Context: an optimization exercise on an open-source flow, tuned for small area, a short achievable clock period and few clock cycles per item. The choices shown serve that exercise and are no tape-out recipe. RTL that was checked went through simulation tests only; none was proved equivalent to the original. Not every run is shown, and edits may drop behaviour that the tests do not exercise. For run 16, only the layout was checked, not whether the RTL still works.

Figure 1. Metal 2 (run 1).
Scale bar: 100 microns. Cells faint in the background.
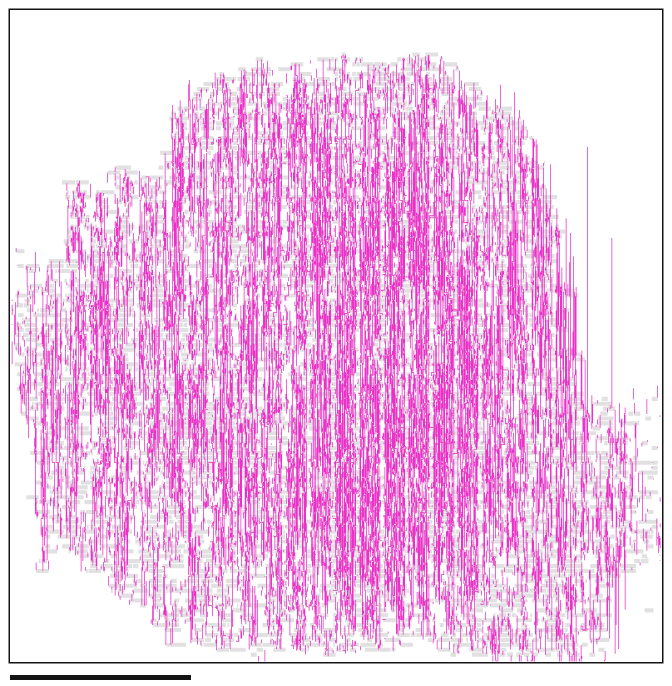
Figure 2. Routed metal, one colour a layer (run 1).
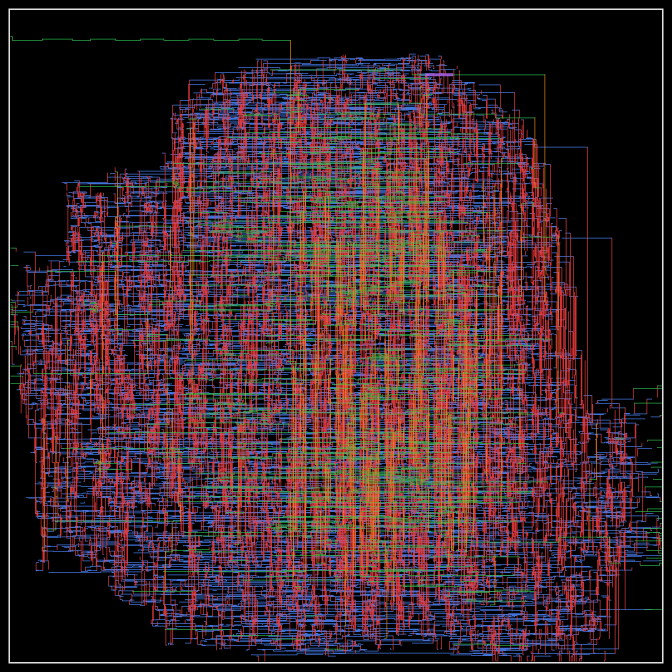
Figure 3. Clock nets (run 1).
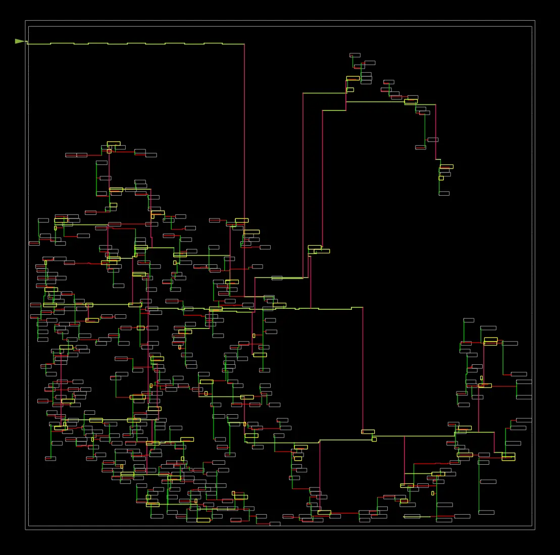
Figure 4. Track usage over the die (run 1).
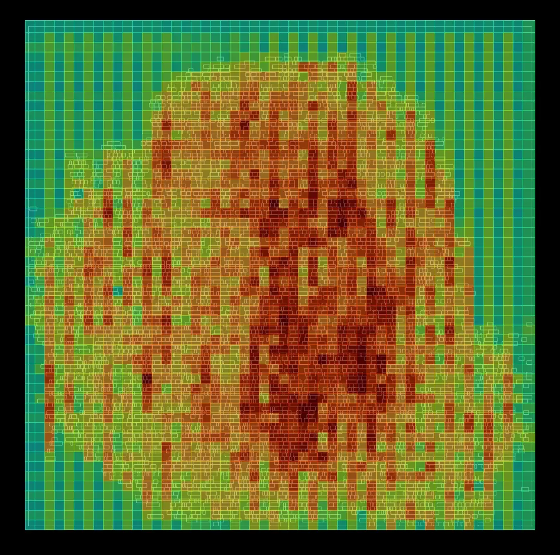
## flow/design.v in outline (module list and top-level ports)
// module lms_core: 4409 lines
// module lms_gp: 11 lines
// module lms_g: 8 lines
// module lms_fa: 10 lines
module lms_core #(
    parameter WIDTH = 16,
    parameter FRAC  = 8
)(
    input wire clk,
    input wire rst,
    input wire start,
    input wire signed [WIDTH-1:0] x_in,
    input wire signed [WIDTH-1:0] d_in,
    output wire signed [WIDTH-1:0] y_out,
    output wire signed [WIDTH-1:0] e_out,
    output reg done
);
  // ...
==> flow/run.sh <==
#!/bin/bash
# synth_recipe.tcl (not shown) runs the flow's synth.tcl, then flattens the netlist and writes it again
# the make line also repeats each setting of config.mk as NAME=value (left out here)
make -C /OpenROAD-flow-scripts/flow DESIGN_CONFIG=/design/flow/config.mk WORK_HOME=/design/flow/orfs CLKGATE_MAP_FILE= SYNTH_SCRIPT=/design/flow/synth_recipe.tcl finish
==> flow/config.mk <==
export PLATFORM = sky130hd
export DESIGN_NAME = lms_core
export DESIGN_NICKNAME = lms_core
export VERILOG_FILES = /design/flow/design.v
export SDC_FILE = /design/flow/constraint.sdc
export NUM_CORES = 4
export LEC_CHECK = 0
export CAP_MARGIN = 20
export CORE_MARGIN = 2
export CORE_UTILIZATION = 40
export SETUP_SLACK_MARGIN = 3.0
export SLEW_MARGIN = 20
export SYNTH_HIERARCHICAL = 1
export SYNTH_MINIMUM_KEEP_SIZE = 0
==> flow/constraint.sdc <==
create_clock -name core_clock -period 8.0 [get_ports {clk}]
set_input_delay 1.6000 -clock core_clock [delete_from_list [all_inputs] [get_ports {clk}]]
set_output_delay 1.6000 -clock core_clock [all_outputs]
set_load 0.01 [all_outputs]
==> metrics.yaml, run 1 <==
synth:
  synthFlopType: "dfxtp_1"
  syn_area_sq_mm: 0.05085
  synth-edff-count: 16
  synth_compound_area_share_pct: 8.731
  synth-seq-area-share_pct: 15.36
  synth_seq_cells: 382
  synth_area_leaders: "fa_1 (24%), dfxtp_1 (14%), mux2i_1 (14%)"
  ys_types: 50
detailed_routing:
  drt-total-wl_microns: 180000
  post-route-drc-count: 0
  antenna_left: 0
  first_pass_iters: 6
placement:
  port_buffers: 67
  gp_congestion: 0.9477
  placed_area_sq_mm: 0.05289
  post-place-ws_ns: 1.079
layout:
  multiInputGateArea_sq_mm: 0.04300
  n_fill_cell: 11734
  layout.nets: 6202
  nClkBuffers: 68
  diodes: 0
  inverters: 108
sta:
  fin_tns_setup_ns: 0
  post-route-min-period_ns: 6.199
  rsz0062_at_grt: "yes"
  fin_ws_ns: 1.801
  period_share_pct: 77.48
hold_path:
  holdPathStages: 1
floorplan:
  start_util_pct: 40.39
  die_w_microns: 360.5
cts:
  cts_root_buf: "clkbuf_16"
  cts_hold_buffers: 0
  cts_setup_buffers: 192
  clockBufferDepth: 3
  cts_tree: "done"
  htreeDepth: 2
setup_path:
  critPathKind: "register to register"
  cp.depth: 23
  worst_path_most_repeated_cell: "a21o_1"
  end_kind: "register"
  cp.arrival_ns: 6.71
global_routing:
  grt-ovfl-total: 0
  grt_use_met1_pct: 36.10
  grt_max_degree: 119
status:
  status: "no timing/DRC/antenna violations"
Testbench counts for the RTL of run 1, summed over its fixed seeds: cycles 6,144, items 2,048.
Back to the opening pictures, Figure 1:
wire length on this layer: 77.9 mm
longest straight run: 147 microns

Back to the opening pictures, Figure 2:
legend:
  metal 1:
    colour: blue
    wire_length: 76.7 mm
  metal 5:
    colour: purple
    wire_length: 13.8 microns
  metal 2:
    colour: red
    wire_length: 77.9 mm
  metal 3:
    colour: green
    wire_length: 15900 microns
  metal 4:
    colour: orange
    wire_length: 9430 microns

Back to the opening pictures, Figure 3:
cts bufs inserted: 48
clock latency (worst-skew pair): 0.64 ns
clock skew: 0.03383 ns

Back to the opening pictures, Figure 4:
fin util: 47.41%
Most Crowded Layer GR: met2
overall routing resource usage: 27.02%

Figure 5. Zoomed window (run 1).
Region (170, 170) to (190, 190) microns. Cells in grey, sequential cells in the stronger grey; small squares are vias.
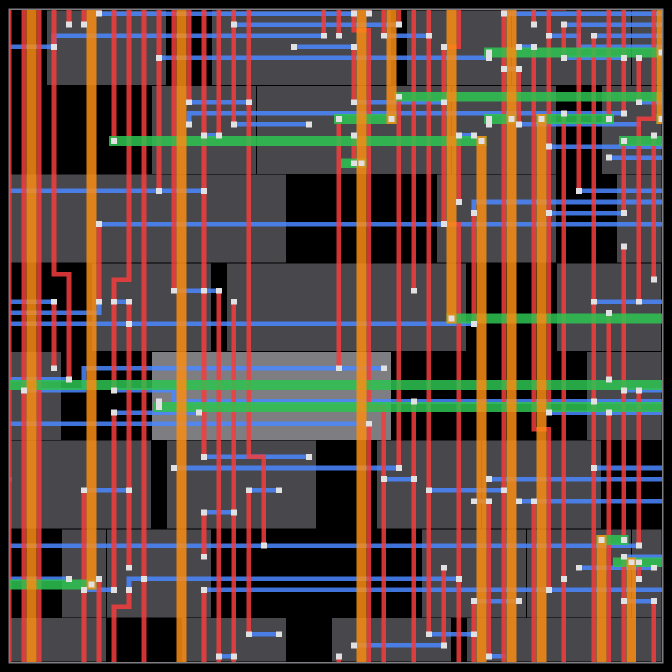

## Run 2: large edit since run 1, in outline
flow/design.v: 4439 -> 4688 lines; modules unchanged: 3
  lms_core: edited, 4409 -> 4658 lines
--- a/flow/config.mk
+++ b/flow/config.mk
@@ -9,5 +9,5 @@
 export CORE_MARGIN = 2
 export CORE_UTILIZATION = 40
-export SETUP_SLACK_MARGIN = 3.0
+export SETUP_SLACK_MARGIN = 2.0
 export SLEW_MARGIN = 20
 export SYNTH_HIERARCHICAL = 1
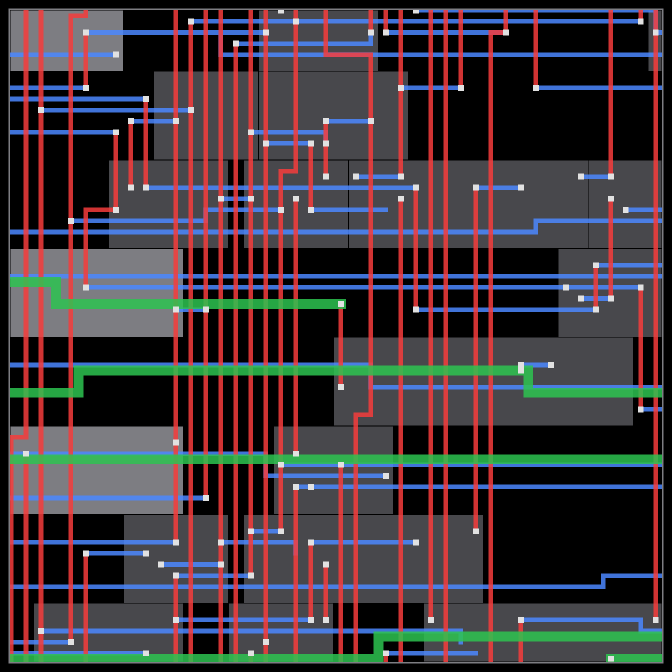
Figure 6: run 2, zoomed window.
Region (175, 175) to (195, 195) microns. Cells in grey, sequential cells in the stronger grey; small squares are vias.
legend:
  metal 1:
    colour: blue
  metal 3:
    colour: green
  metal 2:
    colour: red
sequential cells in the window: 2
cells with their middle in the window: 17
most frequent: xnor2_1 (5), mux2i_1 (4), fa_1 (3)

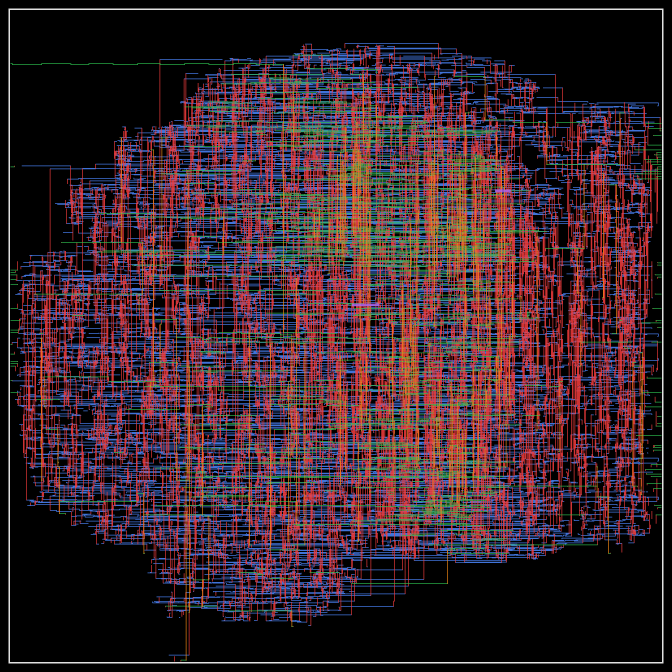
Figure 7: run 2, routed metal, one colour a layer.
legend:
  metal 3:
    colour: green
    wire_length: 14600 microns
  metal 1:
    colour: blue
    wire_length: 77.9 mm
  metal 2:
    colour: red
    wire_length: 75.4 mm
  metal 4:
    colour: orange
    wire_length: 7500 microns
  metal 5:
    colour: purple
    wire_length: 21.2 microns

==> run 2 against run 1 <==
- area after synthesis is 5.0% higher
- non-clock buffer count decreased by 323
- clock-buffer cell count rose by 10
- synthesized cell count rose by 4.9%
- critical path type unchanged
- cell count increased by 1.1%
- die area up 4.9%
==> metrics.yaml, run 2 <==
floorplan:
  start_util_pct: 40.15  # -0.24 points
synth:
  ys_types: 59  # +18%
  synth_compound_area_share_pct: 9.231  # +0.50 points
  synthFlopType: "dfxtp_1"
  synth-edff-count: 16  # unchanged
  syn_area_sq_mm: 0.05338  # +5.0%
  synth_seq_cells: 431  # +13%
placement:
  placed_area_sq_mm: 0.05520  # +4.4%
  port_buffers: 67  # unchanged
  post-place-ws_ns: 1.434  # +0.3553 ns
  gp_congestion: 0.9610  # +1.4%
layout:
  n_fill_cell: 12847  # +9.5%
  layout.nets: 6203  # +0.016%
  nClkBuffers: 78  # +15%
cts:
  cts_root_buf: "clkbuf_16"
  cts_buffers: 53  # +10%
  cts_hold_buffers: 0  # unchanged
  clk_latency_ns: 0.67  # +0.03 ns
  htreeDepth: 2  # unchanged
  clockBufferDepth: 3  # unchanged
  cts_tree: "done"
global_routing:
  grt_use_met1_pct: 35.53  # -0.57 points
  grt_max_degree: 111  # -6.7%
  top_usage_layer: "met2"
sta:
  finClkSkew_ns: 0.02410  # -0.009731 ns
  fin_tns_setup_ns: 0  # unchanged
  period_share_pct: 74.19  # -3.3 points
detailed_routing:
  antenna_left: 0  # unchanged
  drt-total-wl_microns: 175500  # -2.5%
  post-route-drc-count: 0  # unchanged
setup_path:
  cp.depth: 16  # -30%
  end_kind: "register"
  cp.arrival_ns: 6.47  # -0.24 ns
  critPathKind: "register to register"
  worst_path_most_repeated_cell: "fa_1"
status:
  status: "no timing/DRC/antenna violations"
Testbench counts for the RTL of run 2, summed over its fixed seeds: cycles 6,144, items 2,048.
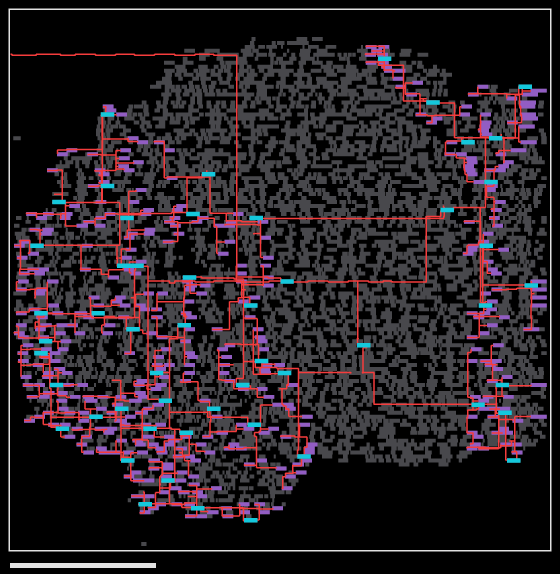
Figure 8: run 2, routed clock nets over the placement.
Scale bar: 100 microns.
legend:
  flip-flops:
    colour: purple
    count: 431
  clock drivers:
    colour: cyan
    count: 53
  clock wires:
    colour: red
    length: 7100 microns
routed clock nets: 54

Figure 9. Metal 2 (run 2).
Scale bar: 100 microns. Cells faint in the background.
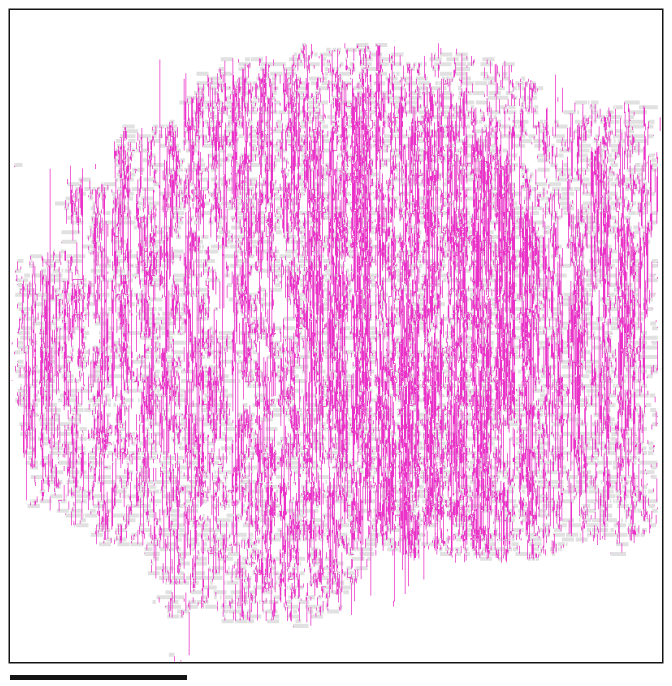

## Run 3: what changed since run 2
--- a/flow/config.mk
+++ b/flow/config.mk
@@ -10,3 +10,3 @@
 export CORE_UTILIZATION = 40
-export SETUP_SLACK_MARGIN = 2.0
+export SETUP_SLACK_MARGIN = 2.5
 export SLEW_MARGIN = 20
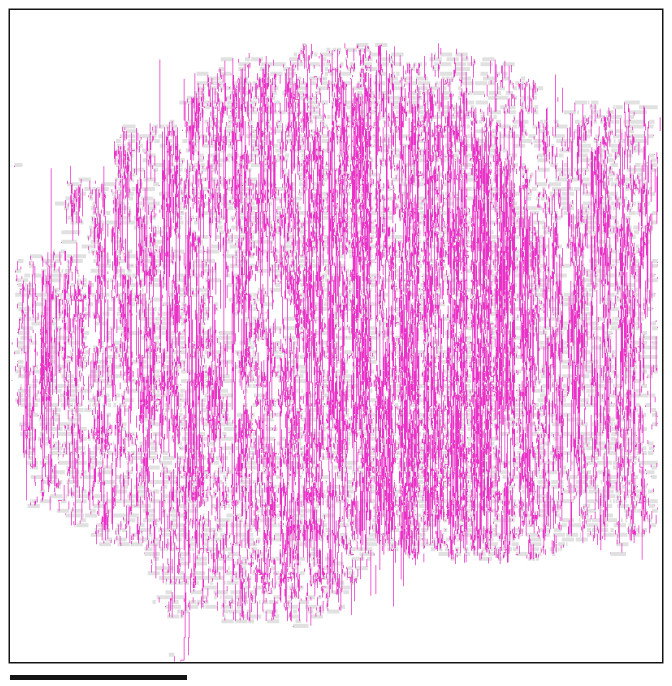
Figure 10: run 3, metal 2.
Scale bar: 100 microns. Cells faint in the background.
share of all routed wire: 43%
main direction: vertical
nets with wire on the layer: 5203
wire length on this layer: 77.0 mm

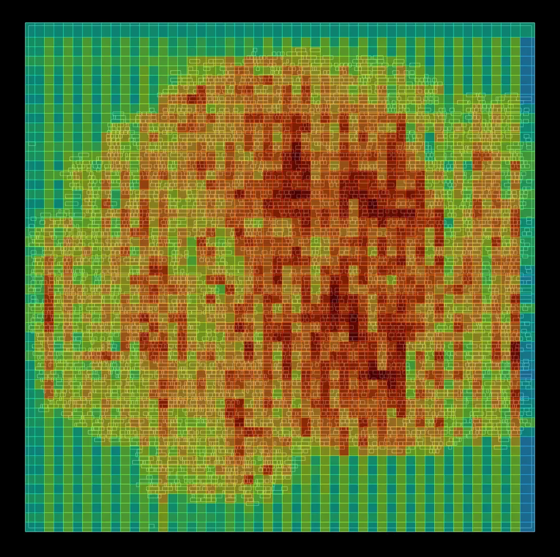
Figure 11: run 3, track usage over the die.
fin util: 44.06%
GR Util met1: 35.79%

==> run 3 against run 2 <==
- largest cell class unchanged
- maximum frequency is 8.1% higher
- non-clock buffer count is 95 higher
- area after synthesis stayed put
- highest routed layer unchanged
- synthesized cell count stayed put
- still clean
==> metrics.yaml, run 3 <==
status:
  status: "no timing/DRC/antenna violations"
global_routing:
  top_usage_layer: "met2"
  grt-ovfl-total: 0
  use_met3_pct: 4.951
  grt_max_degree: 111  # unchanged
layout:
  n_fill_cell: 12740  # -0.83%
  layout.nets: 6299  # +1.5%
  nonClkBufAreaFrac_pct: 3.778
synth:
  synth-simple-area-share_pct: 10.33
  syn_area_per_cell_sq_um: 10.01
  ys_types: 59  # unchanged
  synth_compound_area_share_pct: 9.231  # unchanged
  synthFlopType: "dfxtp_1"
  synth-edff-count: 16  # unchanged
  synth_seq_cells: 431  # unchanged
  synth_top_cell_by_area: "fa_1"
  syn_area_sq_mm: 0.05338  # unchanged
  synth_area_leaders: "fa_1 (21%), dfxtp_1 (16%), xnor2_1 (13%)"
detailed_routing:
  vias: 38258
  post-route-drc-count: 0  # unchanged
  topRoutingLayerUsed: "met5"
  routed-wl-met2_microns: 77040
  drt_iter0_drc: 3436
  antenna_left: 0  # unchanged
  drt-total-wl_microns: 178600  # +1.8%
cts:
  cts_hold_buffers: 0  # unchanged
  htreeDepth: 2  # unchanged
  clk_latency_ns: 0.67  # about the same
  cts_root_buf: "clkbuf_16"
  cts_tree: "done"
  clkSlewWorstSetupHoldPaths_ns: 0.06
  clockBufferDepth: 3  # unchanged
floorplan:
  placementRows: 134
  start_util_pct: 40.15  # unchanged
  io_pins: 68
setup_path:
  critPathKind: "register to register"
  cp.depth: 14  # -2
  cp.arrival_ns: 6.03  # -0.44 ns
  cp_max_fo: 9
  start_kind: "register"
  end_kind: "register"
placement:
  placed_area_sq_mm: 0.05520  # unchanged
  gp_congestion: 0.9610  # unchanged
  post-place-ws_ns: 1.434  # unchanged
  port_buffers: 67  # unchanged
sta:
  tightestPinTransition_ns: 1.083
  post-route-min-period_ns: 5.491
  fin_tns_setup_ns: 0  # unchanged
  period_share_pct: 68.64  # -5.6 points
  finClkSkew_ns: 0.02261  # -0.001487 ns
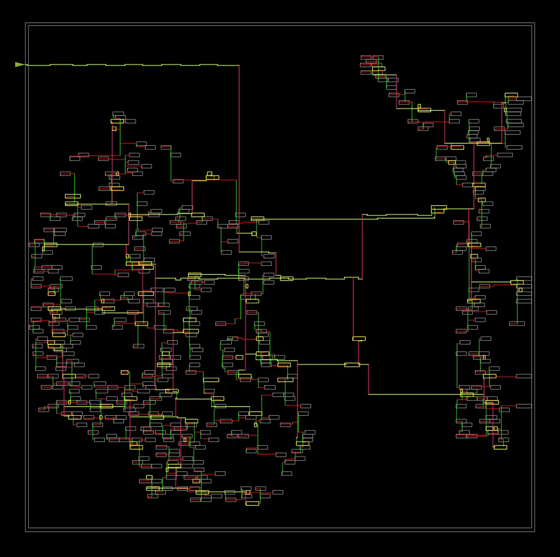
Figure 12: run 3, clock nets.
cts bufs inserted: 53
clock buffers: 78
Num Clock Sinks: 431

Figure 13. Routed metal, one colour a layer (run 3).
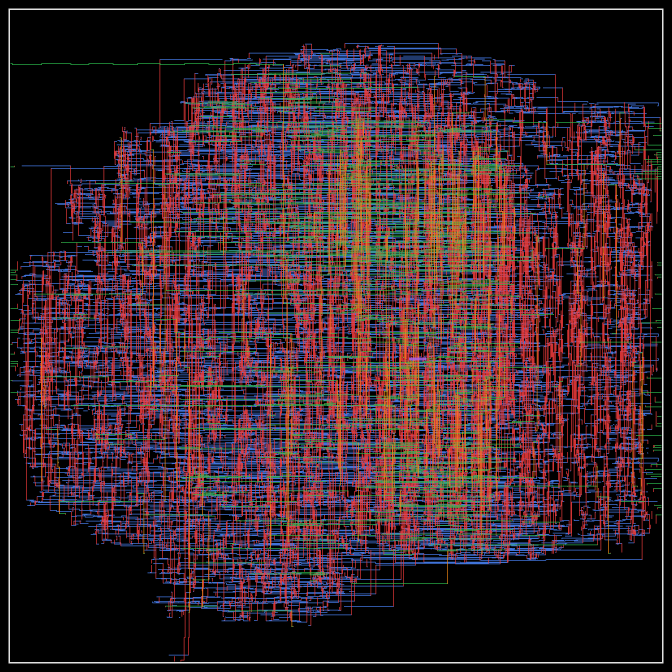

## Run 4: what changed since run 3
--- a/flow/config.mk
+++ b/flow/config.mk
@@ -10,3 +10,3 @@
 export CORE_UTILIZATION = 40
-export SETUP_SLACK_MARGIN = 2.5
+export SETUP_SLACK_MARGIN = 2.75
 export SLEW_MARGIN = 20
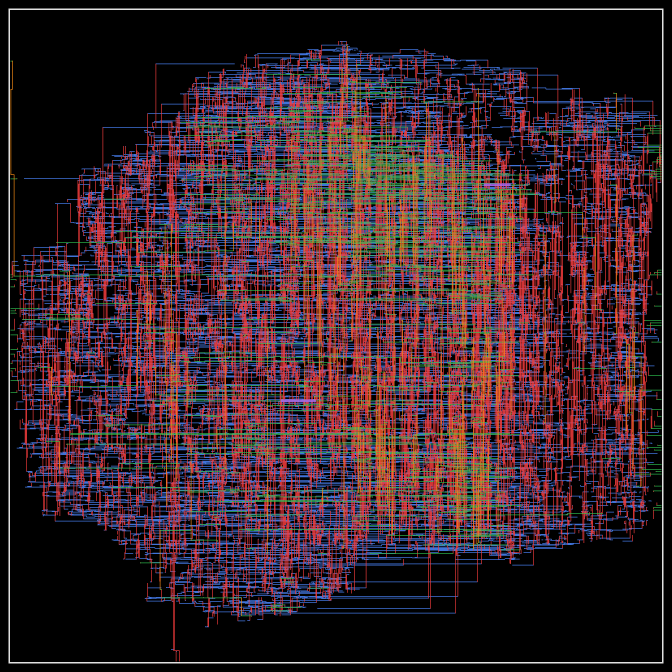
Figure 14: run 4, routed metal, one colour a layer.
legend:
  metal 5:
    colour: purple
    wire_length: 32.2 microns
  metal 3:
    colour: green
    wire_length: 14700 microns
  metal 1:
    colour: blue
    wire_length: 77.0 mm
  metal 4:
    colour: orange
    wire_length: 7820 microns
  metal 2:
    colour: red
    wire_length: 77.1 mm

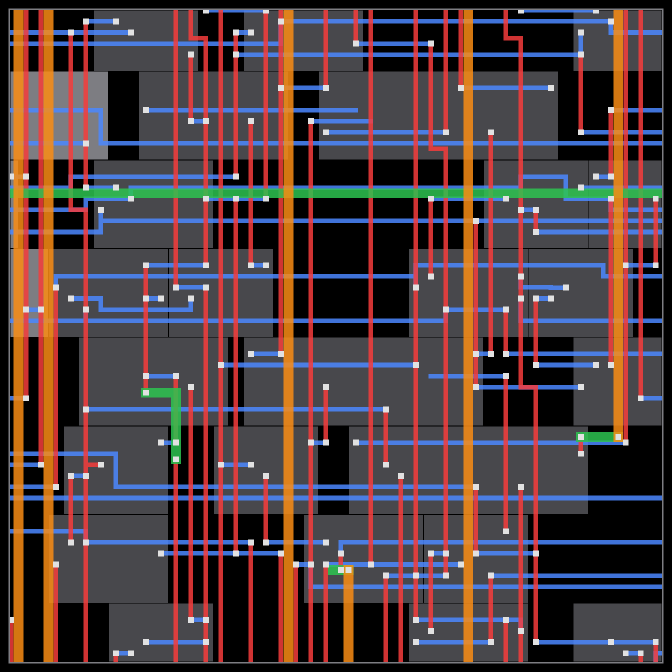
Figure 15: run 4, zoomed window.
Region (175, 175) to (195, 195) microns. Cells in grey, sequential cells in the stronger grey; small squares are vias.
legend:
  metal 4:
    colour: orange
  metal 2:
    colour: red
  metal 1:
    colour: blue
  metal 3:
    colour: green
cells with their middle in the window: 23
sequential cells in the window: 0
most frequent: xnor2_1 (9), mux2i_1 (9), fa_1 (3)

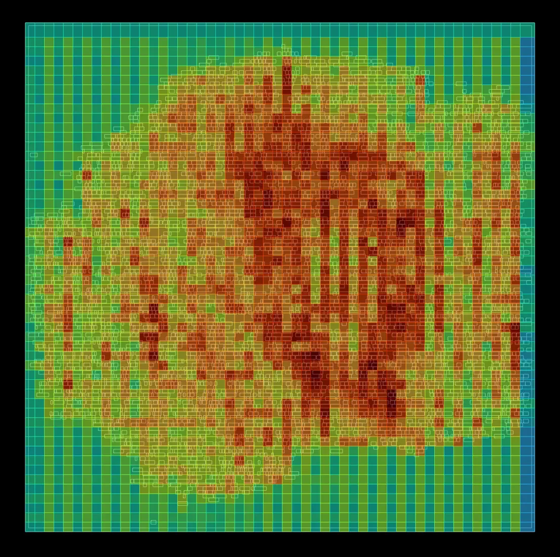
Figure 16: run 4, track usage over the die.
GR Util met1: 34.82%
fin util: 44.57%
global routing usage on met2: 39.95%
M3 GR Usage: 5.141%
routed len/inst: 25.01 microns

==> run 4 against run 3 <==
- area after synthesis is the same
- still clean
- design area rose by 1.1%
- sequential share of layout area hardly changed
- maximum frequency increased by 2.3%
- utilization increased by 0.50 points
==> metrics.yaml, run 4 <==
setup_path:
  cp.depth: 16  # +2
  start_kind: "register"
  critPathKind: "register to register"
  cp_max_fo: 9  # unchanged
  end_kind: "register"
layout:
  layout.nets: 6316  # +0.27%
  n_fill_cell: 12575  # -1.3%
  nClkBuffers: 64  # -18%
  nonClkBufAreaFrac_pct: 4.143  # +0.37 points
  multi_input_area_share_pct: 72.75
detailed_routing:
  antenna_left: 0  # unchanged
  drt_iter0_drc: 3074  # -11%
  drt-total-wl_microns: 176600  # -1.1%
  vias: 38218  # -0.10%
  post-route-drc-count: 0  # unchanged
  topRoutingLayerUsed: "met5"
  routed-wl-met2_microns: 77100  # about the same
cts:
  htreeDepth: 2  # unchanged
  cts_root_buf: "clkbuf_16"
  cts_buffers: 51  # -3.8%
  clkSlewWorstSetupHoldPaths_ns: 0.06  # about the same
  clockBufferDepth: 3  # unchanged
  cts_hold_buffers: 0  # unchanged
  cts_tree: "done"
synth:
  syn_area_per_cell_sq_um: 10.01  # unchanged
  ys_types: 59  # unchanged
  synth-edff-count: 16  # unchanged
  synth_most_common_cell: "xnor2_1"
  synth_area_leaders: "fa_1 (21%), dfxtp_1 (16%), xnor2_1 (13%)"
  synth-seq-area-share_pct: 16.46
  synth_seq_cells: 431  # unchanged
  synthFlopType: "dfxtp_1"
  synth_top_cell_by_area: "fa_1"
  synth_compound_area_share_pct: 9.231  # unchanged
global_routing:
  grt-ovfl-total: 0  # unchanged
  top_usage_layer: "met2"
sta:
  post-route-min-period_ns: 5.368  # -0.1238 ns
  fin_tns_setup_ns: 0  # unchanged
  finClkSkew_ns: 0.04293  # +0.02032 ns
  hold_viol: 0
  tightestPinTransition_ns: 1.092  # +0.009638 ns
placement:
  post-place-ws_ns: 1.724  # +0.2900 ns
  gp_congestion: 0.9708  # +1.0%
  port_buffers: 67  # unchanged
  placed_area_sq_mm: 0.05522  # about the same
floorplan:
  placementRows: 134  # unchanged
  start_util_pct: 40.15  # unchanged
  io_pins: 68  # unchanged
status:
  status: "no timing/DRC/antenna violations"
Figure 17. Metal 2 (run 4).
Scale bar: 100 microns. Cells faint in the background.
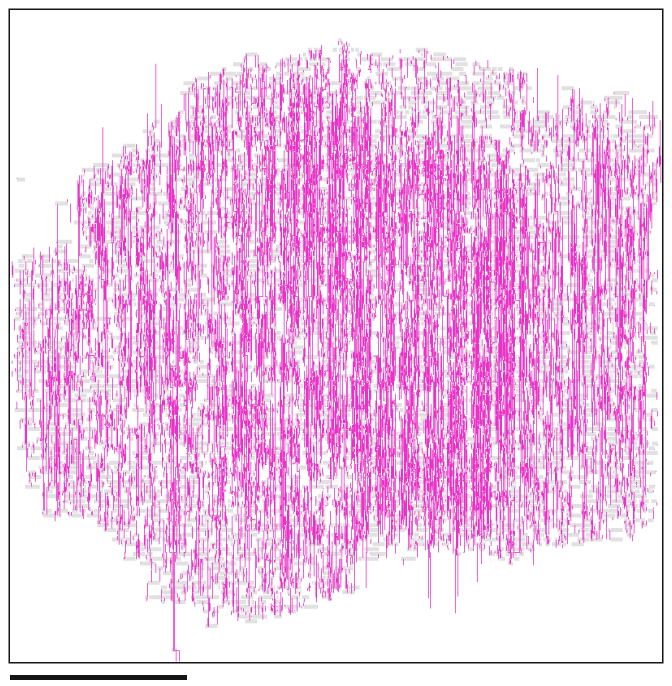

## Run 5: what changed since run 4
--- a/flow/config.mk
+++ b/flow/config.mk
@@ -10,3 +10,3 @@
 export CORE_UTILIZATION = 40
-export SETUP_SLACK_MARGIN = 2.75
+export SETUP_SLACK_MARGIN = 3.0
 export SLEW_MARGIN = 20
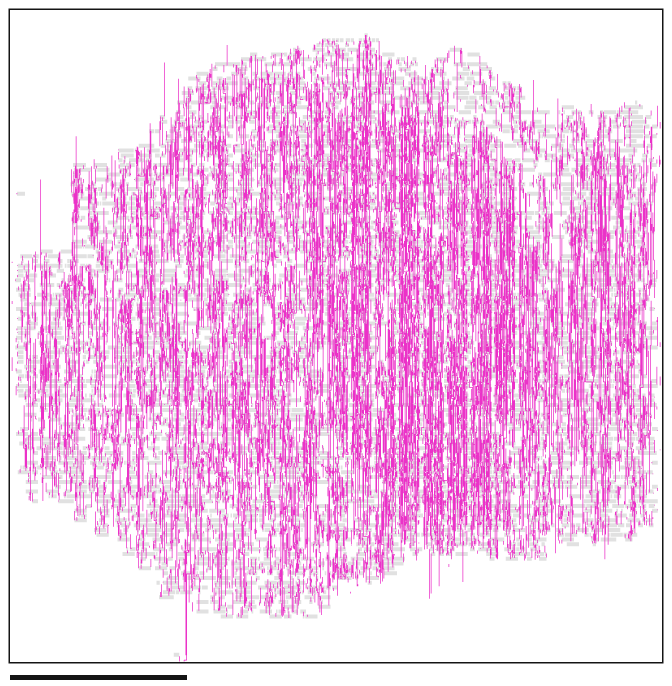
Figure 18: run 5, metal 2.
Scale bar: 100 microns. Cells faint in the background.
main direction: vertical
nets with wire on the layer: 5311
longest straight run: 117 microns

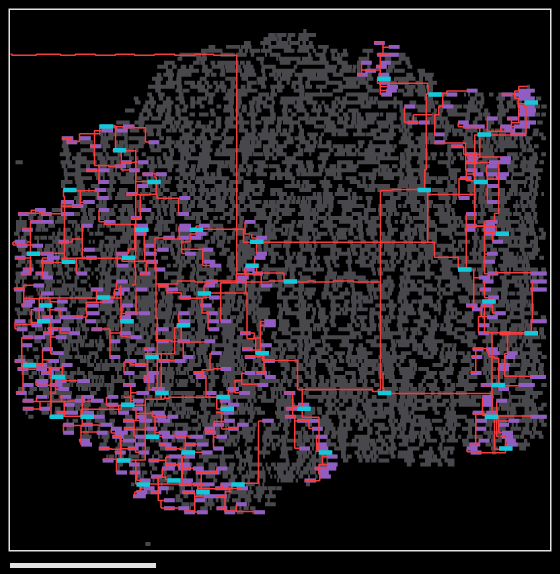
Figure 19: run 5, routed clock nets over the placement.
Scale bar: 100 microns.
legend:
  clock wires:
    colour: red
    length: 6910 microns
  flip-flops:
    colour: purple
    count: 431
  clock drivers:
    colour: cyan
    count: 51
routed clock nets: 52

==> run 5 against run 4 <==
- still clean on timing, DRC and antenna
- design area increased by 4.0%
- non-clock buffer count grew 108
- area after synthesis did not move
- largest cell class unchanged
- highest routed layer unchanged
==> metrics.yaml, run 5 <==
layout:
  multi_input_area_share_pct: 71.58  # -1.2 points
  nonClkBufAreaFrac_pct: 5.840  # +1.7 points
  layout.nets: 6425  # +1.7%
  n_fill_cell: 12417  # -1.3%
cts:
  clockBufferDepth: 3  # unchanged
  htreeDepth: 2  # unchanged
  cts_root_buf: "clkbuf_16"
  cts_hold_buffers: 0  # unchanged
placement:
  gp_congestion: 0.9303  # -4.2%
  port_buffers: 67  # unchanged
  placed_area_sq_mm: 0.05528  # +0.11%
  post-place-ws_ns: 1.677  # -0.04750 ns
sta:
  tightestPinTransition_ns: 1.049  # -0.04342 ns
  hold_viol: 0  # unchanged
  post-route-min-period_ns: 5.383  # +0.01548 ns
  fin_tns_setup_ns: 0  # unchanged
detailed_routing:
  topRoutingLayerUsed: "met5"
  post-route-drc-count: 0  # unchanged
  drt_iter0_drc: 3161  # +2.8%
synth:
  synth_area_leaders: "fa_1 (21%), dfxtp_1 (16%), xnor2_1 (13%)"
  synthFlopType: "dfxtp_1"
  ys_types: 59  # unchanged
  synth-edff-count: 16  # unchanged
  synth_top_cell_by_area: "fa_1"
  syn_area_per_cell_sq_um: 10.01  # unchanged
  synth_seq_cells: 431  # unchanged
setup_path:
  start_kind: "register"
  cp.depth: 14  # -2
  critPathKind: "register to register"
  cp_max_fo: 3  # -6
floorplan:
  placementRows: 134  # unchanged
global_routing:
  globalRouteMet2Util_pct: 40.12  # +0.17 points
status:
  status: "no timing/DRC/antenna violations"
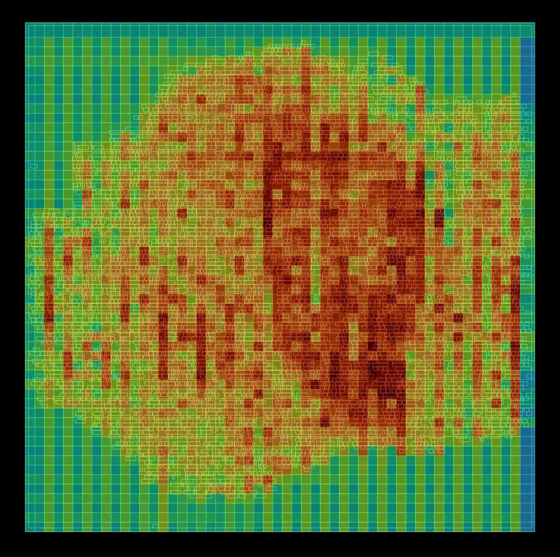
Figure 20: run 5, track usage over the die.
overall routing resource usage: 25.97%
fin util: 46.36%
routed len/inst: 25.26 microns
M3 GR Usage: 5.553%
GR Util met1: 35.10%

Figure 21. Clock nets (run 5).
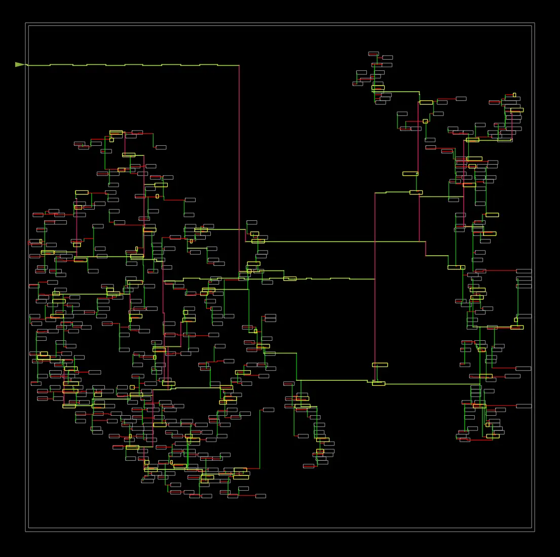

## Run 6: what changed since run 5
--- a/flow/config.mk
+++ b/flow/config.mk
@@ -9,4 +9,5 @@
 export CORE_MARGIN = 2
-export CORE_UTILIZATION = 40
-export SETUP_SLACK_MARGIN = 3.0
+export CORE_UTILIZATION = 55
+export CTS_BUF_LIST = sky130_fd_sc_hd__clkbuf_4 sky130_fd_sc_hd__clkbuf_8
+export SETUP_SLACK_MARGIN = 2.9
 export SLEW_MARGIN = 20
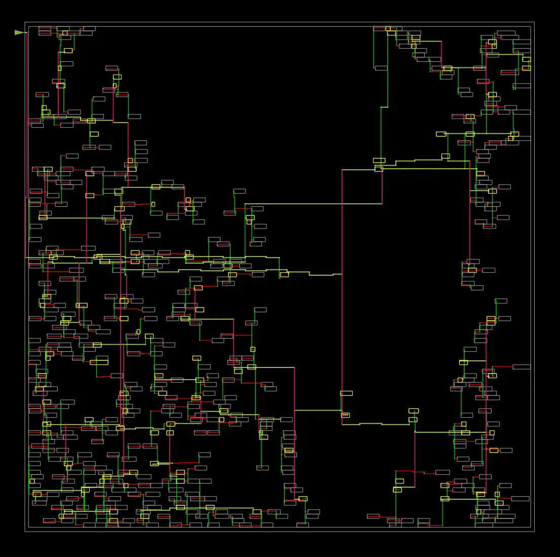
Figure 22: run 6, clock nets.
FFs & Latches: 431
clock buffers: 126
clock skew: 0.03866 ns

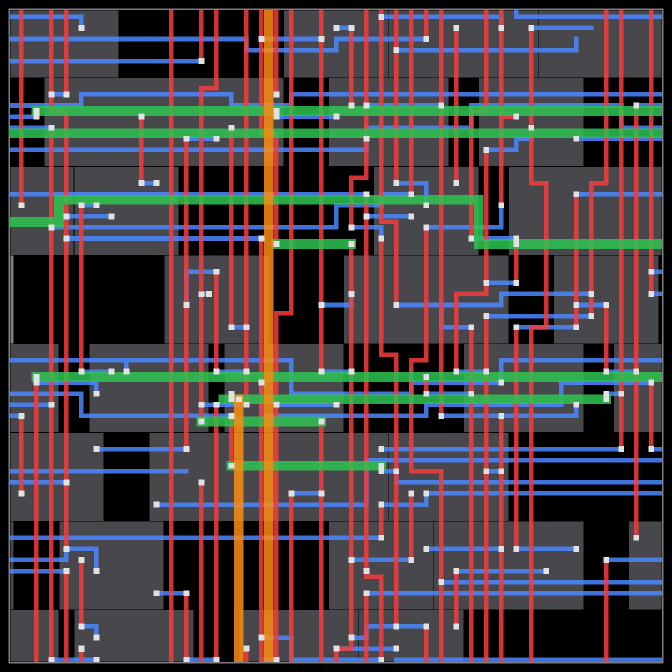
Figure 23: run 6, zoomed window.
Region (148, 148) to (168, 168) microns. Cells in grey, sequential cells in the stronger grey; small squares are vias.
legend:
  metal 4:
    colour: orange
  metal 3:
    colour: green
  metal 2:
    colour: red
  metal 1:
    colour: blue
sequential cells in the window: 0
cells with their middle in the window: 25
most frequent: xnor2_1 (9), mux2i_1 (7)

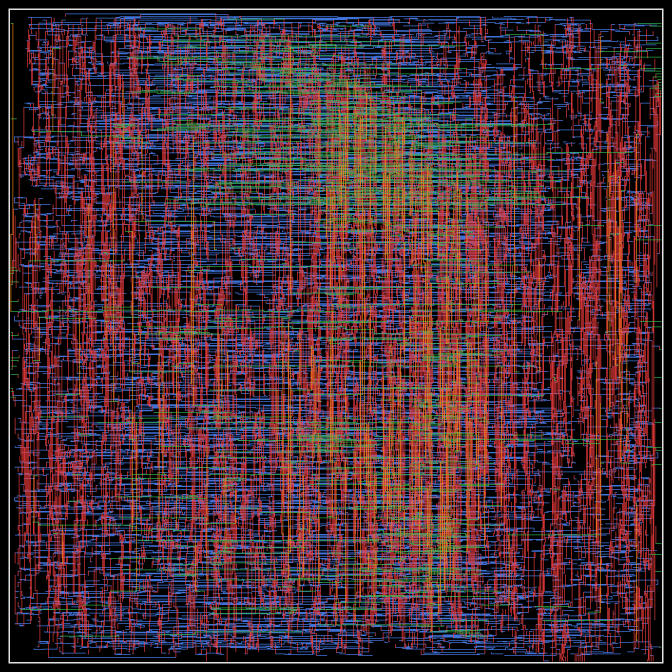
Figure 24: run 6, routed metal, one colour a layer.
legend:
  metal 4:
    colour: orange
    wire_length: 9240 microns
  metal 1:
    colour: blue
    wire_length: 76.0 mm
  metal 3:
    colour: green
    wire_length: 15100 microns
  metal 2:
    colour: red
    wire_length: 81.0 mm

==> run 6 against run 5 <==
- routed wire length about the same
- via count is 0.39% lower
- design area fell by 2.4%
- hold slack better by 0.019 ns
- register-to-register slack got worse by 0.07 ns
- cell count fell by 6.7%
- maximum frequency fell by 1.3%
==> metrics.yaml, run 6 <==
synth:
  syn_area_per_cell_sq_um: 10.01  # unchanged
  synth_seq_cells: 431  # unchanged
  synth_top_cell_by_area: "fa_1"
  synth-edff-count: 16  # unchanged
  ys_types: 59  # unchanged
  synthFlopType: "dfxtp_1"
detailed_routing:
  post-route-drc-count: 0  # unchanged
  met1_length_microns: 75980
  wire_per_inst_microns: 27.11  # +7.3%
  drt_iter0_drc: 3276  # +3.6%
  topRoutingLayerUsed: "met4"
global_routing:
  globalRouteMet2Util_pct: 57.60  # +17 points
  use_met3_pct: 8.474  # +2.9 points
  grt_usage_pct: 36.07  # +10 points
  grt_use_met1_pct: 47.14  # +12 points
  antenna_found_initial: 5
layout:
  n_fill_cell: 8306  # -33%
  multi_input_area_share_pct: 72.99  # +1.4 points
  layout.nets: 6416  # -0.14%
  final_util_pct: 62.37  # +16 points
  finalNonFillerCells: 6687
cts:
  cts_hold_buffers: 0  # unchanged
  htreeDepth: 3  # +1
  cts_buffers: 82
  cts-resized-gates: 326
  cts_root_buf: "clkbuf_8"
setup_path:
  cp.depth: 18  # +4
  critPathKind: "register to register"
  start_kind: "register"
placement:
  gp_congestion: 0.9480  # +1.9%
  placed_area_sq_mm: 0.05457  # -1.3%
  port_buffers: 67  # unchanged
status:
  status: "no timing/DRC/antenna violations"
sta:
  hold_viol: 0  # unchanged
  tightestPinTransition_ns: 0.9442  # -0.1048 ns
Figure 25. Metal 2 (run 6).
Scale bar: 100 microns. Cells faint in the background.
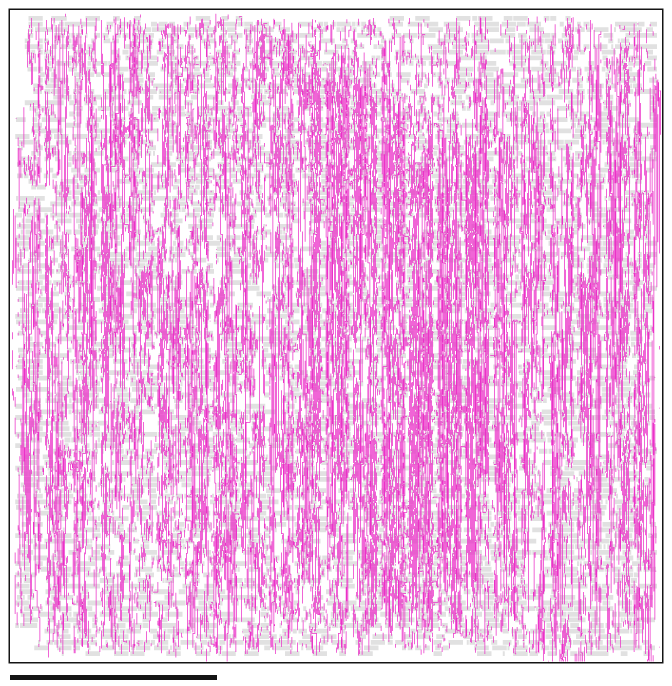

## Run 7: what changed since run 6
--- a/flow/config.mk
+++ b/flow/config.mk
@@ -11,3 +11,3 @@
 export CTS_BUF_LIST = sky130_fd_sc_hd__clkbuf_4 sky130_fd_sc_hd__clkbuf_8
-export SETUP_SLACK_MARGIN = 2.9
+export SETUP_SLACK_MARGIN = 2.75
 export SLEW_MARGIN = 20
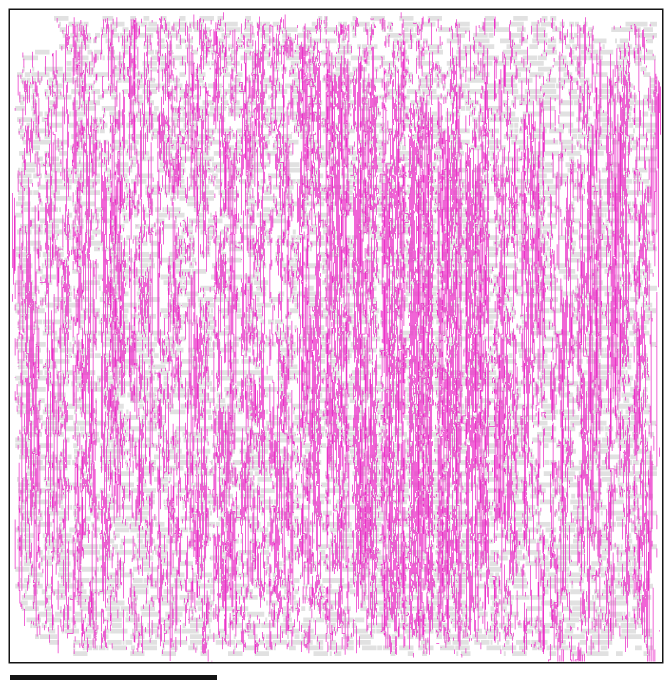
Figure 26: run 7, metal 2.
Scale bar: 100 microns. Cells faint in the background.
nets with wire on the layer: 5218
wire length on this layer: 78.0 mm
share of all routed wire: 44%
main direction: vertical
longest straight run: 130 microns

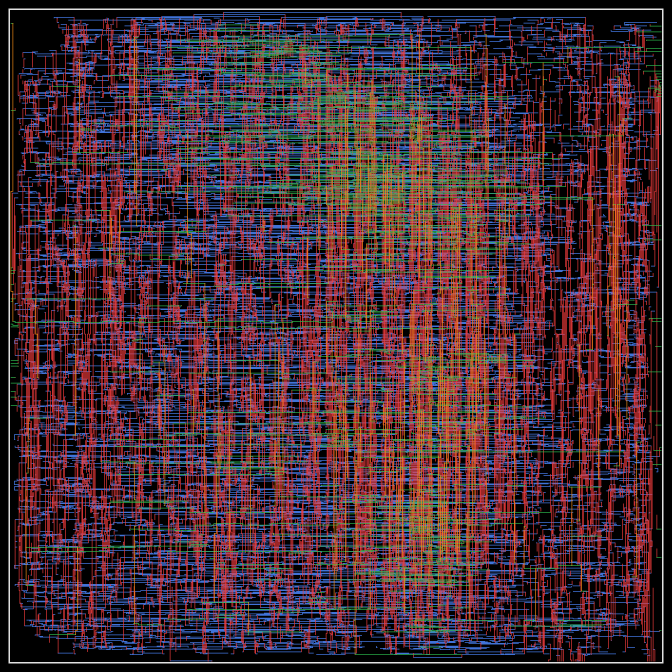
Figure 27: run 7, routed metal, one colour a layer.
legend:
  metal 1:
    colour: blue
    wire_length: 74.9 mm
  metal 2:
    colour: red
    wire_length: 78.0 mm
  metal 3:
    colour: green
    wire_length: 15000 microns
  metal 4:
    colour: orange
    wire_length: 8760 microns

==> run 7 against run 6 <==
- area after synthesis unchanged
- critical path type unchanged
- via count down 1.0%
- die area unchanged
==> metrics.yaml, run 7 <==
floorplan:
  tapCellCount: 1276
  die_h_microns: 315.5
synth:
  syn_area_sq_mm: 0.05338
  synth_most_common_cell: "xnor2_1"
  synth_top_cell_by_area: "fa_1"
  synth_seq_cells: 431  # unchanged
  synth-edff-count: 16  # unchanged
  ys_types: 59  # unchanged
  synthFlopType: "dfxtp_1"
  syn_area_per_cell_sq_um: 10.01  # unchanged
  muxShareOfSynthArea_pct: 12.71
  synth_commonest_cells: "xnor2_1 (770), mux2i_1 (668), fa_1 (568)"
setup_path:
  start_kind: "register"
  cp.depth: 13  # -5
  crit_chain: "buf_12 -> buf_4 -> mux2i_2 -> xnor2_1 -> ha_1 -> fa_1 -> fa_2 -> fa_1 -> fa_2 -> fa_1 -> fa_1 -> fa_1 -> fa_1"
  reg2regPathDepth: 13
  critPathKind: "register to register"
detailed_routing:
  post-route-drc-count: 0  # unchanged
  wire_per_inst_microns: 26.60  # -1.9%
  met1_length_microns: 74890  # -1.4%
  topRoutingLayerUsed: "met4"
  antenna_left: 0
  routed-wl-met2_microns: 78010
layout:
  layout.nets: 6360  # -0.87%
  n_fill_cell: 8377  # +0.85%
  inverters: 175
  final_util_pct: 61.15  # -1.2 points
  design.seq.count: 431  # unchanged
  finalNonFillerCells: 6642  # -0.67%
  multi_input_area_share_pct: 73.21  # +0.22 points
  nClkBuffers: 120  # -4.8%
cts:
  htreeDepth: 3  # unchanged
  clkSlewWorstSetupHoldPaths_ns: 0.06
  cts-resized-gates: 187  # -43%
  cts_hold_buffers: 0  # unchanged
  cts_root_buf: "clkbuf_8"
  cts_buffers: 84  # +2.4%
global_routing:
  grt_use_met1_pct: 46.88  # -0.26 points
  grt-ovfl-total: 0
  grt_usage_pct: 35.51  # -0.56 points
  top_usage_layer: "met2"
  use_met3_pct: 8.310  # -0.16 points
  globalRouteMet2Util_pct: 56.02  # -1.6 points
status:
  status: "no timing/DRC/antenna violations"
sta:
  post-route-min-period_ns: 5.334
  finClkSkew_ns: 0.06358  # +0.02492 ns
  tightestPinTransition_ns: 0.9858  # +0.04155 ns
placement:
  gp_congestion: 0.9562  # +0.86%
  port_buffers: 67  # unchanged
  placed_area_sq_mm: 0.05460  # about the same
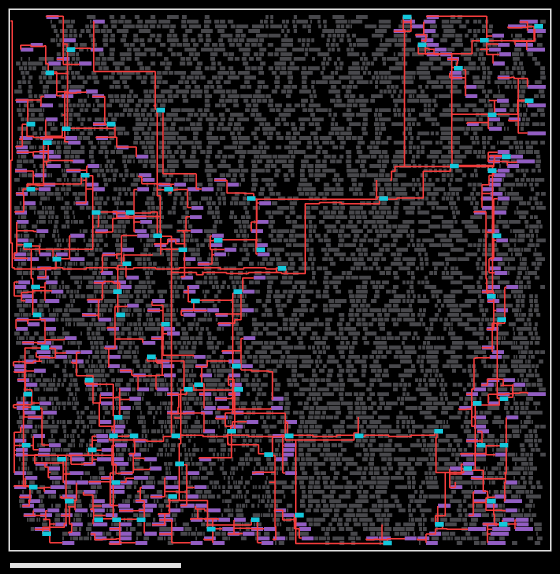
Figure 28: run 7, routed clock nets over the placement.
Scale bar: 100 microns.
legend:
  flip-flops:
    colour: purple
    count: 431
  clock drivers:
    colour: cyan
    count: 84
  clock wires:
    colour: red
    length: 7760 microns
flops lie: widely spread

Figure 29. Zoomed window (run 7).
Region (148, 148) to (168, 168) microns. Cells in grey, sequential cells in the stronger grey; small squares are vias.
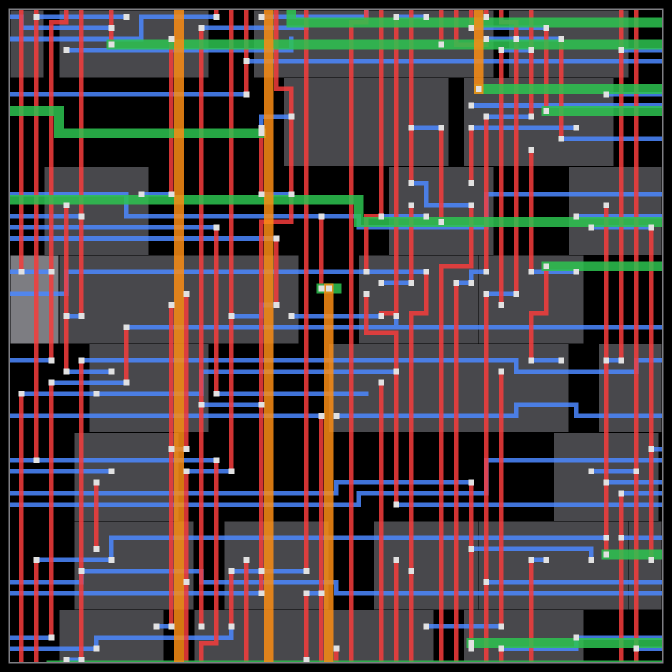

## Run 8: what changed since run 7
--- a/flow/config.mk
+++ b/flow/config.mk
@@ -15 +15,2 @@
 export SYNTH_MINIMUM_KEEP_SIZE = 0
+export TNS_END_PERCENT = 3
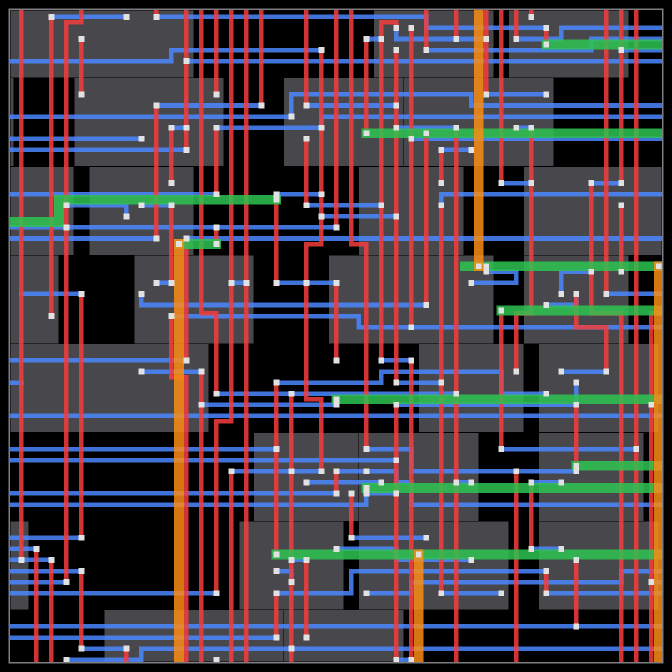
Figure 30: run 8, zoomed window.
Region (148, 148) to (168, 168) microns. Cells in grey, sequential cells in the stronger grey; small squares are vias.
legend:
  metal 1:
    colour: blue
  metal 4:
    colour: orange
  metal 3:
    colour: green
  metal 2:
    colour: red
most frequent: mux2i_1 (9), xnor2_1 (7)
cells with their middle in the window: 24
sequential cells in the window: 0

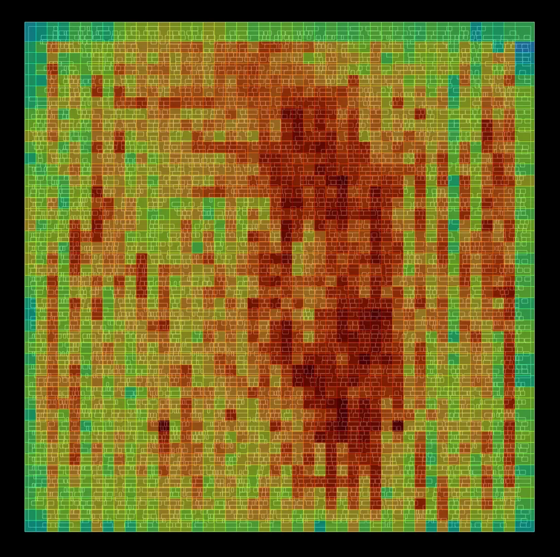
Figure 31: run 8, track usage over the die.
routed len/inst: 26.62 microns
overall routing resource usage: 35.37%

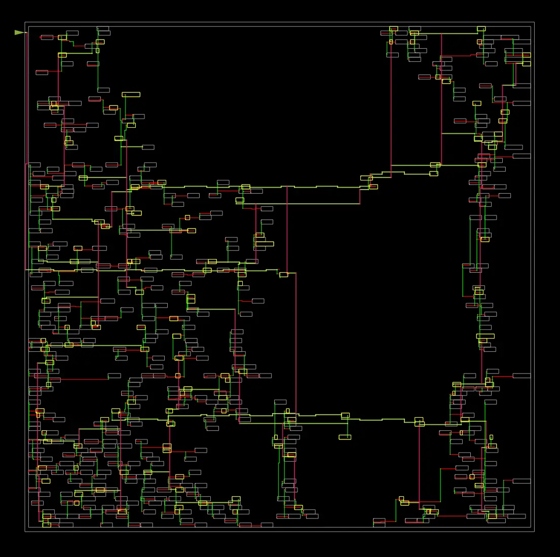
Figure 32: run 8, clock nets.
cts bufs inserted: 83
clock buffers: 123
clock skew: 0.05937 ns

==> run 8 against run 7 <==
- global-route usage decreased by 0.14 points
- worst setup slack got worse by 0.098 ns
- area after synthesis unchanged
- design area down 2.5%
- clock skew down 0.0042 ns
- via count down 1.2%
- maximum frequency shrank 1.8%
- hold slack improved by 0.0035 ns
- critical endpoint is now acc_b[14]
- sequential share of layout area rose by 0.30 points
==> metrics.yaml, run 8 <==
placement:
  gp_congestion: 0.9552  # -0.10%
  port_buffers: 67  # unchanged
floorplan:
  tapCellCount: 1276  # unchanged
setup_path:
  critPathKind: "register to register"
  cp.depth: 11  # -2
  start_kind: "register"
detailed_routing:
  antenna_left: 0  # unchanged
  met1_length_microns: 74320  # -0.75%
  post-route-drc-count: 0  # unchanged
synth:
  ys_types: 59  # unchanged
  muxShareOfSynthArea_pct: 12.71  # unchanged
  synth_seq_cells: 431  # unchanged
  syn_area_per_cell_sq_um: 10.01  # unchanged
  synth-edff-count: 16  # unchanged
global_routing:
  globalRouteMet2Util_pct: 55.67  # -0.35 points
  use_met3_pct: 8.533  # +0.22 points
  grt_use_met1_pct: 46.60  # -0.27 points
  grt-ovfl-total: 0  # unchanged
status:
  status: "no timing/DRC/antenna violations"
layout:
  layout.nets: 6291  # -1.1%
  n_fill_cell: 8480  # +1.2%
  design.seq.count: 431  # unchanged
  multi_input_area_share_pct: 74.23  # +1.0 points
  finalNonFillerCells: 6562  # -1.2%
cts:
  cts-resized-gates: 97  # -48%
  clkSlewWorstSetupHoldPaths_ns: 0.06  # about the same
  htreeDepth: 3  # unchanged
Figure 33. Metal 2 (run 8).
Scale bar: 100 microns. Cells faint in the background.
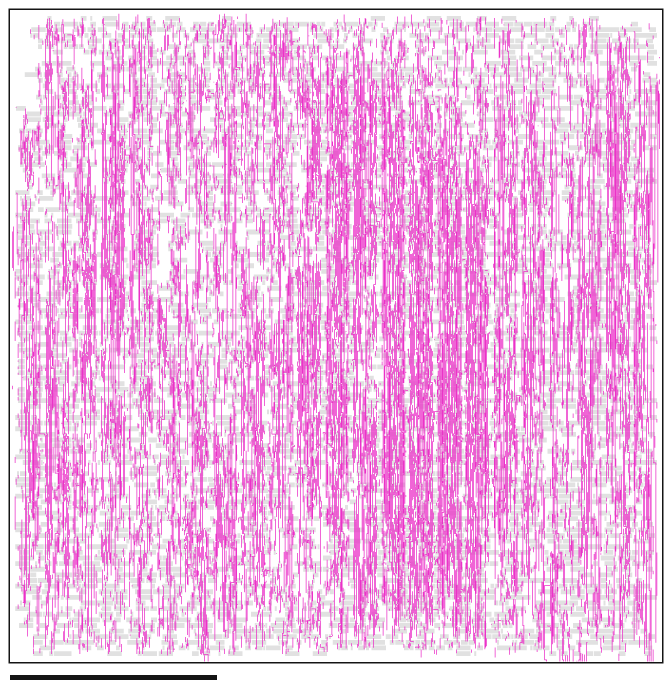

## Run 9: what changed since run 8
--- a/flow/config.mk
+++ b/flow/config.mk
@@ -15,2 +15,2 @@
 export SYNTH_MINIMUM_KEEP_SIZE = 0
-export TNS_END_PERCENT = 3
+export TNS_END_PERCENT = 10
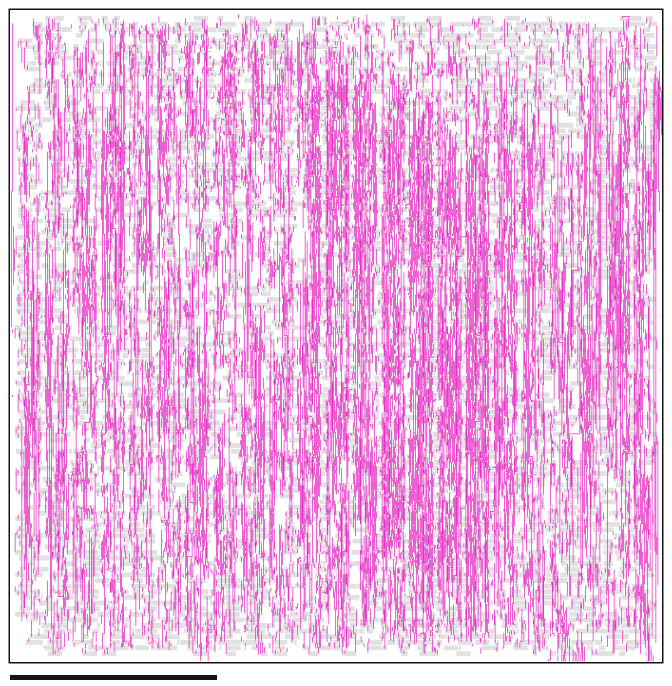
Figure 34: run 9, metal 2.
Scale bar: 100 microns. Cells faint in the background.
main direction: vertical
longest straight run: 232 microns

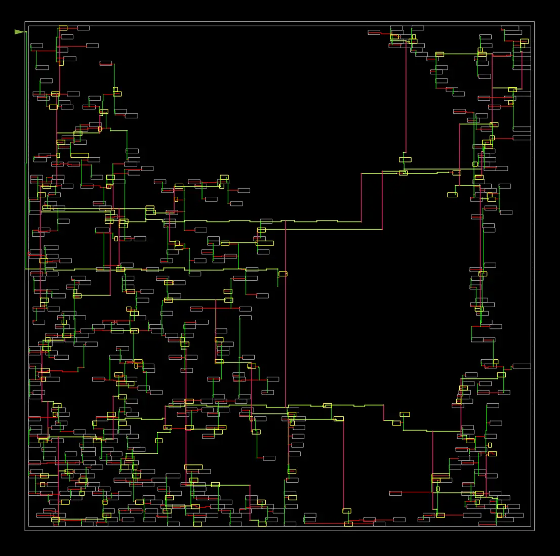
Figure 35: run 9, clock nets.
clock buffers: 127
clock latency (worst-skew pair): 0.79 ns
clock skew: 0.05074 ns

==> run 9 against run 8 <==
- clock skew down 0.0086 ns
- still clean
- via count about the same
- largest cell class unchanged
- critical path type unchanged
- die area unchanged
- clock-buffer cell count up 4
- critical path depth increased by 4
- synthesized cell count did not move
- sequential share of layout area shrank 0.056 points
- first-iteration DRC count is 7.3% higher
==> metrics.yaml, run 9 <==
status:
  status: "no timing/DRC/antenna violations"
detailed_routing:
  met1_length_microns: 74980  # +0.88%
  post-route-drc-count: 0  # unchanged
  wire_per_inst_microns: 26.73  # +0.38%
setup_path:
  start_kind: "register"
  critPathKind: "register to register"
  cp.depth: 15  # +4
global_routing:
  grt_pass1_wl_microns: 258300
  grt-ovfl-total: 0  # unchanged
  grt_usage_pct: 35.67  # +0.29 points
  globalRouteMet2Util_pct: 56.36  # +0.69 points
  grt_use_met1_pct: 47.14  # +0.54 points
cts:
  cts_buffers: 83  # unchanged
  htreeDepth: 3  # unchanged
  cts-resized-gates: 111  # +14%
floorplan:
  tapCellCount: 1276  # unchanged
layout:
  n_fill_cell: 8535  # +0.65%
  layout.nets: 6301  # +0.16%
  finalNonFillerCells: 6585  # +0.35%
  multi_input_area_share_pct: 73.90  # -0.32 points
placement:
  gp_congestion: 0.9437  # -1.2%
synth:
  ys_types: 59  # unchanged
  synth-edff-count: 16  # unchanged
  muxShareOfSynthArea_pct: 12.71  # unchanged
  synth_seq_cells: 431  # unchanged
  syn_area_per_cell_sq_um: 10.01  # unchanged
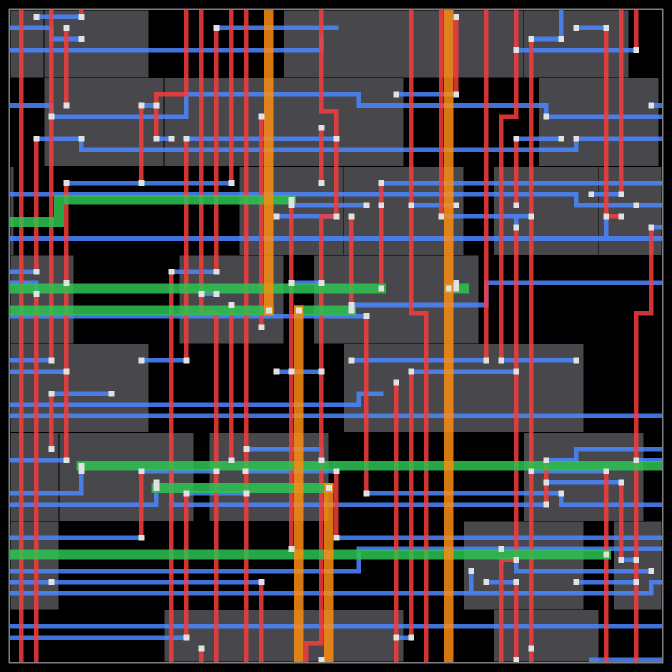
Figure 36: run 9, zoomed window.
Region (148, 148) to (168, 168) microns. Cells in grey, sequential cells in the stronger grey; small squares are vias.
legend:
  metal 4:
    colour: orange
  metal 3:
    colour: green
  metal 2:
    colour: red
  metal 1:
    colour: blue
most frequent: mux2i_1 (8), xnor2_1 (6), fa_1 (4)
sequential cells in the window: 0
cells with their middle in the window: 21

Figure 37. Track usage over the die (run 9).
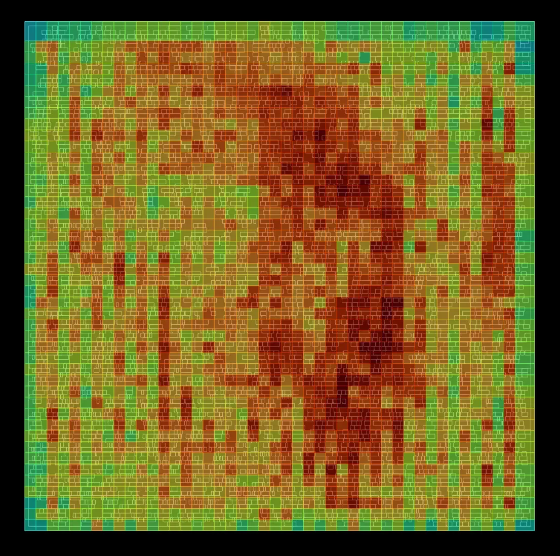

## Run 10: what changed since run 9
--- a/flow/config.mk
+++ b/flow/config.mk
@@ -7,2 +7,3 @@
 export LEC_CHECK = 0
+export ABC_AREA = 1
 export CAP_MARGIN = 20
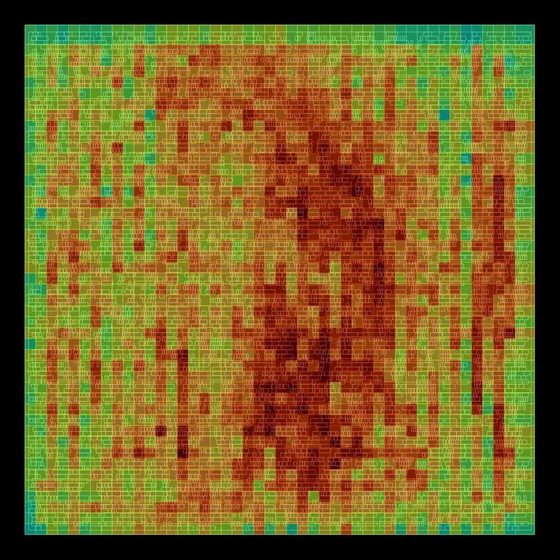
Figure 38: run 10, track usage over the die.
global routing usage on met2: 57.39%
routed len/inst: 21.23 microns
GR Util met1: 49.78%
overall routing resource usage: 37.12%
fin util: 59.96%

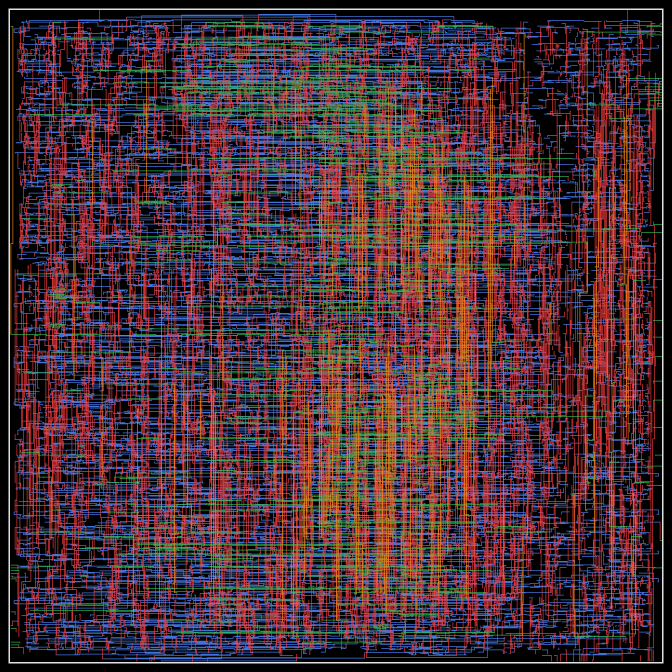
Figure 39: run 10, routed metal, one colour a layer.
legend:
  metal 1:
    colour: blue
    wire_length: 81.2 mm
  metal 2:
    colour: red
    wire_length: 82.1 mm
  metal 3:
    colour: green
    wire_length: 18400 microns
  metal 4:
    colour: orange
    wire_length: 10900 microns

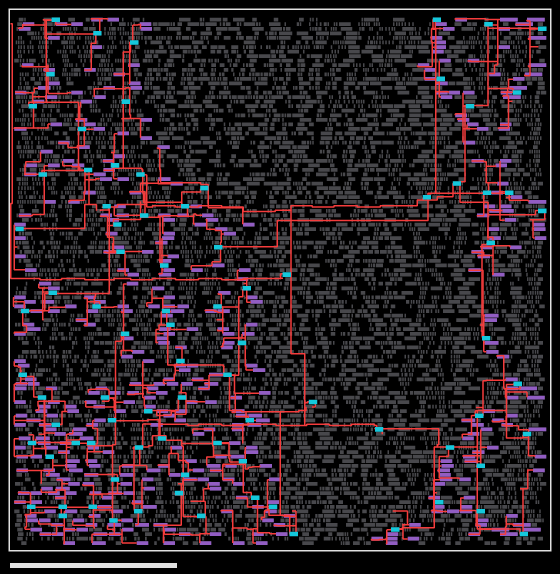
Figure 40: run 10, routed clock nets over the placement.
Scale bar: 100 microns.
legend:
  clock wires:
    colour: red
    length: 7770 microns
  flip-flops:
    colour: purple
    count: 431
  clock drivers:
    colour: cyan
    count: 85
flops lie: widely spread

==> run 10 against run 9 <==
- still clean
- hold slack worse by 0.039 ns
- design area is 4.2% higher
- first-iteration DRC count is 39% higher
- maximum frequency is 1.6% higher
- non-clock buffer count is 20 lower
- clock skew is 0.012 ns higher
- clock-buffer cell count is 8 higher
- sequential cell count stayed put
- global-route usage is 1.5 points higher
- critical endpoint is now acc_b[17]
==> metrics.yaml, run 10 <==
status:
  status: "no timing/DRC/antenna violations"
cts:
  cts-resized-gates: 137  # +23%
  clk_latency_ns: 0.80  # about the same
  htreeDepth: 3  # unchanged
  cts_buffers: 85  # +2.4%
  cts_hold_buffers: 0
sta:
  tightestPinTransition_ns: 1.047
  finClkSkew_ns: 0.06318  # +0.01243 ns
  slew_violations: 0
  hold_ws_ns: 0.4063
hold_path:
  hold_class: "register to register"
  holdPathStages: 2
detailed_routing:
  topRoutingLayerUsed: "met4"
  drt_iter0_drc: 4444
  post-route-drc-count: 0  # unchanged
  drt-total-wl_microns: 192600
  met1_length_microns: 81180  # +8.3%
global_routing:
  grt_pass1_wl_microns: 286300  # +11%
  use_met3_pct: 7.855
  grt_pass1_vias: 45612
  grt-ovfl-total: 0  # unchanged
  top_usage_layer: "met2"
synth:
  synth_commonest_cells: "nand2_1 (2337), inv_1 (1278), o21ai_0 (686)"
  muxShareOfSynthArea_pct: 0.5018  # -12 points
  syn_area_per_cell_sq_um: 7.215  # -28%
  synth-edff-count: 16  # unchanged
  ys_types: 35  # -41%
  synth-xor-area-share_pct: 13.14
  synth_seq_cells: 431  # unchanged
setup_path:
  critPathKind: "register to register"
  cp.depth: 13  # -2
  worstPathRequired_ns: 8.64
  start_kind: "register"
layout:
  clockNetworkAreaShare_pct: 3.351
  area_growth_pct: 7.827
  multiInputGateArea_sq_mm: 0.04085
  multi_input_area_share_pct: 67.82  # -6.1 points
  n_fill_cell: 9549  # +12%
  regArea_sq_mm: 0.009010
  finalNonFillerCells: 9069  # +38%
  layout.nets: 8706  # +38%
  num-nonclk-buffers: 174
  layout_common_cells: "nand2_1 (2318), inv_1 (1261), xor2_1 (674)"
  nClkBuffers: 135  # +6.3%
placement:
  dp_cells: 8848
  gp_congestion: 0.9751  # +3.3%
floorplan:
  tapCellCount: 1357  # +6.3%
  die_h_microns: 322.7
job:
  max_cap_viol_count: 0
Figure 41. Zoomed window (run 10).
Region (151, 151) to (171, 171) microns. Cells in grey, sequential cells in the stronger grey; small squares are vias.
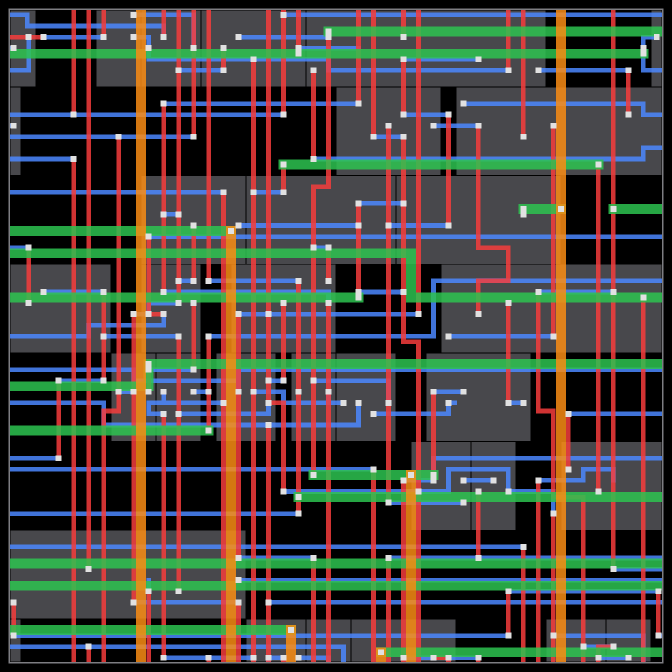

## Run 11: what changed since run 10
--- a/flow/config.mk
+++ b/flow/config.mk
@@ -7,3 +7,2 @@
 export LEC_CHECK = 0
-export ABC_AREA = 1
 export CAP_MARGIN = 20
@@ -12,2 +11,3 @@
 export CTS_BUF_LIST = sky130_fd_sc_hd__clkbuf_4 sky130_fd_sc_hd__clkbuf_8
+export PLACE_DENSITY = 0.7
 export SETUP_SLACK_MARGIN = 2.75
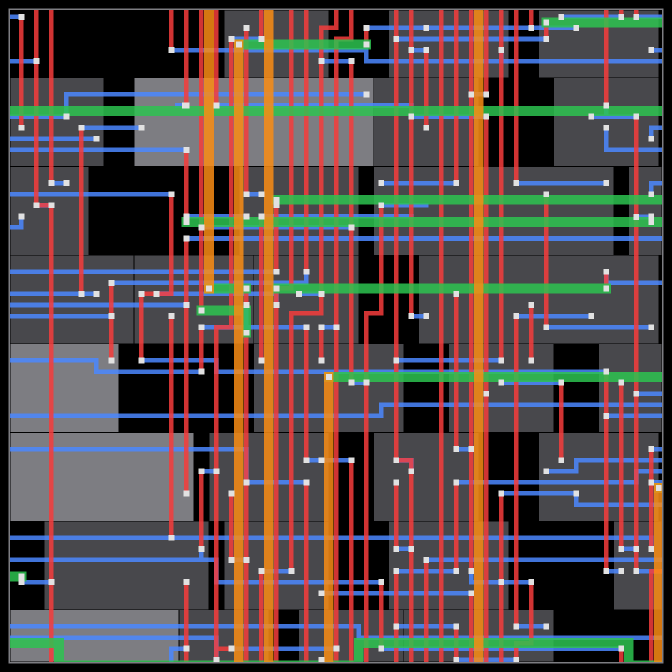
Figure 42: run 11, zoomed window.
Region (148, 148) to (168, 168) microns. Cells in grey, sequential cells in the stronger grey; small squares are vias.
legend:
  metal 1:
    colour: blue
  metal 2:
    colour: red
  metal 3:
    colour: green
  metal 4:
    colour: orange
sequential cells in the window: 3
cells with their middle in the window: 28
most frequent: xnor2_1 (10), mux2i_1 (7)

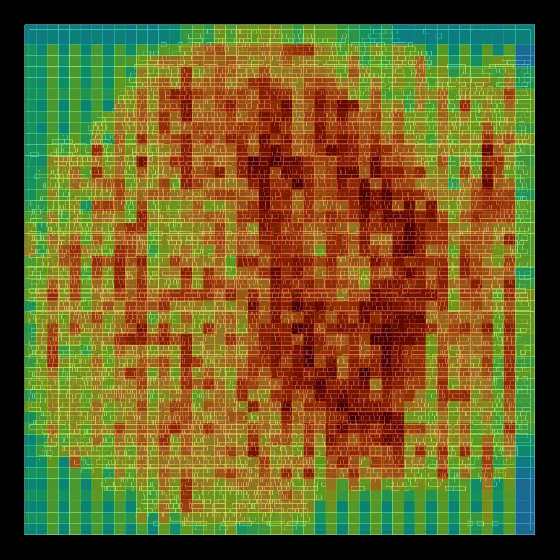
Figure 43: run 11, track usage over the die.
GR Util met1: 43.37%
fin util: 60.20%
global routing usage on met2: 52.61%
overall routing resource usage: 33.66%

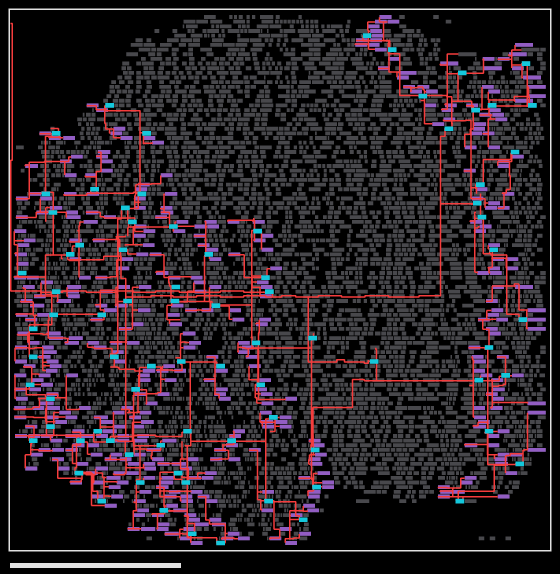
Figure 44: run 11, routed clock nets over the placement.
Scale bar: 100 microns.
legend:
  clock drivers:
    colour: cyan
    count: 81
  flip-flops:
    colour: purple
    count: 431
  clock wires:
    colour: red
    length: 6840 microns
routed clock nets: 82
flops lie: widely spread

==> run 11 against run 10 <==
- routed wire length shrank 13%
- global-route usage fell by 3.5 points
- clock skew is 0.0096 ns higher
- critical path type unchanged
- sequential cell count is the same
- highest routed layer is now met5
- critical path depth up 2
- via count down 19%
- first-iteration DRC count fell by 25%
- die area down 4.4%
- non-clock buffer count up 81
==> metrics.yaml, run 11 <==
sta:
  finClkSkew_ns: 0.07283  # +0.009648 ns
  hold_ws_ns: 0.4432  # +0.03690 ns
layout:
  clockNetworkAreaShare_pct: 3.083  # -0.27 points
  multiInputGateArea_sq_mm: 0.04260  # +4.3%
  nClkBuffers: 120  # -11%
  regArea_sq_mm: 0.008954  # -0.62%
  num-nonclk-buffers: 255  # +47%
  layout.nets: 6359  # -27%
  finalNonFillerCells: 6630  # -27%
  multi_input_area_share_pct: 73.40  # +5.6 points
  layout_common_cells: "xnor2_1 (768), mux2i_1 (666), fa_1 (555)"
  n_fill_cell: 8213  # -14%
  area_growth_pct: 8.736
cts:
  clk_latency_ns: 0.77  # -0.03 ns
  htreeDepth: 3  # unchanged
  cts_buffers: 81  # -4.7%
synth:
  synth-edff-count: 16  # unchanged
  synth-xor-area-share_pct: 14.91  # +1.8 points
  synth_seq_cells: 431  # unchanged
  synth_commonest_cells: "xnor2_1 (770), mux2i_1 (668), fa_1 (568)"
  ys_types: 59  # +69%
  muxShareOfSynthArea_pct: 12.71  # +12 points
  syn_area_per_cell_sq_um: 10.01  # +39%
detailed_routing:
  post-route-drc-count: 0  # unchanged
  met1_length_microns: 68040  # -16%
  wire_per_inst_microns: 25.17  # +19%
  topRoutingLayerUsed: "met5"
  drt-total-wl_microns: 166900  # -13%
setup_path:
  cp.depth: 15  # +2
  start_kind: "register"
  worstPathRequired_ns: 8.60  # -0.04 ns
  critPathKind: "register to register"
placement:
  gp_congestion: 0.9740  # -0.11%
  dp_cells: 6358  # -28%
hold_path:
  holdPathStages: 1  # -1
status:
  status: "no timing/DRC/antenna violations"
global_routing:
  grt_pass1_vias: 39488  # -13%
  top_usage_layer: "met2"
  grt-ovfl-total: 0  # unchanged
  use_met3_pct: 8.041  # +0.19 points
job:
  max_cap_viol_count: 0  # unchanged
Figure 45. Routed metal, one colour a layer (run 11).
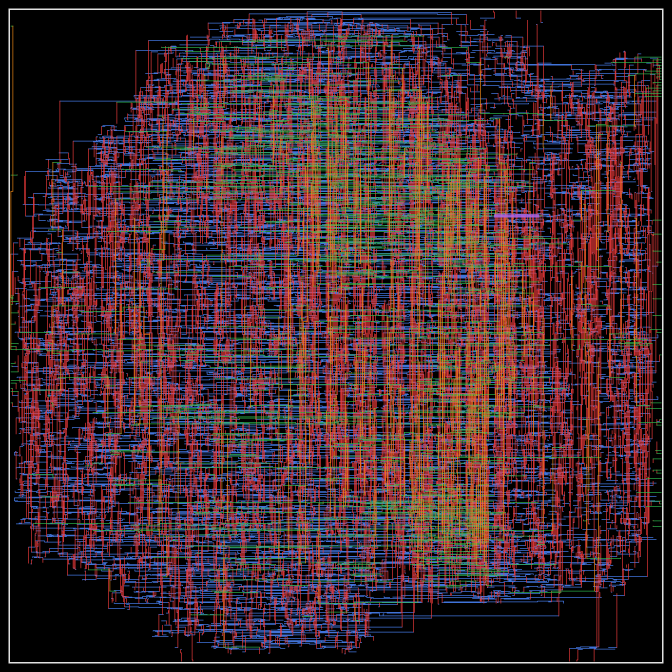

## Run 12: what changed since run 11
--- a/flow/config.mk
+++ b/flow/config.mk
@@ -11,3 +11,3 @@
 export CTS_BUF_LIST = sky130_fd_sc_hd__clkbuf_4 sky130_fd_sc_hd__clkbuf_8
-export PLACE_DENSITY = 0.7
+export GPL_ROUTABILITY_DRIVEN = 0
 export SETUP_SLACK_MARGIN = 2.75
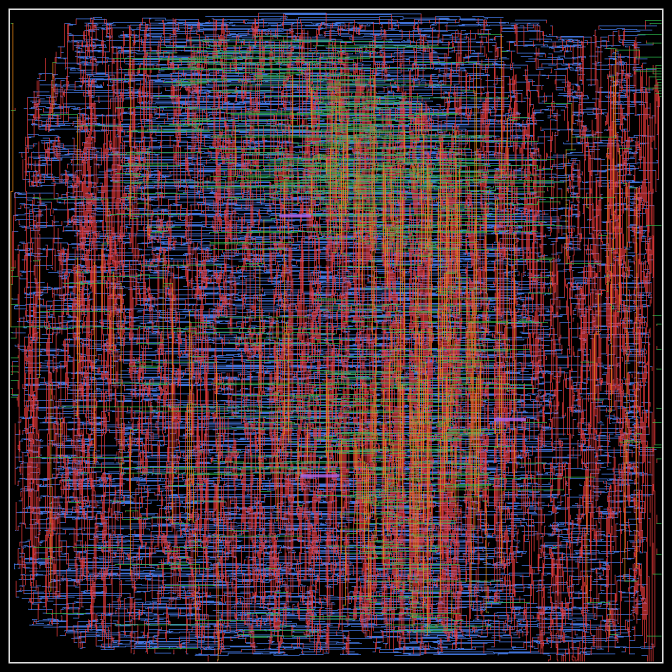
Figure 46: run 12, routed metal, one colour a layer.
legend:
  metal 5:
    colour: purple
    wire_length: 45.1 microns
  metal 4:
    colour: orange
    wire_length: 8970 microns
  metal 3:
    colour: green
    wire_length: 14900 microns
  metal 1:
    colour: blue
    wire_length: 74.4 mm
  metal 2:
    colour: red
    wire_length: 76.9 mm

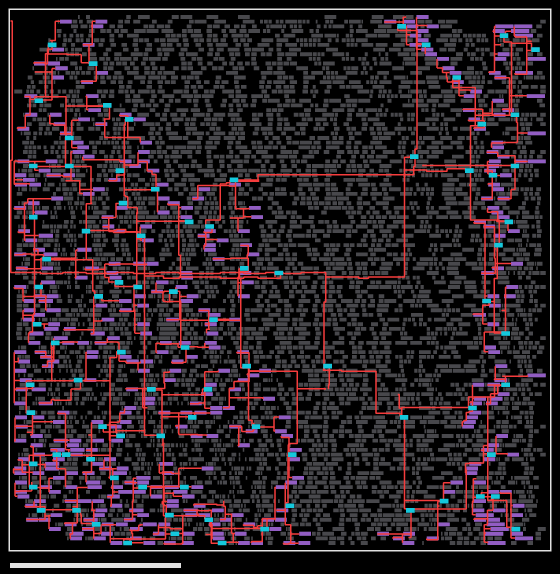
Figure 47: run 12, routed clock nets over the placement.
Scale bar: 100 microns.
legend:
  clock wires:
    colour: red
    length: 7400 microns
  clock drivers:
    colour: cyan
    count: 85
  flip-flops:
    colour: purple
    count: 431
routed clock nets: 86
flops lie: widely spread

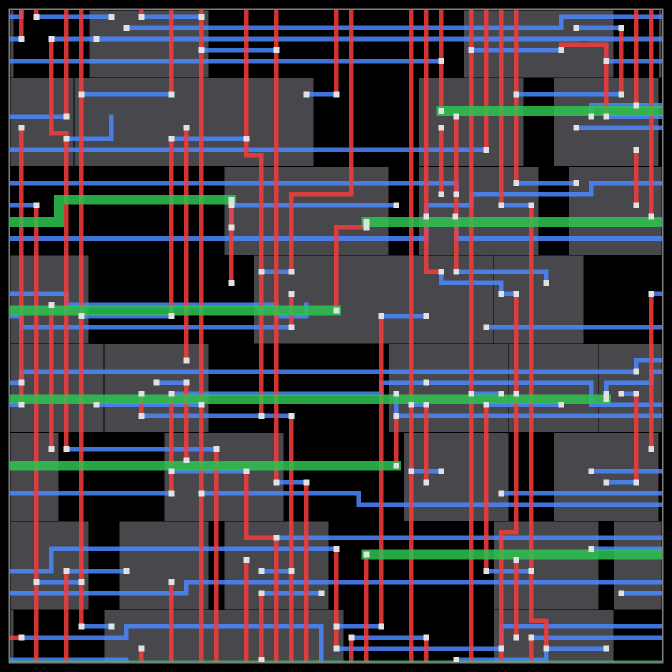
Figure 48: run 12, zoomed window.
Region (148, 148) to (168, 168) microns. Cells in grey, sequential cells in the stronger grey; small squares are vias.
legend:
  metal 3:
    colour: green
  metal 1:
    colour: blue
  metal 2:
    colour: red
most frequent: mux2i_1 (8), xnor2_1 (8)
cells with their middle in the window: 25
sequential cells in the window: 0

==> run 12 against run 11 <==
- first-iteration DRC count is 12% lower
- utilization is 0.083 points higher
- worst setup slack better by 0.16 ns
- area after synthesis stayed put
- critical endpoint is now acc_b[12]
- largest cell class unchanged
- highest routed layer unchanged
==> metrics.yaml, run 12 <==
global_routing:
  top_usage_layer: "met2"
  grt-ovfl-total: 0  # unchanged
  globalRouteMet2Util_pct: 55.26  # +2.7 points
  use_met3_pct: 8.573  # +0.53 points
  grt_use_met1_pct: 46.34  # +3.0 points
  grt_usage_pct: 35.34  # +1.7 points
  grt_pass1_vias: 38939  # -1.4%
cts:
  clk_latency_ns: 0.78  # about the same
  htreeDepth: 3  # unchanged
  cts_buffers: 85  # +4.9%
synth:
  synth-edff-count: 16  # unchanged
  ys_types: 59  # unchanged
  synth_seq_cells: 431  # unchanged
  muxShareOfSynthArea_pct: 12.71  # unchanged
  yosysWarnings: 7
  synth_commonest_cells: "xnor2_1 (770), mux2i_1 (668), fa_1 (568)"
  synth-xor-area-share_pct: 14.91  # unchanged
  syn_area_per_cell_sq_um: 10.01  # unchanged
sta:
  post-route-min-period_ns: 5.436
  finClkSkew_ns: 0.07216  # -0.0006627 ns
  max_freq_mhz: 184.0
  hold_ws_ns: 0.4322  # -0.01109 ns
  slew_violations: 0
detailed_routing:
  topRoutingLayerUsed: "met5"
  met1_length_microns: 74360  # +9.3%
  post-route-drc-count: 0  # unchanged
  drt-total-wl_microns: 175100  # +5.0%
  wire_per_inst_microns: 26.50  # +5.3%
  vias: 38368
layout:
  n_fill_cell: 8374  # +2.0%
  layout.nets: 6330  # -0.46%
  finalNonFillerCells: 6608  # -0.33%
  layout_common_cells: "xnor2_1 (762), mux2i_1 (662), fa_1 (546)"
  multiInputGateArea_sq_mm: 0.04278  # +0.41%
  clockNetworkAreaShare_pct: 3.307  # +0.22 points
  final_util_pct: 60.28  # +0.083 points
  regArea_sq_mm: 0.008956  # about the same
  area_growth_pct: 8.886
placement:
  post-place-ws_ns: 1.743
setup_path:
  start_kind: "register"
  worstPathRequired_ns: 8.63  # +0.03 ns
  cp.depth: 11  # -4
  critPathKind: "register to register"
  cp.arrival_ns: 6.06
status:
  status: "no timing/DRC/antenna violations"
job:
  max_cap_viol_count: 0  # unchanged
hold_path:
  holdPathStages: 1  # unchanged
floorplan:
  start_util_pct: 55.36
Figure 49. Track usage over the die (run 12).
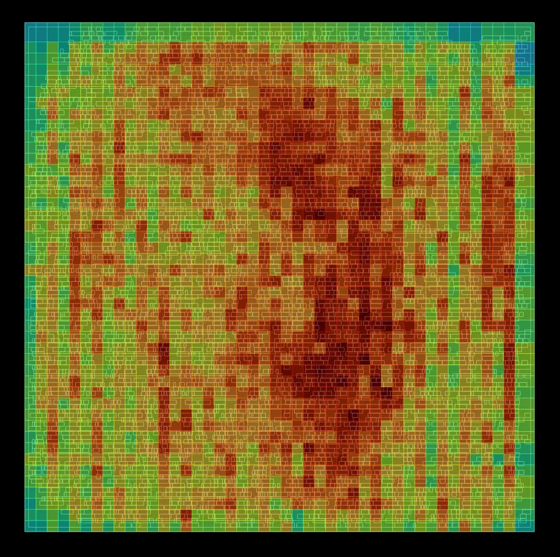

## Run 13: what changed since run 12
--- a/flow/config.mk
+++ b/flow/config.mk
@@ -9,5 +9,4 @@
 export CORE_MARGIN = 2
-export CORE_UTILIZATION = 55
+export CORE_UTILIZATION = 65
 export CTS_BUF_LIST = sky130_fd_sc_hd__clkbuf_4 sky130_fd_sc_hd__clkbuf_8
-export GPL_ROUTABILITY_DRIVEN = 0
 export SETUP_SLACK_MARGIN = 2.75
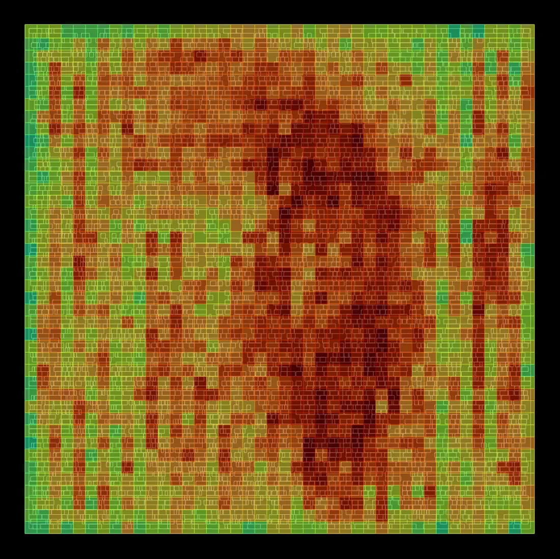
Figure 50: run 13, track usage over the die.
global routing usage on met2: 61.95%
overall routing resource usage: 40.00%
fin util: 71.15%

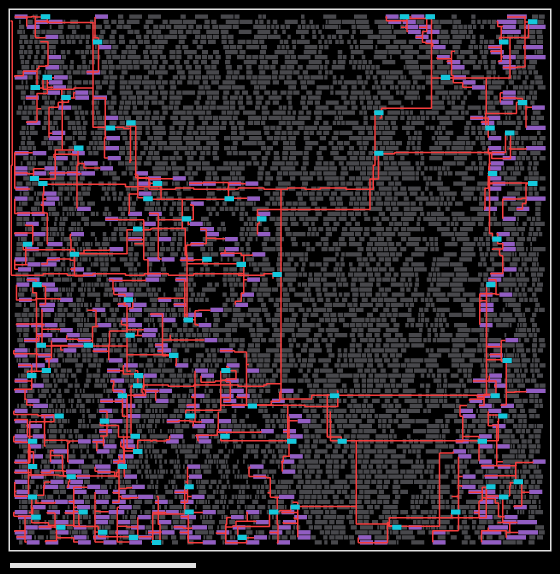
Figure 51: run 13, routed clock nets over the placement.
Scale bar: 100 microns.
legend:
  flip-flops:
    colour: purple
    count: 431
  clock drivers:
    colour: cyan
    count: 83
  clock wires:
    colour: red
    length: 7090 microns
flops lie: widely spread

==> run 13 against run 12 <==
- still clean
- global-route usage increased by 4.7 points
- utilization rose by 11 points
- register-to-register slack about the same
- via count grew 2.0%
- routed wire length shrank 3.1%
- highest routed layer unchanged
==> metrics.yaml, run 13 <==
global_routing:
  grt_pass1_vias: 40215  # +3.3%
  grt-ovfl-total: 0  # unchanged
  grt_use_met1_pct: 50.52  # +4.2 points
  top_usage_layer: "met2"
  grt_pass1_wl_microns: 251200
  use_met3_pct: 12.20  # +3.6 points
cts:
  numClockSinks: 431
  htreeDepth: 3  # unchanged
layout:
  n_fill_cell: 6314  # -25%
  layout.nets: 6364  # +0.54%
  nonClkBufAreaFrac_pct: 4.407
  layout_common_cells: "xnor2_1 (764), mux2i_1 (659), fa_1 (547)"
  finalNonFillerCells: 6434  # -2.6%
  multiInputGateArea_sq_mm: 0.04277  # about the same
  regArea_sq_mm: 0.008954  # about the same
  area_growth_pct: 8.919  # about the same
  clockNetworkAreaShare_pct: 3.153  # -0.15 points
setup_path:
  cp.depth: 14  # +3
  start_kind: "register"
  cp.arrival_ns: 6.05  # about the same
  critPathKind: "register to register"
synth:
  synth_seq_cells: 431  # unchanged
  syn_area_per_cell_sq_um: 10.01  # unchanged
  synth-xor-area-share_pct: 14.91  # unchanged
  synth_most_common_cell: "xnor2_1"
  ys_types: 59  # unchanged
  yosysWarnings: 7  # unchanged
  synth_commonest_cells: "xnor2_1 (770), mux2i_1 (668), fa_1 (568)"
  synth-seq-area-share_pct: 16.46
  postSynthCellCount: 5332
hold_path:
  holdPathStages: 1  # unchanged
sta:
  post-route-min-period_ns: 5.449  # +0.01285 ns
  hold_ws_ns: 0.4550  # +0.02286 ns
  slew_violations: 0  # unchanged
  max_freq_mhz: 183.5  # -0.24%
placement:
  post-place-ws_ns: 1.638  # -0.1053 ns
floorplan:
  start_util_pct: 65.32  # +10 points
detailed_routing:
  met1_length_microns: 67410  # -9.3%
  post-route-drc-count: 0  # unchanged
  vias: 39123  # +2.0%
  drt-total-wl_microns: 169700  # -3.1%
  wire_per_inst_microns: 26.37  # -0.49%
status:
  status: "no timing/DRC/antenna violations"
job:
  max_cap_viol_count: 0  # unchanged
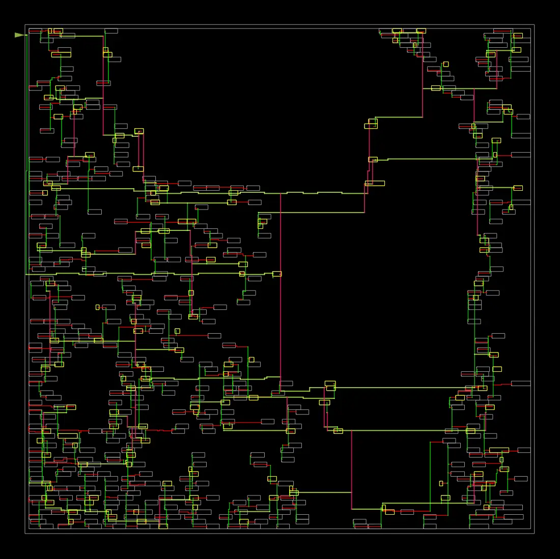
Figure 52: run 13, clock nets.
clock buffers: 122
clock skew: 0.06708 ns
clock latency (worst-skew pair): 0.78 ns

Figure 53. Metal 2 (run 13).
Scale bar: 100 microns. Cells faint in the background.
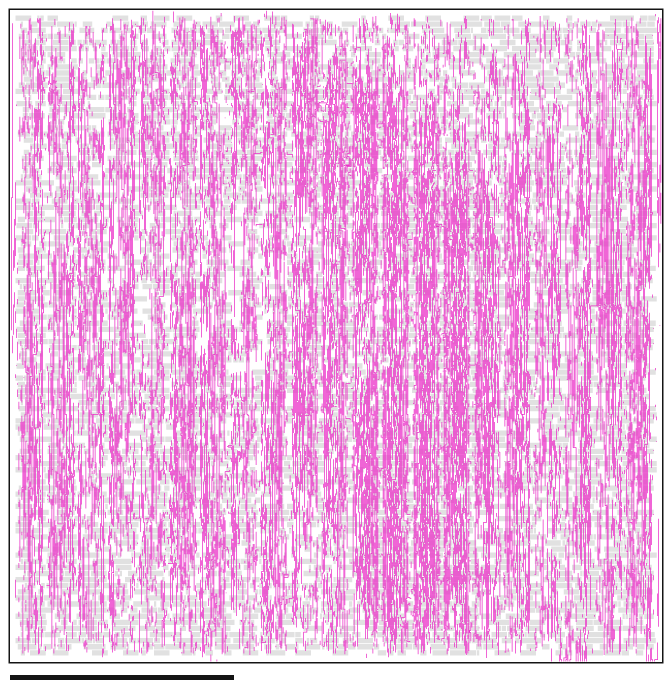

## Run 14: what changed since run 13
--- a/flow/config.mk
+++ b/flow/config.mk
@@ -9,3 +9,3 @@
 export CORE_MARGIN = 2
-export CORE_UTILIZATION = 65
+export CORE_UTILIZATION = 50
 export CTS_BUF_LIST = sky130_fd_sc_hd__clkbuf_4 sky130_fd_sc_hd__clkbuf_8
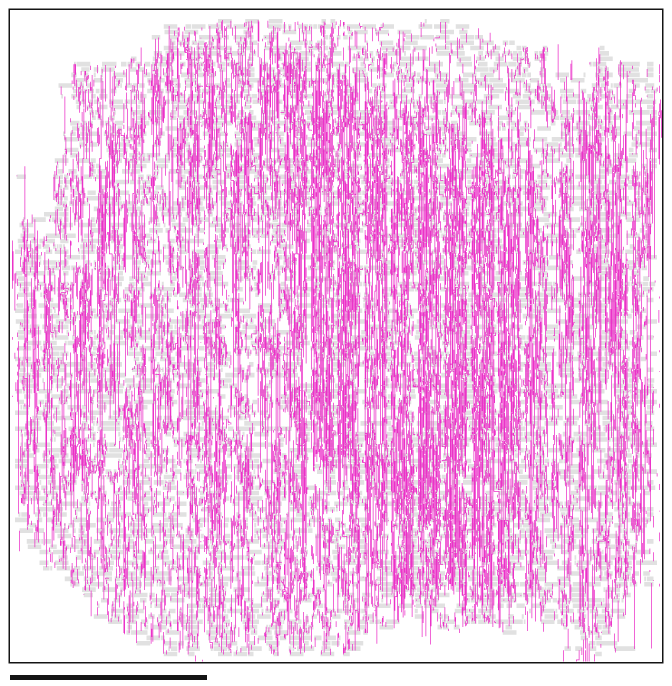
Figure 54: run 14, metal 2.
Scale bar: 100 microns. Cells faint in the background.
nets with wire on the layer: 5232
longest straight run: 139 microns
main direction: vertical

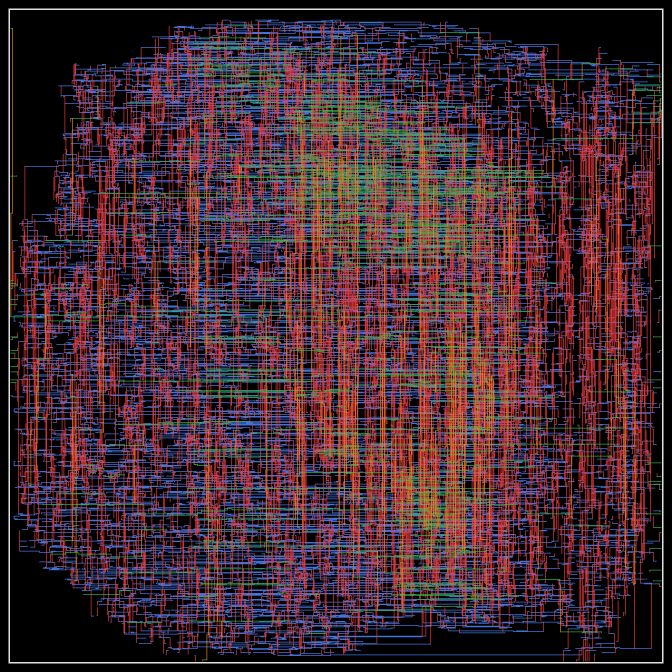
Figure 55: run 14, routed metal, one colour a layer.
legend:
  metal 3:
    colour: green
    wire_length: 13900 microns
  metal 2:
    colour: red
    wire_length: 76.4 mm
  metal 4:
    colour: orange
    wire_length: 8830 microns
  metal 1:
    colour: blue
    wire_length: 74.8 mm

==> run 14 against run 13 <==
- routed wire length up 2.5%
- worst setup slack improved by 0.085 ns
- largest cell class unchanged
- critical path depth up 1
- synthesized cell count unchanged
- highest routed layer is now met4
- still clean
- register-to-register slack improved by 0.09 ns
- critical endpoint is now acc_b[20]
- hold slack worse by 0.019 ns
- sequential cell count is the same
- global-route usage decreased by 8.0 points
- critical path type unchanged
==> metrics.yaml, run 14 <==
setup_path:
  start_kind: "register"
  cp.arrival_ns: 6.03  # -0.02 ns
  worst_path_most_repeated_cell: "fa_1"
  cp.depth: 15  # +1
  critPathKind: "register to register"
synth:
  ys_types: 59  # unchanged
  syn_area_per_cell_sq_um: 10.01  # unchanged
  synth-seq-area-share_pct: 16.46  # unchanged
  synth_commonest_cells: "xnor2_1 (770), mux2i_1 (668), fa_1 (568)"
  synth_seq_cells: 431  # unchanged
  synth-xor-area-share_pct: 14.91  # unchanged
  synth_most_common_cell: "xnor2_1"
  postSynthCellCount: 5332  # unchanged
  yosysWarnings: 7  # unchanged
sta:
  fin_tns_setup_ns: 0
  finClkSkew_ns: 0.06049  # -0.006589 ns
  post-route-min-period_ns: 5.363  # -0.08542 ns
  slew_violations: 0  # unchanged
  hold_ws_ns: 0.4364  # -0.01861 ns
  slew_headroom_pct: 37.43
  max_freq_mhz: 186.5  # +1.6%
placement:
  post-place-ws_ns: 1.854  # +0.2158 ns
cts:
  numClockSinks: 431  # unchanged
  clk_latency_ns: 0.80  # +0.02 ns
  htreeDepth: 3  # unchanged
  cts_hold_buffers: 0
global_routing:
  use_met3_pct: 6.941  # -5.3 points
  grt-ovfl-total: 0  # unchanged
  top_usage_layer: "met2"
  globalRouteMet2Util_pct: 50.48  # -11 points
  grt_pass1_wl_microns: 256000  # +1.9%
  grt_use_met1_pct: 42.40  # -8.1 points
layout:
  layout_common_cells: "xnor2_1 (763), mux2i_1 (659), a21o_1 (534), fa_1 (534), ha_1 (462)"
  multiInputGateArea_sq_mm: 0.04277  # about the same
  clockNetworkAreaShare_pct: 3.310  # +0.16 points
  nClkBuffers: 132  # +8.2%
  regArea_sq_mm: 0.008987  # +0.38%
  num-nonclk-buffers: 219
  layout.nets: 6325  # -0.61%
  area_growth_pct: 9.277
  nonClkBufAreaFrac_pct: 3.805  # -0.60 points
  n_fill_cell: 9389  # +49%
  diodes: 3
  finalNonFillerCells: 6720  # +4.4%
  final_util_pct: 55.26  # -16 points
hold_path:
  holdPathStages: 1  # unchanged
  hold_class: "register to register"
status:
  status: "no timing/DRC/antenna violations"
detailed_routing:
  vias: 38133  # -2.5%
  drt-total-wl_microns: 173900  # +2.5%
  met1_length_microns: 74830  # +11%
  wire_per_inst_microns: 25.88  # -1.9%
job:
  max_cap_viol_count: 0  # unchanged
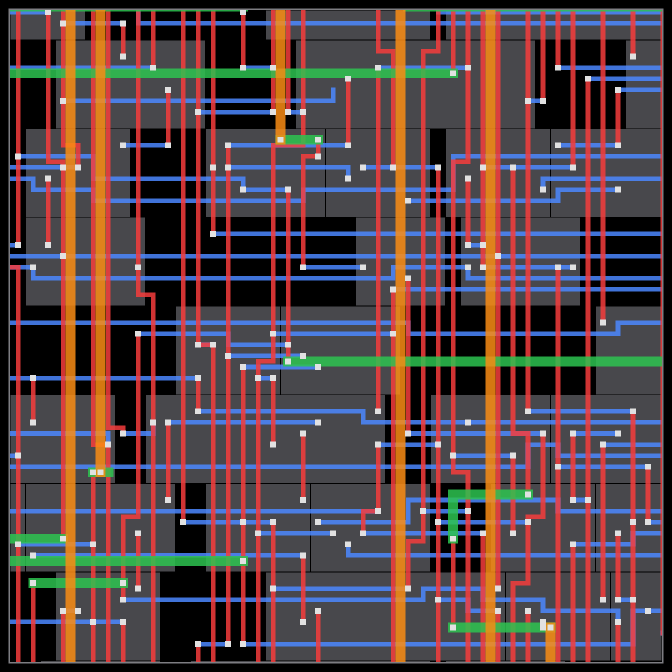
Figure 56: run 14, zoomed window.
Region (155, 155) to (175, 175) microns. Cells in grey, sequential cells in the stronger grey; small squares are vias.
legend:
  metal 2:
    colour: red
  metal 4:
    colour: orange
  metal 1:
    colour: blue
  metal 3:
    colour: green
cells with their middle in the window: 24
most frequent: xnor2_1 (9), mux2i_1 (7), ha_1 (4)
sequential cells in the window: 0

Figure 57. Track usage over the die (run 14).
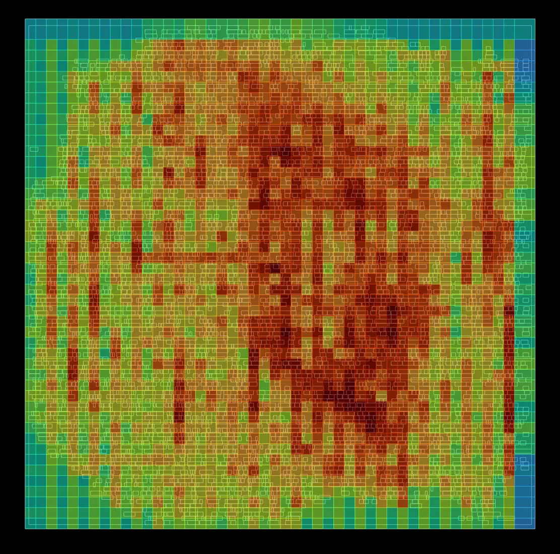

## Run 15: what changed since run 14
--- a/flow/config.mk
+++ b/flow/config.mk
@@ -9,5 +9,5 @@
 export CORE_MARGIN = 2
-export CORE_UTILIZATION = 50
+export CORE_UTILIZATION = 55
 export CTS_BUF_LIST = sky130_fd_sc_hd__clkbuf_4 sky130_fd_sc_hd__clkbuf_8
-export SETUP_SLACK_MARGIN = 2.75
+export SETUP_SLACK_MARGIN = 2.6
 export SLEW_MARGIN = 20
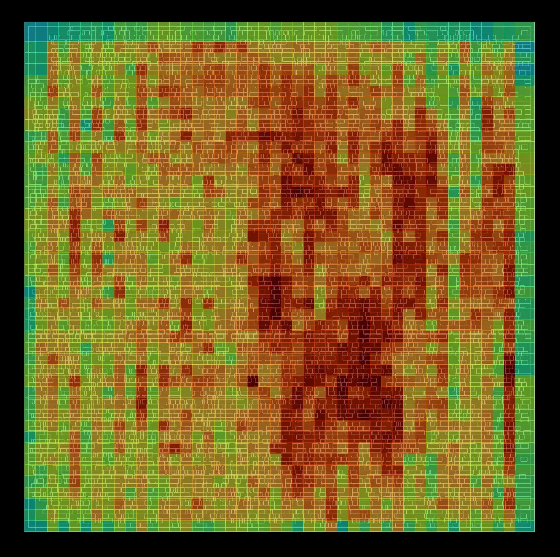
Figure 58: run 15, track usage over the die.
overall routing resource usage: 35.58%
routed len/inst: 26.72 microns

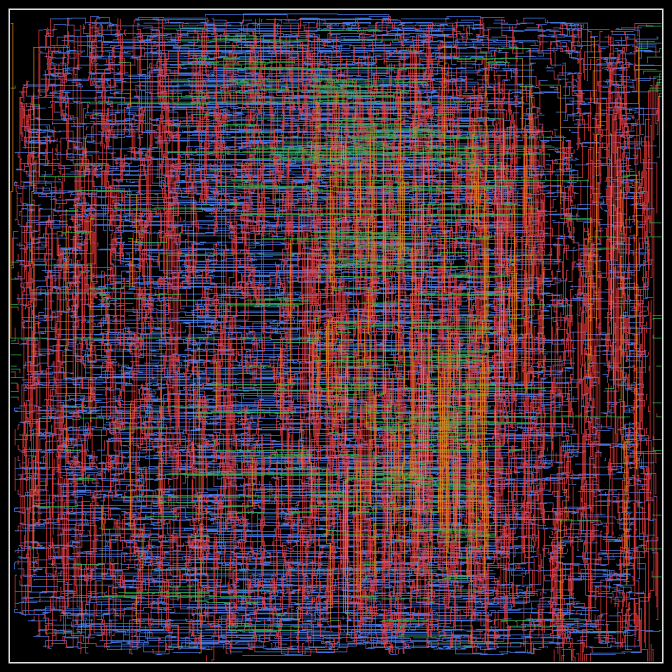
Figure 59: run 15, routed metal, one colour a layer.
legend:
  metal 1:
    colour: blue
    wire_length: 75.3 mm
  metal 2:
    colour: red
    wire_length: 78.1 mm
  metal 4:
    colour: orange
    wire_length: 9450 microns
  metal 3:
    colour: green
    wire_length: 14000 microns

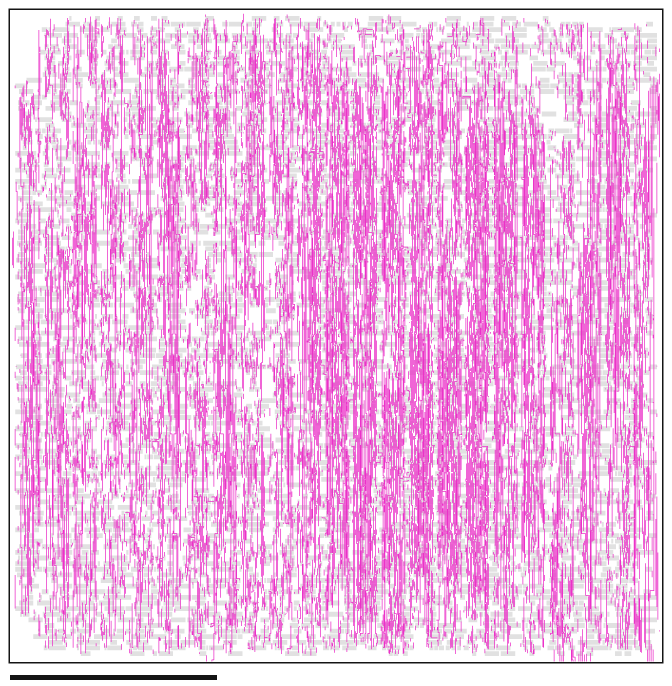
Figure 60: run 15, metal 2.
Scale bar: 100 microns. Cells faint in the background.
main direction: vertical
nets with wire on the layer: 5188
wire length on this layer: 78.1 mm

==> run 15 against run 14 <==
- non-clock buffer count rose by 22
- hold slack better by 0.0011 ns
- clock-buffer cell count is 2 lower
- sequential cell count did not move
- first-iteration DRC count is 5.2% higher
- die area shrank 9.0%
- highest routed layer unchanged
==> metrics.yaml, run 15 <==
status:
  status: "no timing/DRC/antenna violations"
synth:
  synth_seq_cells: 431  # unchanged
  yosysWarnings: 7  # unchanged
  synth_commonest_cells: "xnor2_1 (770), mux2i_1 (668), fa_1 (568)"
layout:
  finalNonFillerCells: 6618  # -1.5%
  area_growth_pct: 8.982
  diodes: 2  # -1
  multiInputGateArea_sq_mm: 0.04267  # -0.23%
  regArea_sq_mm: 0.008982  # about the same
hold_path:
  hold_class: "register to register"
  holdPathStages: 1  # unchanged
sta:
  finClkSkew_ns: 0.05871  # -0.001783 ns
  fin_tns_setup_ns: 0  # unchanged
  slew_headroom_pct: 30.29  # -7.1 points
detailed_routing:
  drt-total-wl_microns: 176800  # +1.7%
  vias: 38373  # +0.63%
  met1_length_microns: 75270  # +0.60%
setup_path:
  worst_path_most_repeated_cell: "fa_1"
placement:
  post-place-ws_ns: 1.547  # -0.3067 ns
global_routing:
  top_usage_layer: "met2"
  grt_use_met1_pct: 46.90  # +4.5 points
Figure 61. Routed clock nets over the placement (run 15).
Scale bar: 100 microns.
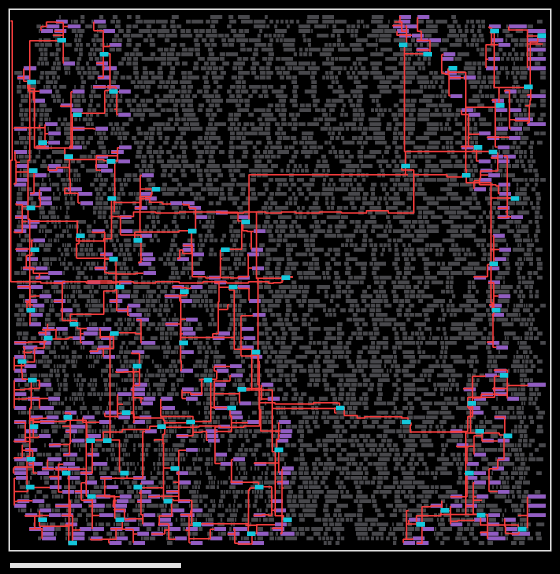

--- run 16: outline of the changes from run 15 ---
flow/design.v: 4688 -> 4698 lines; modules unchanged: 3
  lms_core: edited, 4658 -> 4668 lines
--- a/flow/config.mk
+++ b/flow/config.mk
@@ -10,5 +10,5 @@
 export CORE_UTILIZATION = 55
 export CTS_BUF_LIST = sky130_fd_sc_hd__clkbuf_4 sky130_fd_sc_hd__clkbuf_8
-export SETUP_SLACK_MARGIN = 2.6
+export SETUP_SLACK_MARGIN = 2.75
 export SLEW_MARGIN = 20
 export SYNTH_HIERARCHICAL = 1
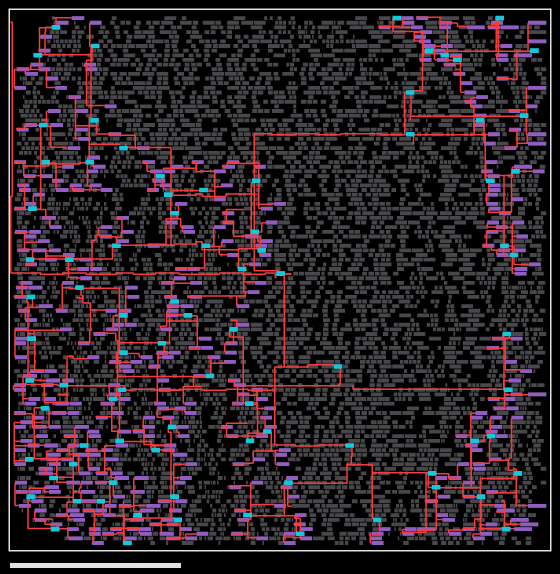
Figure 62: run 16, routed clock nets over the placement.
Scale bar: 100 microns.
legend:
  clock drivers:
    colour: cyan
    count: 85
  flip-flops:
    colour: purple
    count: 438
  clock wires:
    colour: red
    length: 7480 microns
flops lie: widely spread

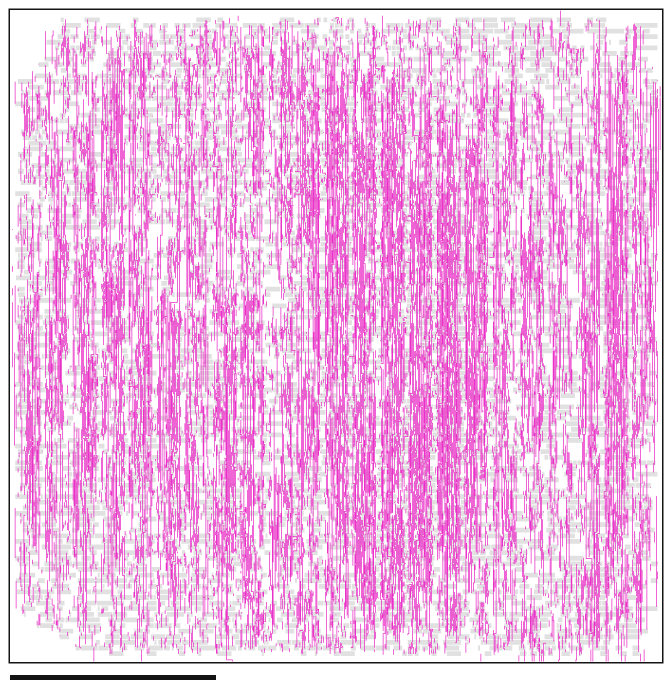
Figure 63: run 16, metal 2.
Scale bar: 100 microns. Cells faint in the background.
longest straight run: 143 microns
wire length on this layer: 78.7 mm
nets with wire on the layer: 5242
share of all routed wire: 44%

==> run 16 against run 15 <==
- still clean on timing, DRC and antenna
- via count increased by 1.8%
- die area increased by 0.43%
- synthesized cell count rose by 0.88%
- hold slack better by 0.0076 ns
- clock skew is 0.026 ns higher
- utilization is 0.52 points higher
- critical endpoint is now acc_b[17]
- area after synthesis rose by 0.43%
- register-to-register slack better by 0.14 ns
- non-clock buffer count decreased by 9
==> metrics.yaml, run 16 <==
status:
  status: "no timing/DRC/antenna violations"
setup_path:
  cp_max_fo: 9
  crit_chain: "mux2i_1 -> xnor2_1 -> fa_1 -> fa_1 -> or2_2 -> and2_1 -> and2_1 -> a21o_4 -> a21o_1 -> nand2_2 -> fa_1 -> fa_2 -> fa_1 -> fa_1"
  worst_path_most_repeated_cell: "fa_1"
placement:
  dp_cells: 6402
  post-place-ws_ns: 1.585  # +0.03793 ns
layout:
  regArea_sq_mm: 0.009126  # +1.6%
  multi_input_area_share_pct: 73.09
  drive_gt1_share_pct: 11.47
  diodes: 4  # +2
  finalNonFillerCells: 6667  # +0.74%
  multiInputGateArea_sq_mm: 0.04302  # +0.82%
  area_growth_pct: 9.772
global_routing:
  top_usage_layer: "met2"
  grt_use_met1_pct: 48.47  # +1.6 points
  grt_usage_pct: 36.15  # +0.57 points
synth:
  synth-seq-area-share_pct: 16.65
  synth_top_cell_by_area: "fa_1"
  yosysWarnings: 7  # unchanged
  synth_commonest_cells: "xnor2_1 (732), mux2i_1 (665), fa_1 (568)"
  synth_seq_cells: 438  # +1.6%
hold_path:
  holdPathStages: 1  # unchanged
  hold_class: "register to register"
sta:
  hold_ws_ns: 0.4451
  fin_tns_setup_ns: 0  # unchanged
  slew_headroom_pct: 27.99  # -2.3 points
  finClkSkew_ns: 0.08467  # +0.02596 ns
cts:
  htreeDepth: 3
  cts-resized-gates: 133
detailed_routing:
  wire_per_inst_microns: 27.10  # +1.4%
  drt-total-wl_microns: 180700  # +2.2%
  vias: 39056  # +1.8%
  met1_length_microns: 77470  # +2.9%
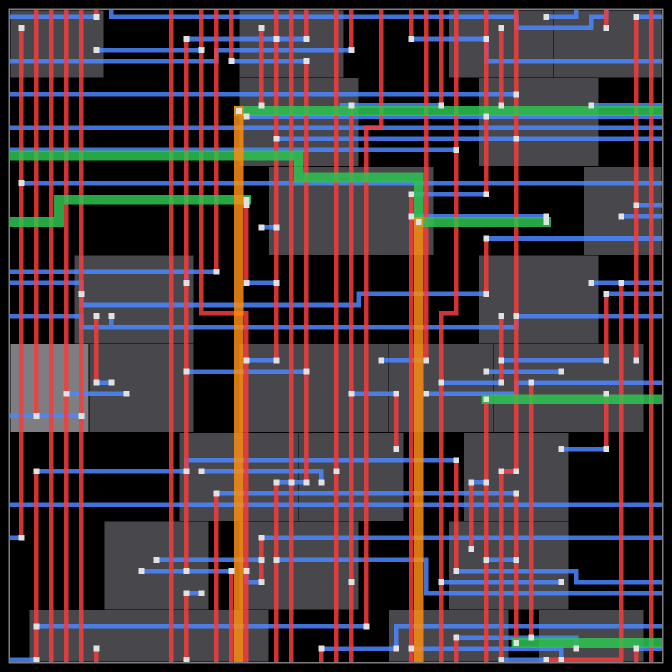
Figure 64: run 16, zoomed window.
Region (148, 148) to (168, 168) microns. Cells in grey, sequential cells in the stronger grey; small squares are vias.
legend:
  metal 2:
    colour: red
  metal 4:
    colour: orange
  metal 1:
    colour: blue
  metal 3:
    colour: green
cells with their middle in the window: 22
most frequent: mux2i_1 (9), xnor2_1 (9), ha_1 (2)
sequential cells in the window: 0


## Gallery

Clock nets.
image #1
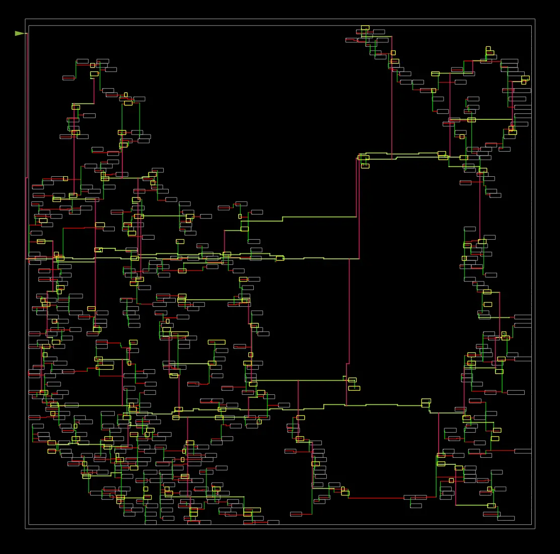
image #2
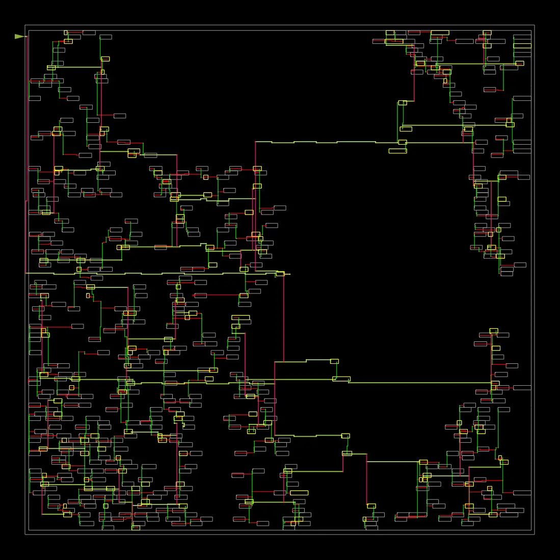
image #3
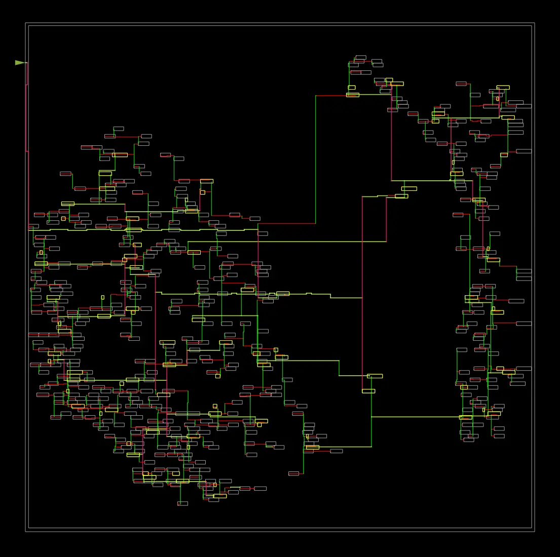
image #4
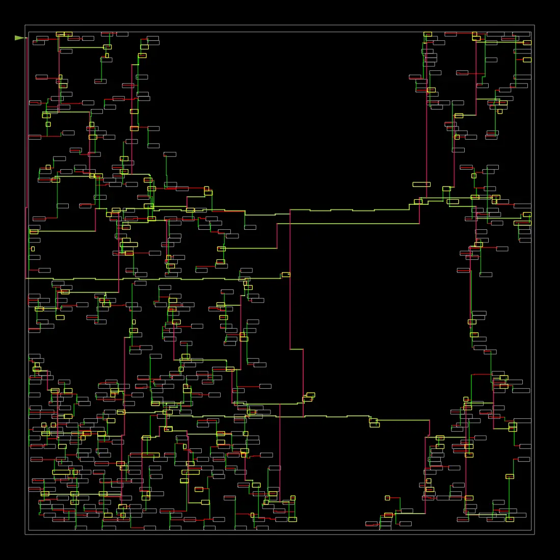
Image #3 comes from run 4.
Image #1 comes from run 14.
Image #2 comes from run 16.
Image #4 comes from run 10.
Of these, fewest clock buffers: image #3

==> separate check: timing with driven ports <==
The results above use ideal ports. As a check the final layouts listed here were re-extracted and re-timed, cells and wires unchanged. Step 1 sets driving cells, clkbuf_16 on the clock port and buf_2 on the other inputs (assumed; they add their load-dependent delay and slew). Step 2 times the ports against the registers' clock, not the clock port: input delays grow and output delays shrink by t, the midpoint of the rising clock arrivals with the driver on. Three values: no drivers, after step 1, after step 2; two values: the first two.
| run | t (ns) | setup slack, ns | slew at the worst register clock pin (ns) |
|---|---|---|---|
| run 1 | 0.703 | 1.801 / 1.801 / 1.801 | 0.08 / 0.08 |
| run 2 | 0.735 | 2.064 / 2.011 / 2.064 | 0.07 / 0.07 |
| run 3 | 0.736 | 2.509 / 2.509 / 2.509 | 0.07 / 0.07 |
| run 4 | 0.745 | 2.632 / 2.632 / 2.632 | 0.08 / 0.08 |
| run 5 | 0.738 | 2.617 / 2.617 / 2.617 | 0.07 / 0.07 |
| run 6 | 0.833 | 2.544 / 2.544 / 2.544 | 0.07 / 0.07 |
| run 7 | 0.821 | 2.666 / 2.666 / 2.666 | 0.09 / 0.09 |
| run 8 | 0.817 | 2.568 / 2.568 / 2.568 | 0.07 / 0.07 |
| run 9 | 0.827 | 2.597 / 2.574 / 2.597 | 0.07 / 0.07 |
| run 10 | 0.832 | 2.682 / 2.682 / 2.682 | 0.07 / 0.07 |
| run 11 | 0.798 | 2.407 / 2.407 / 2.407 | 0.06 / 0.06 |
| run 12 | 0.810 | 2.564 / 2.564 / 2.564 | 0.07 / 0.07 |
| run 13 | 0.804 | 2.551 / 2.551 / 2.551 | 0.07 / 0.07 |
| run 14 | 0.833 | 2.637 / 2.637 / 2.637 | 0.07 / 0.07 |
| run 15 | 0.857 | 2.460 / 2.448 / 2.460 | 0.07 / 0.07 |
| run 16 | 0.826 | 2.600 / 2.600 / 2.600 | 0.07 / 0.07 |
After both steps every run listed still meets setup and hold.
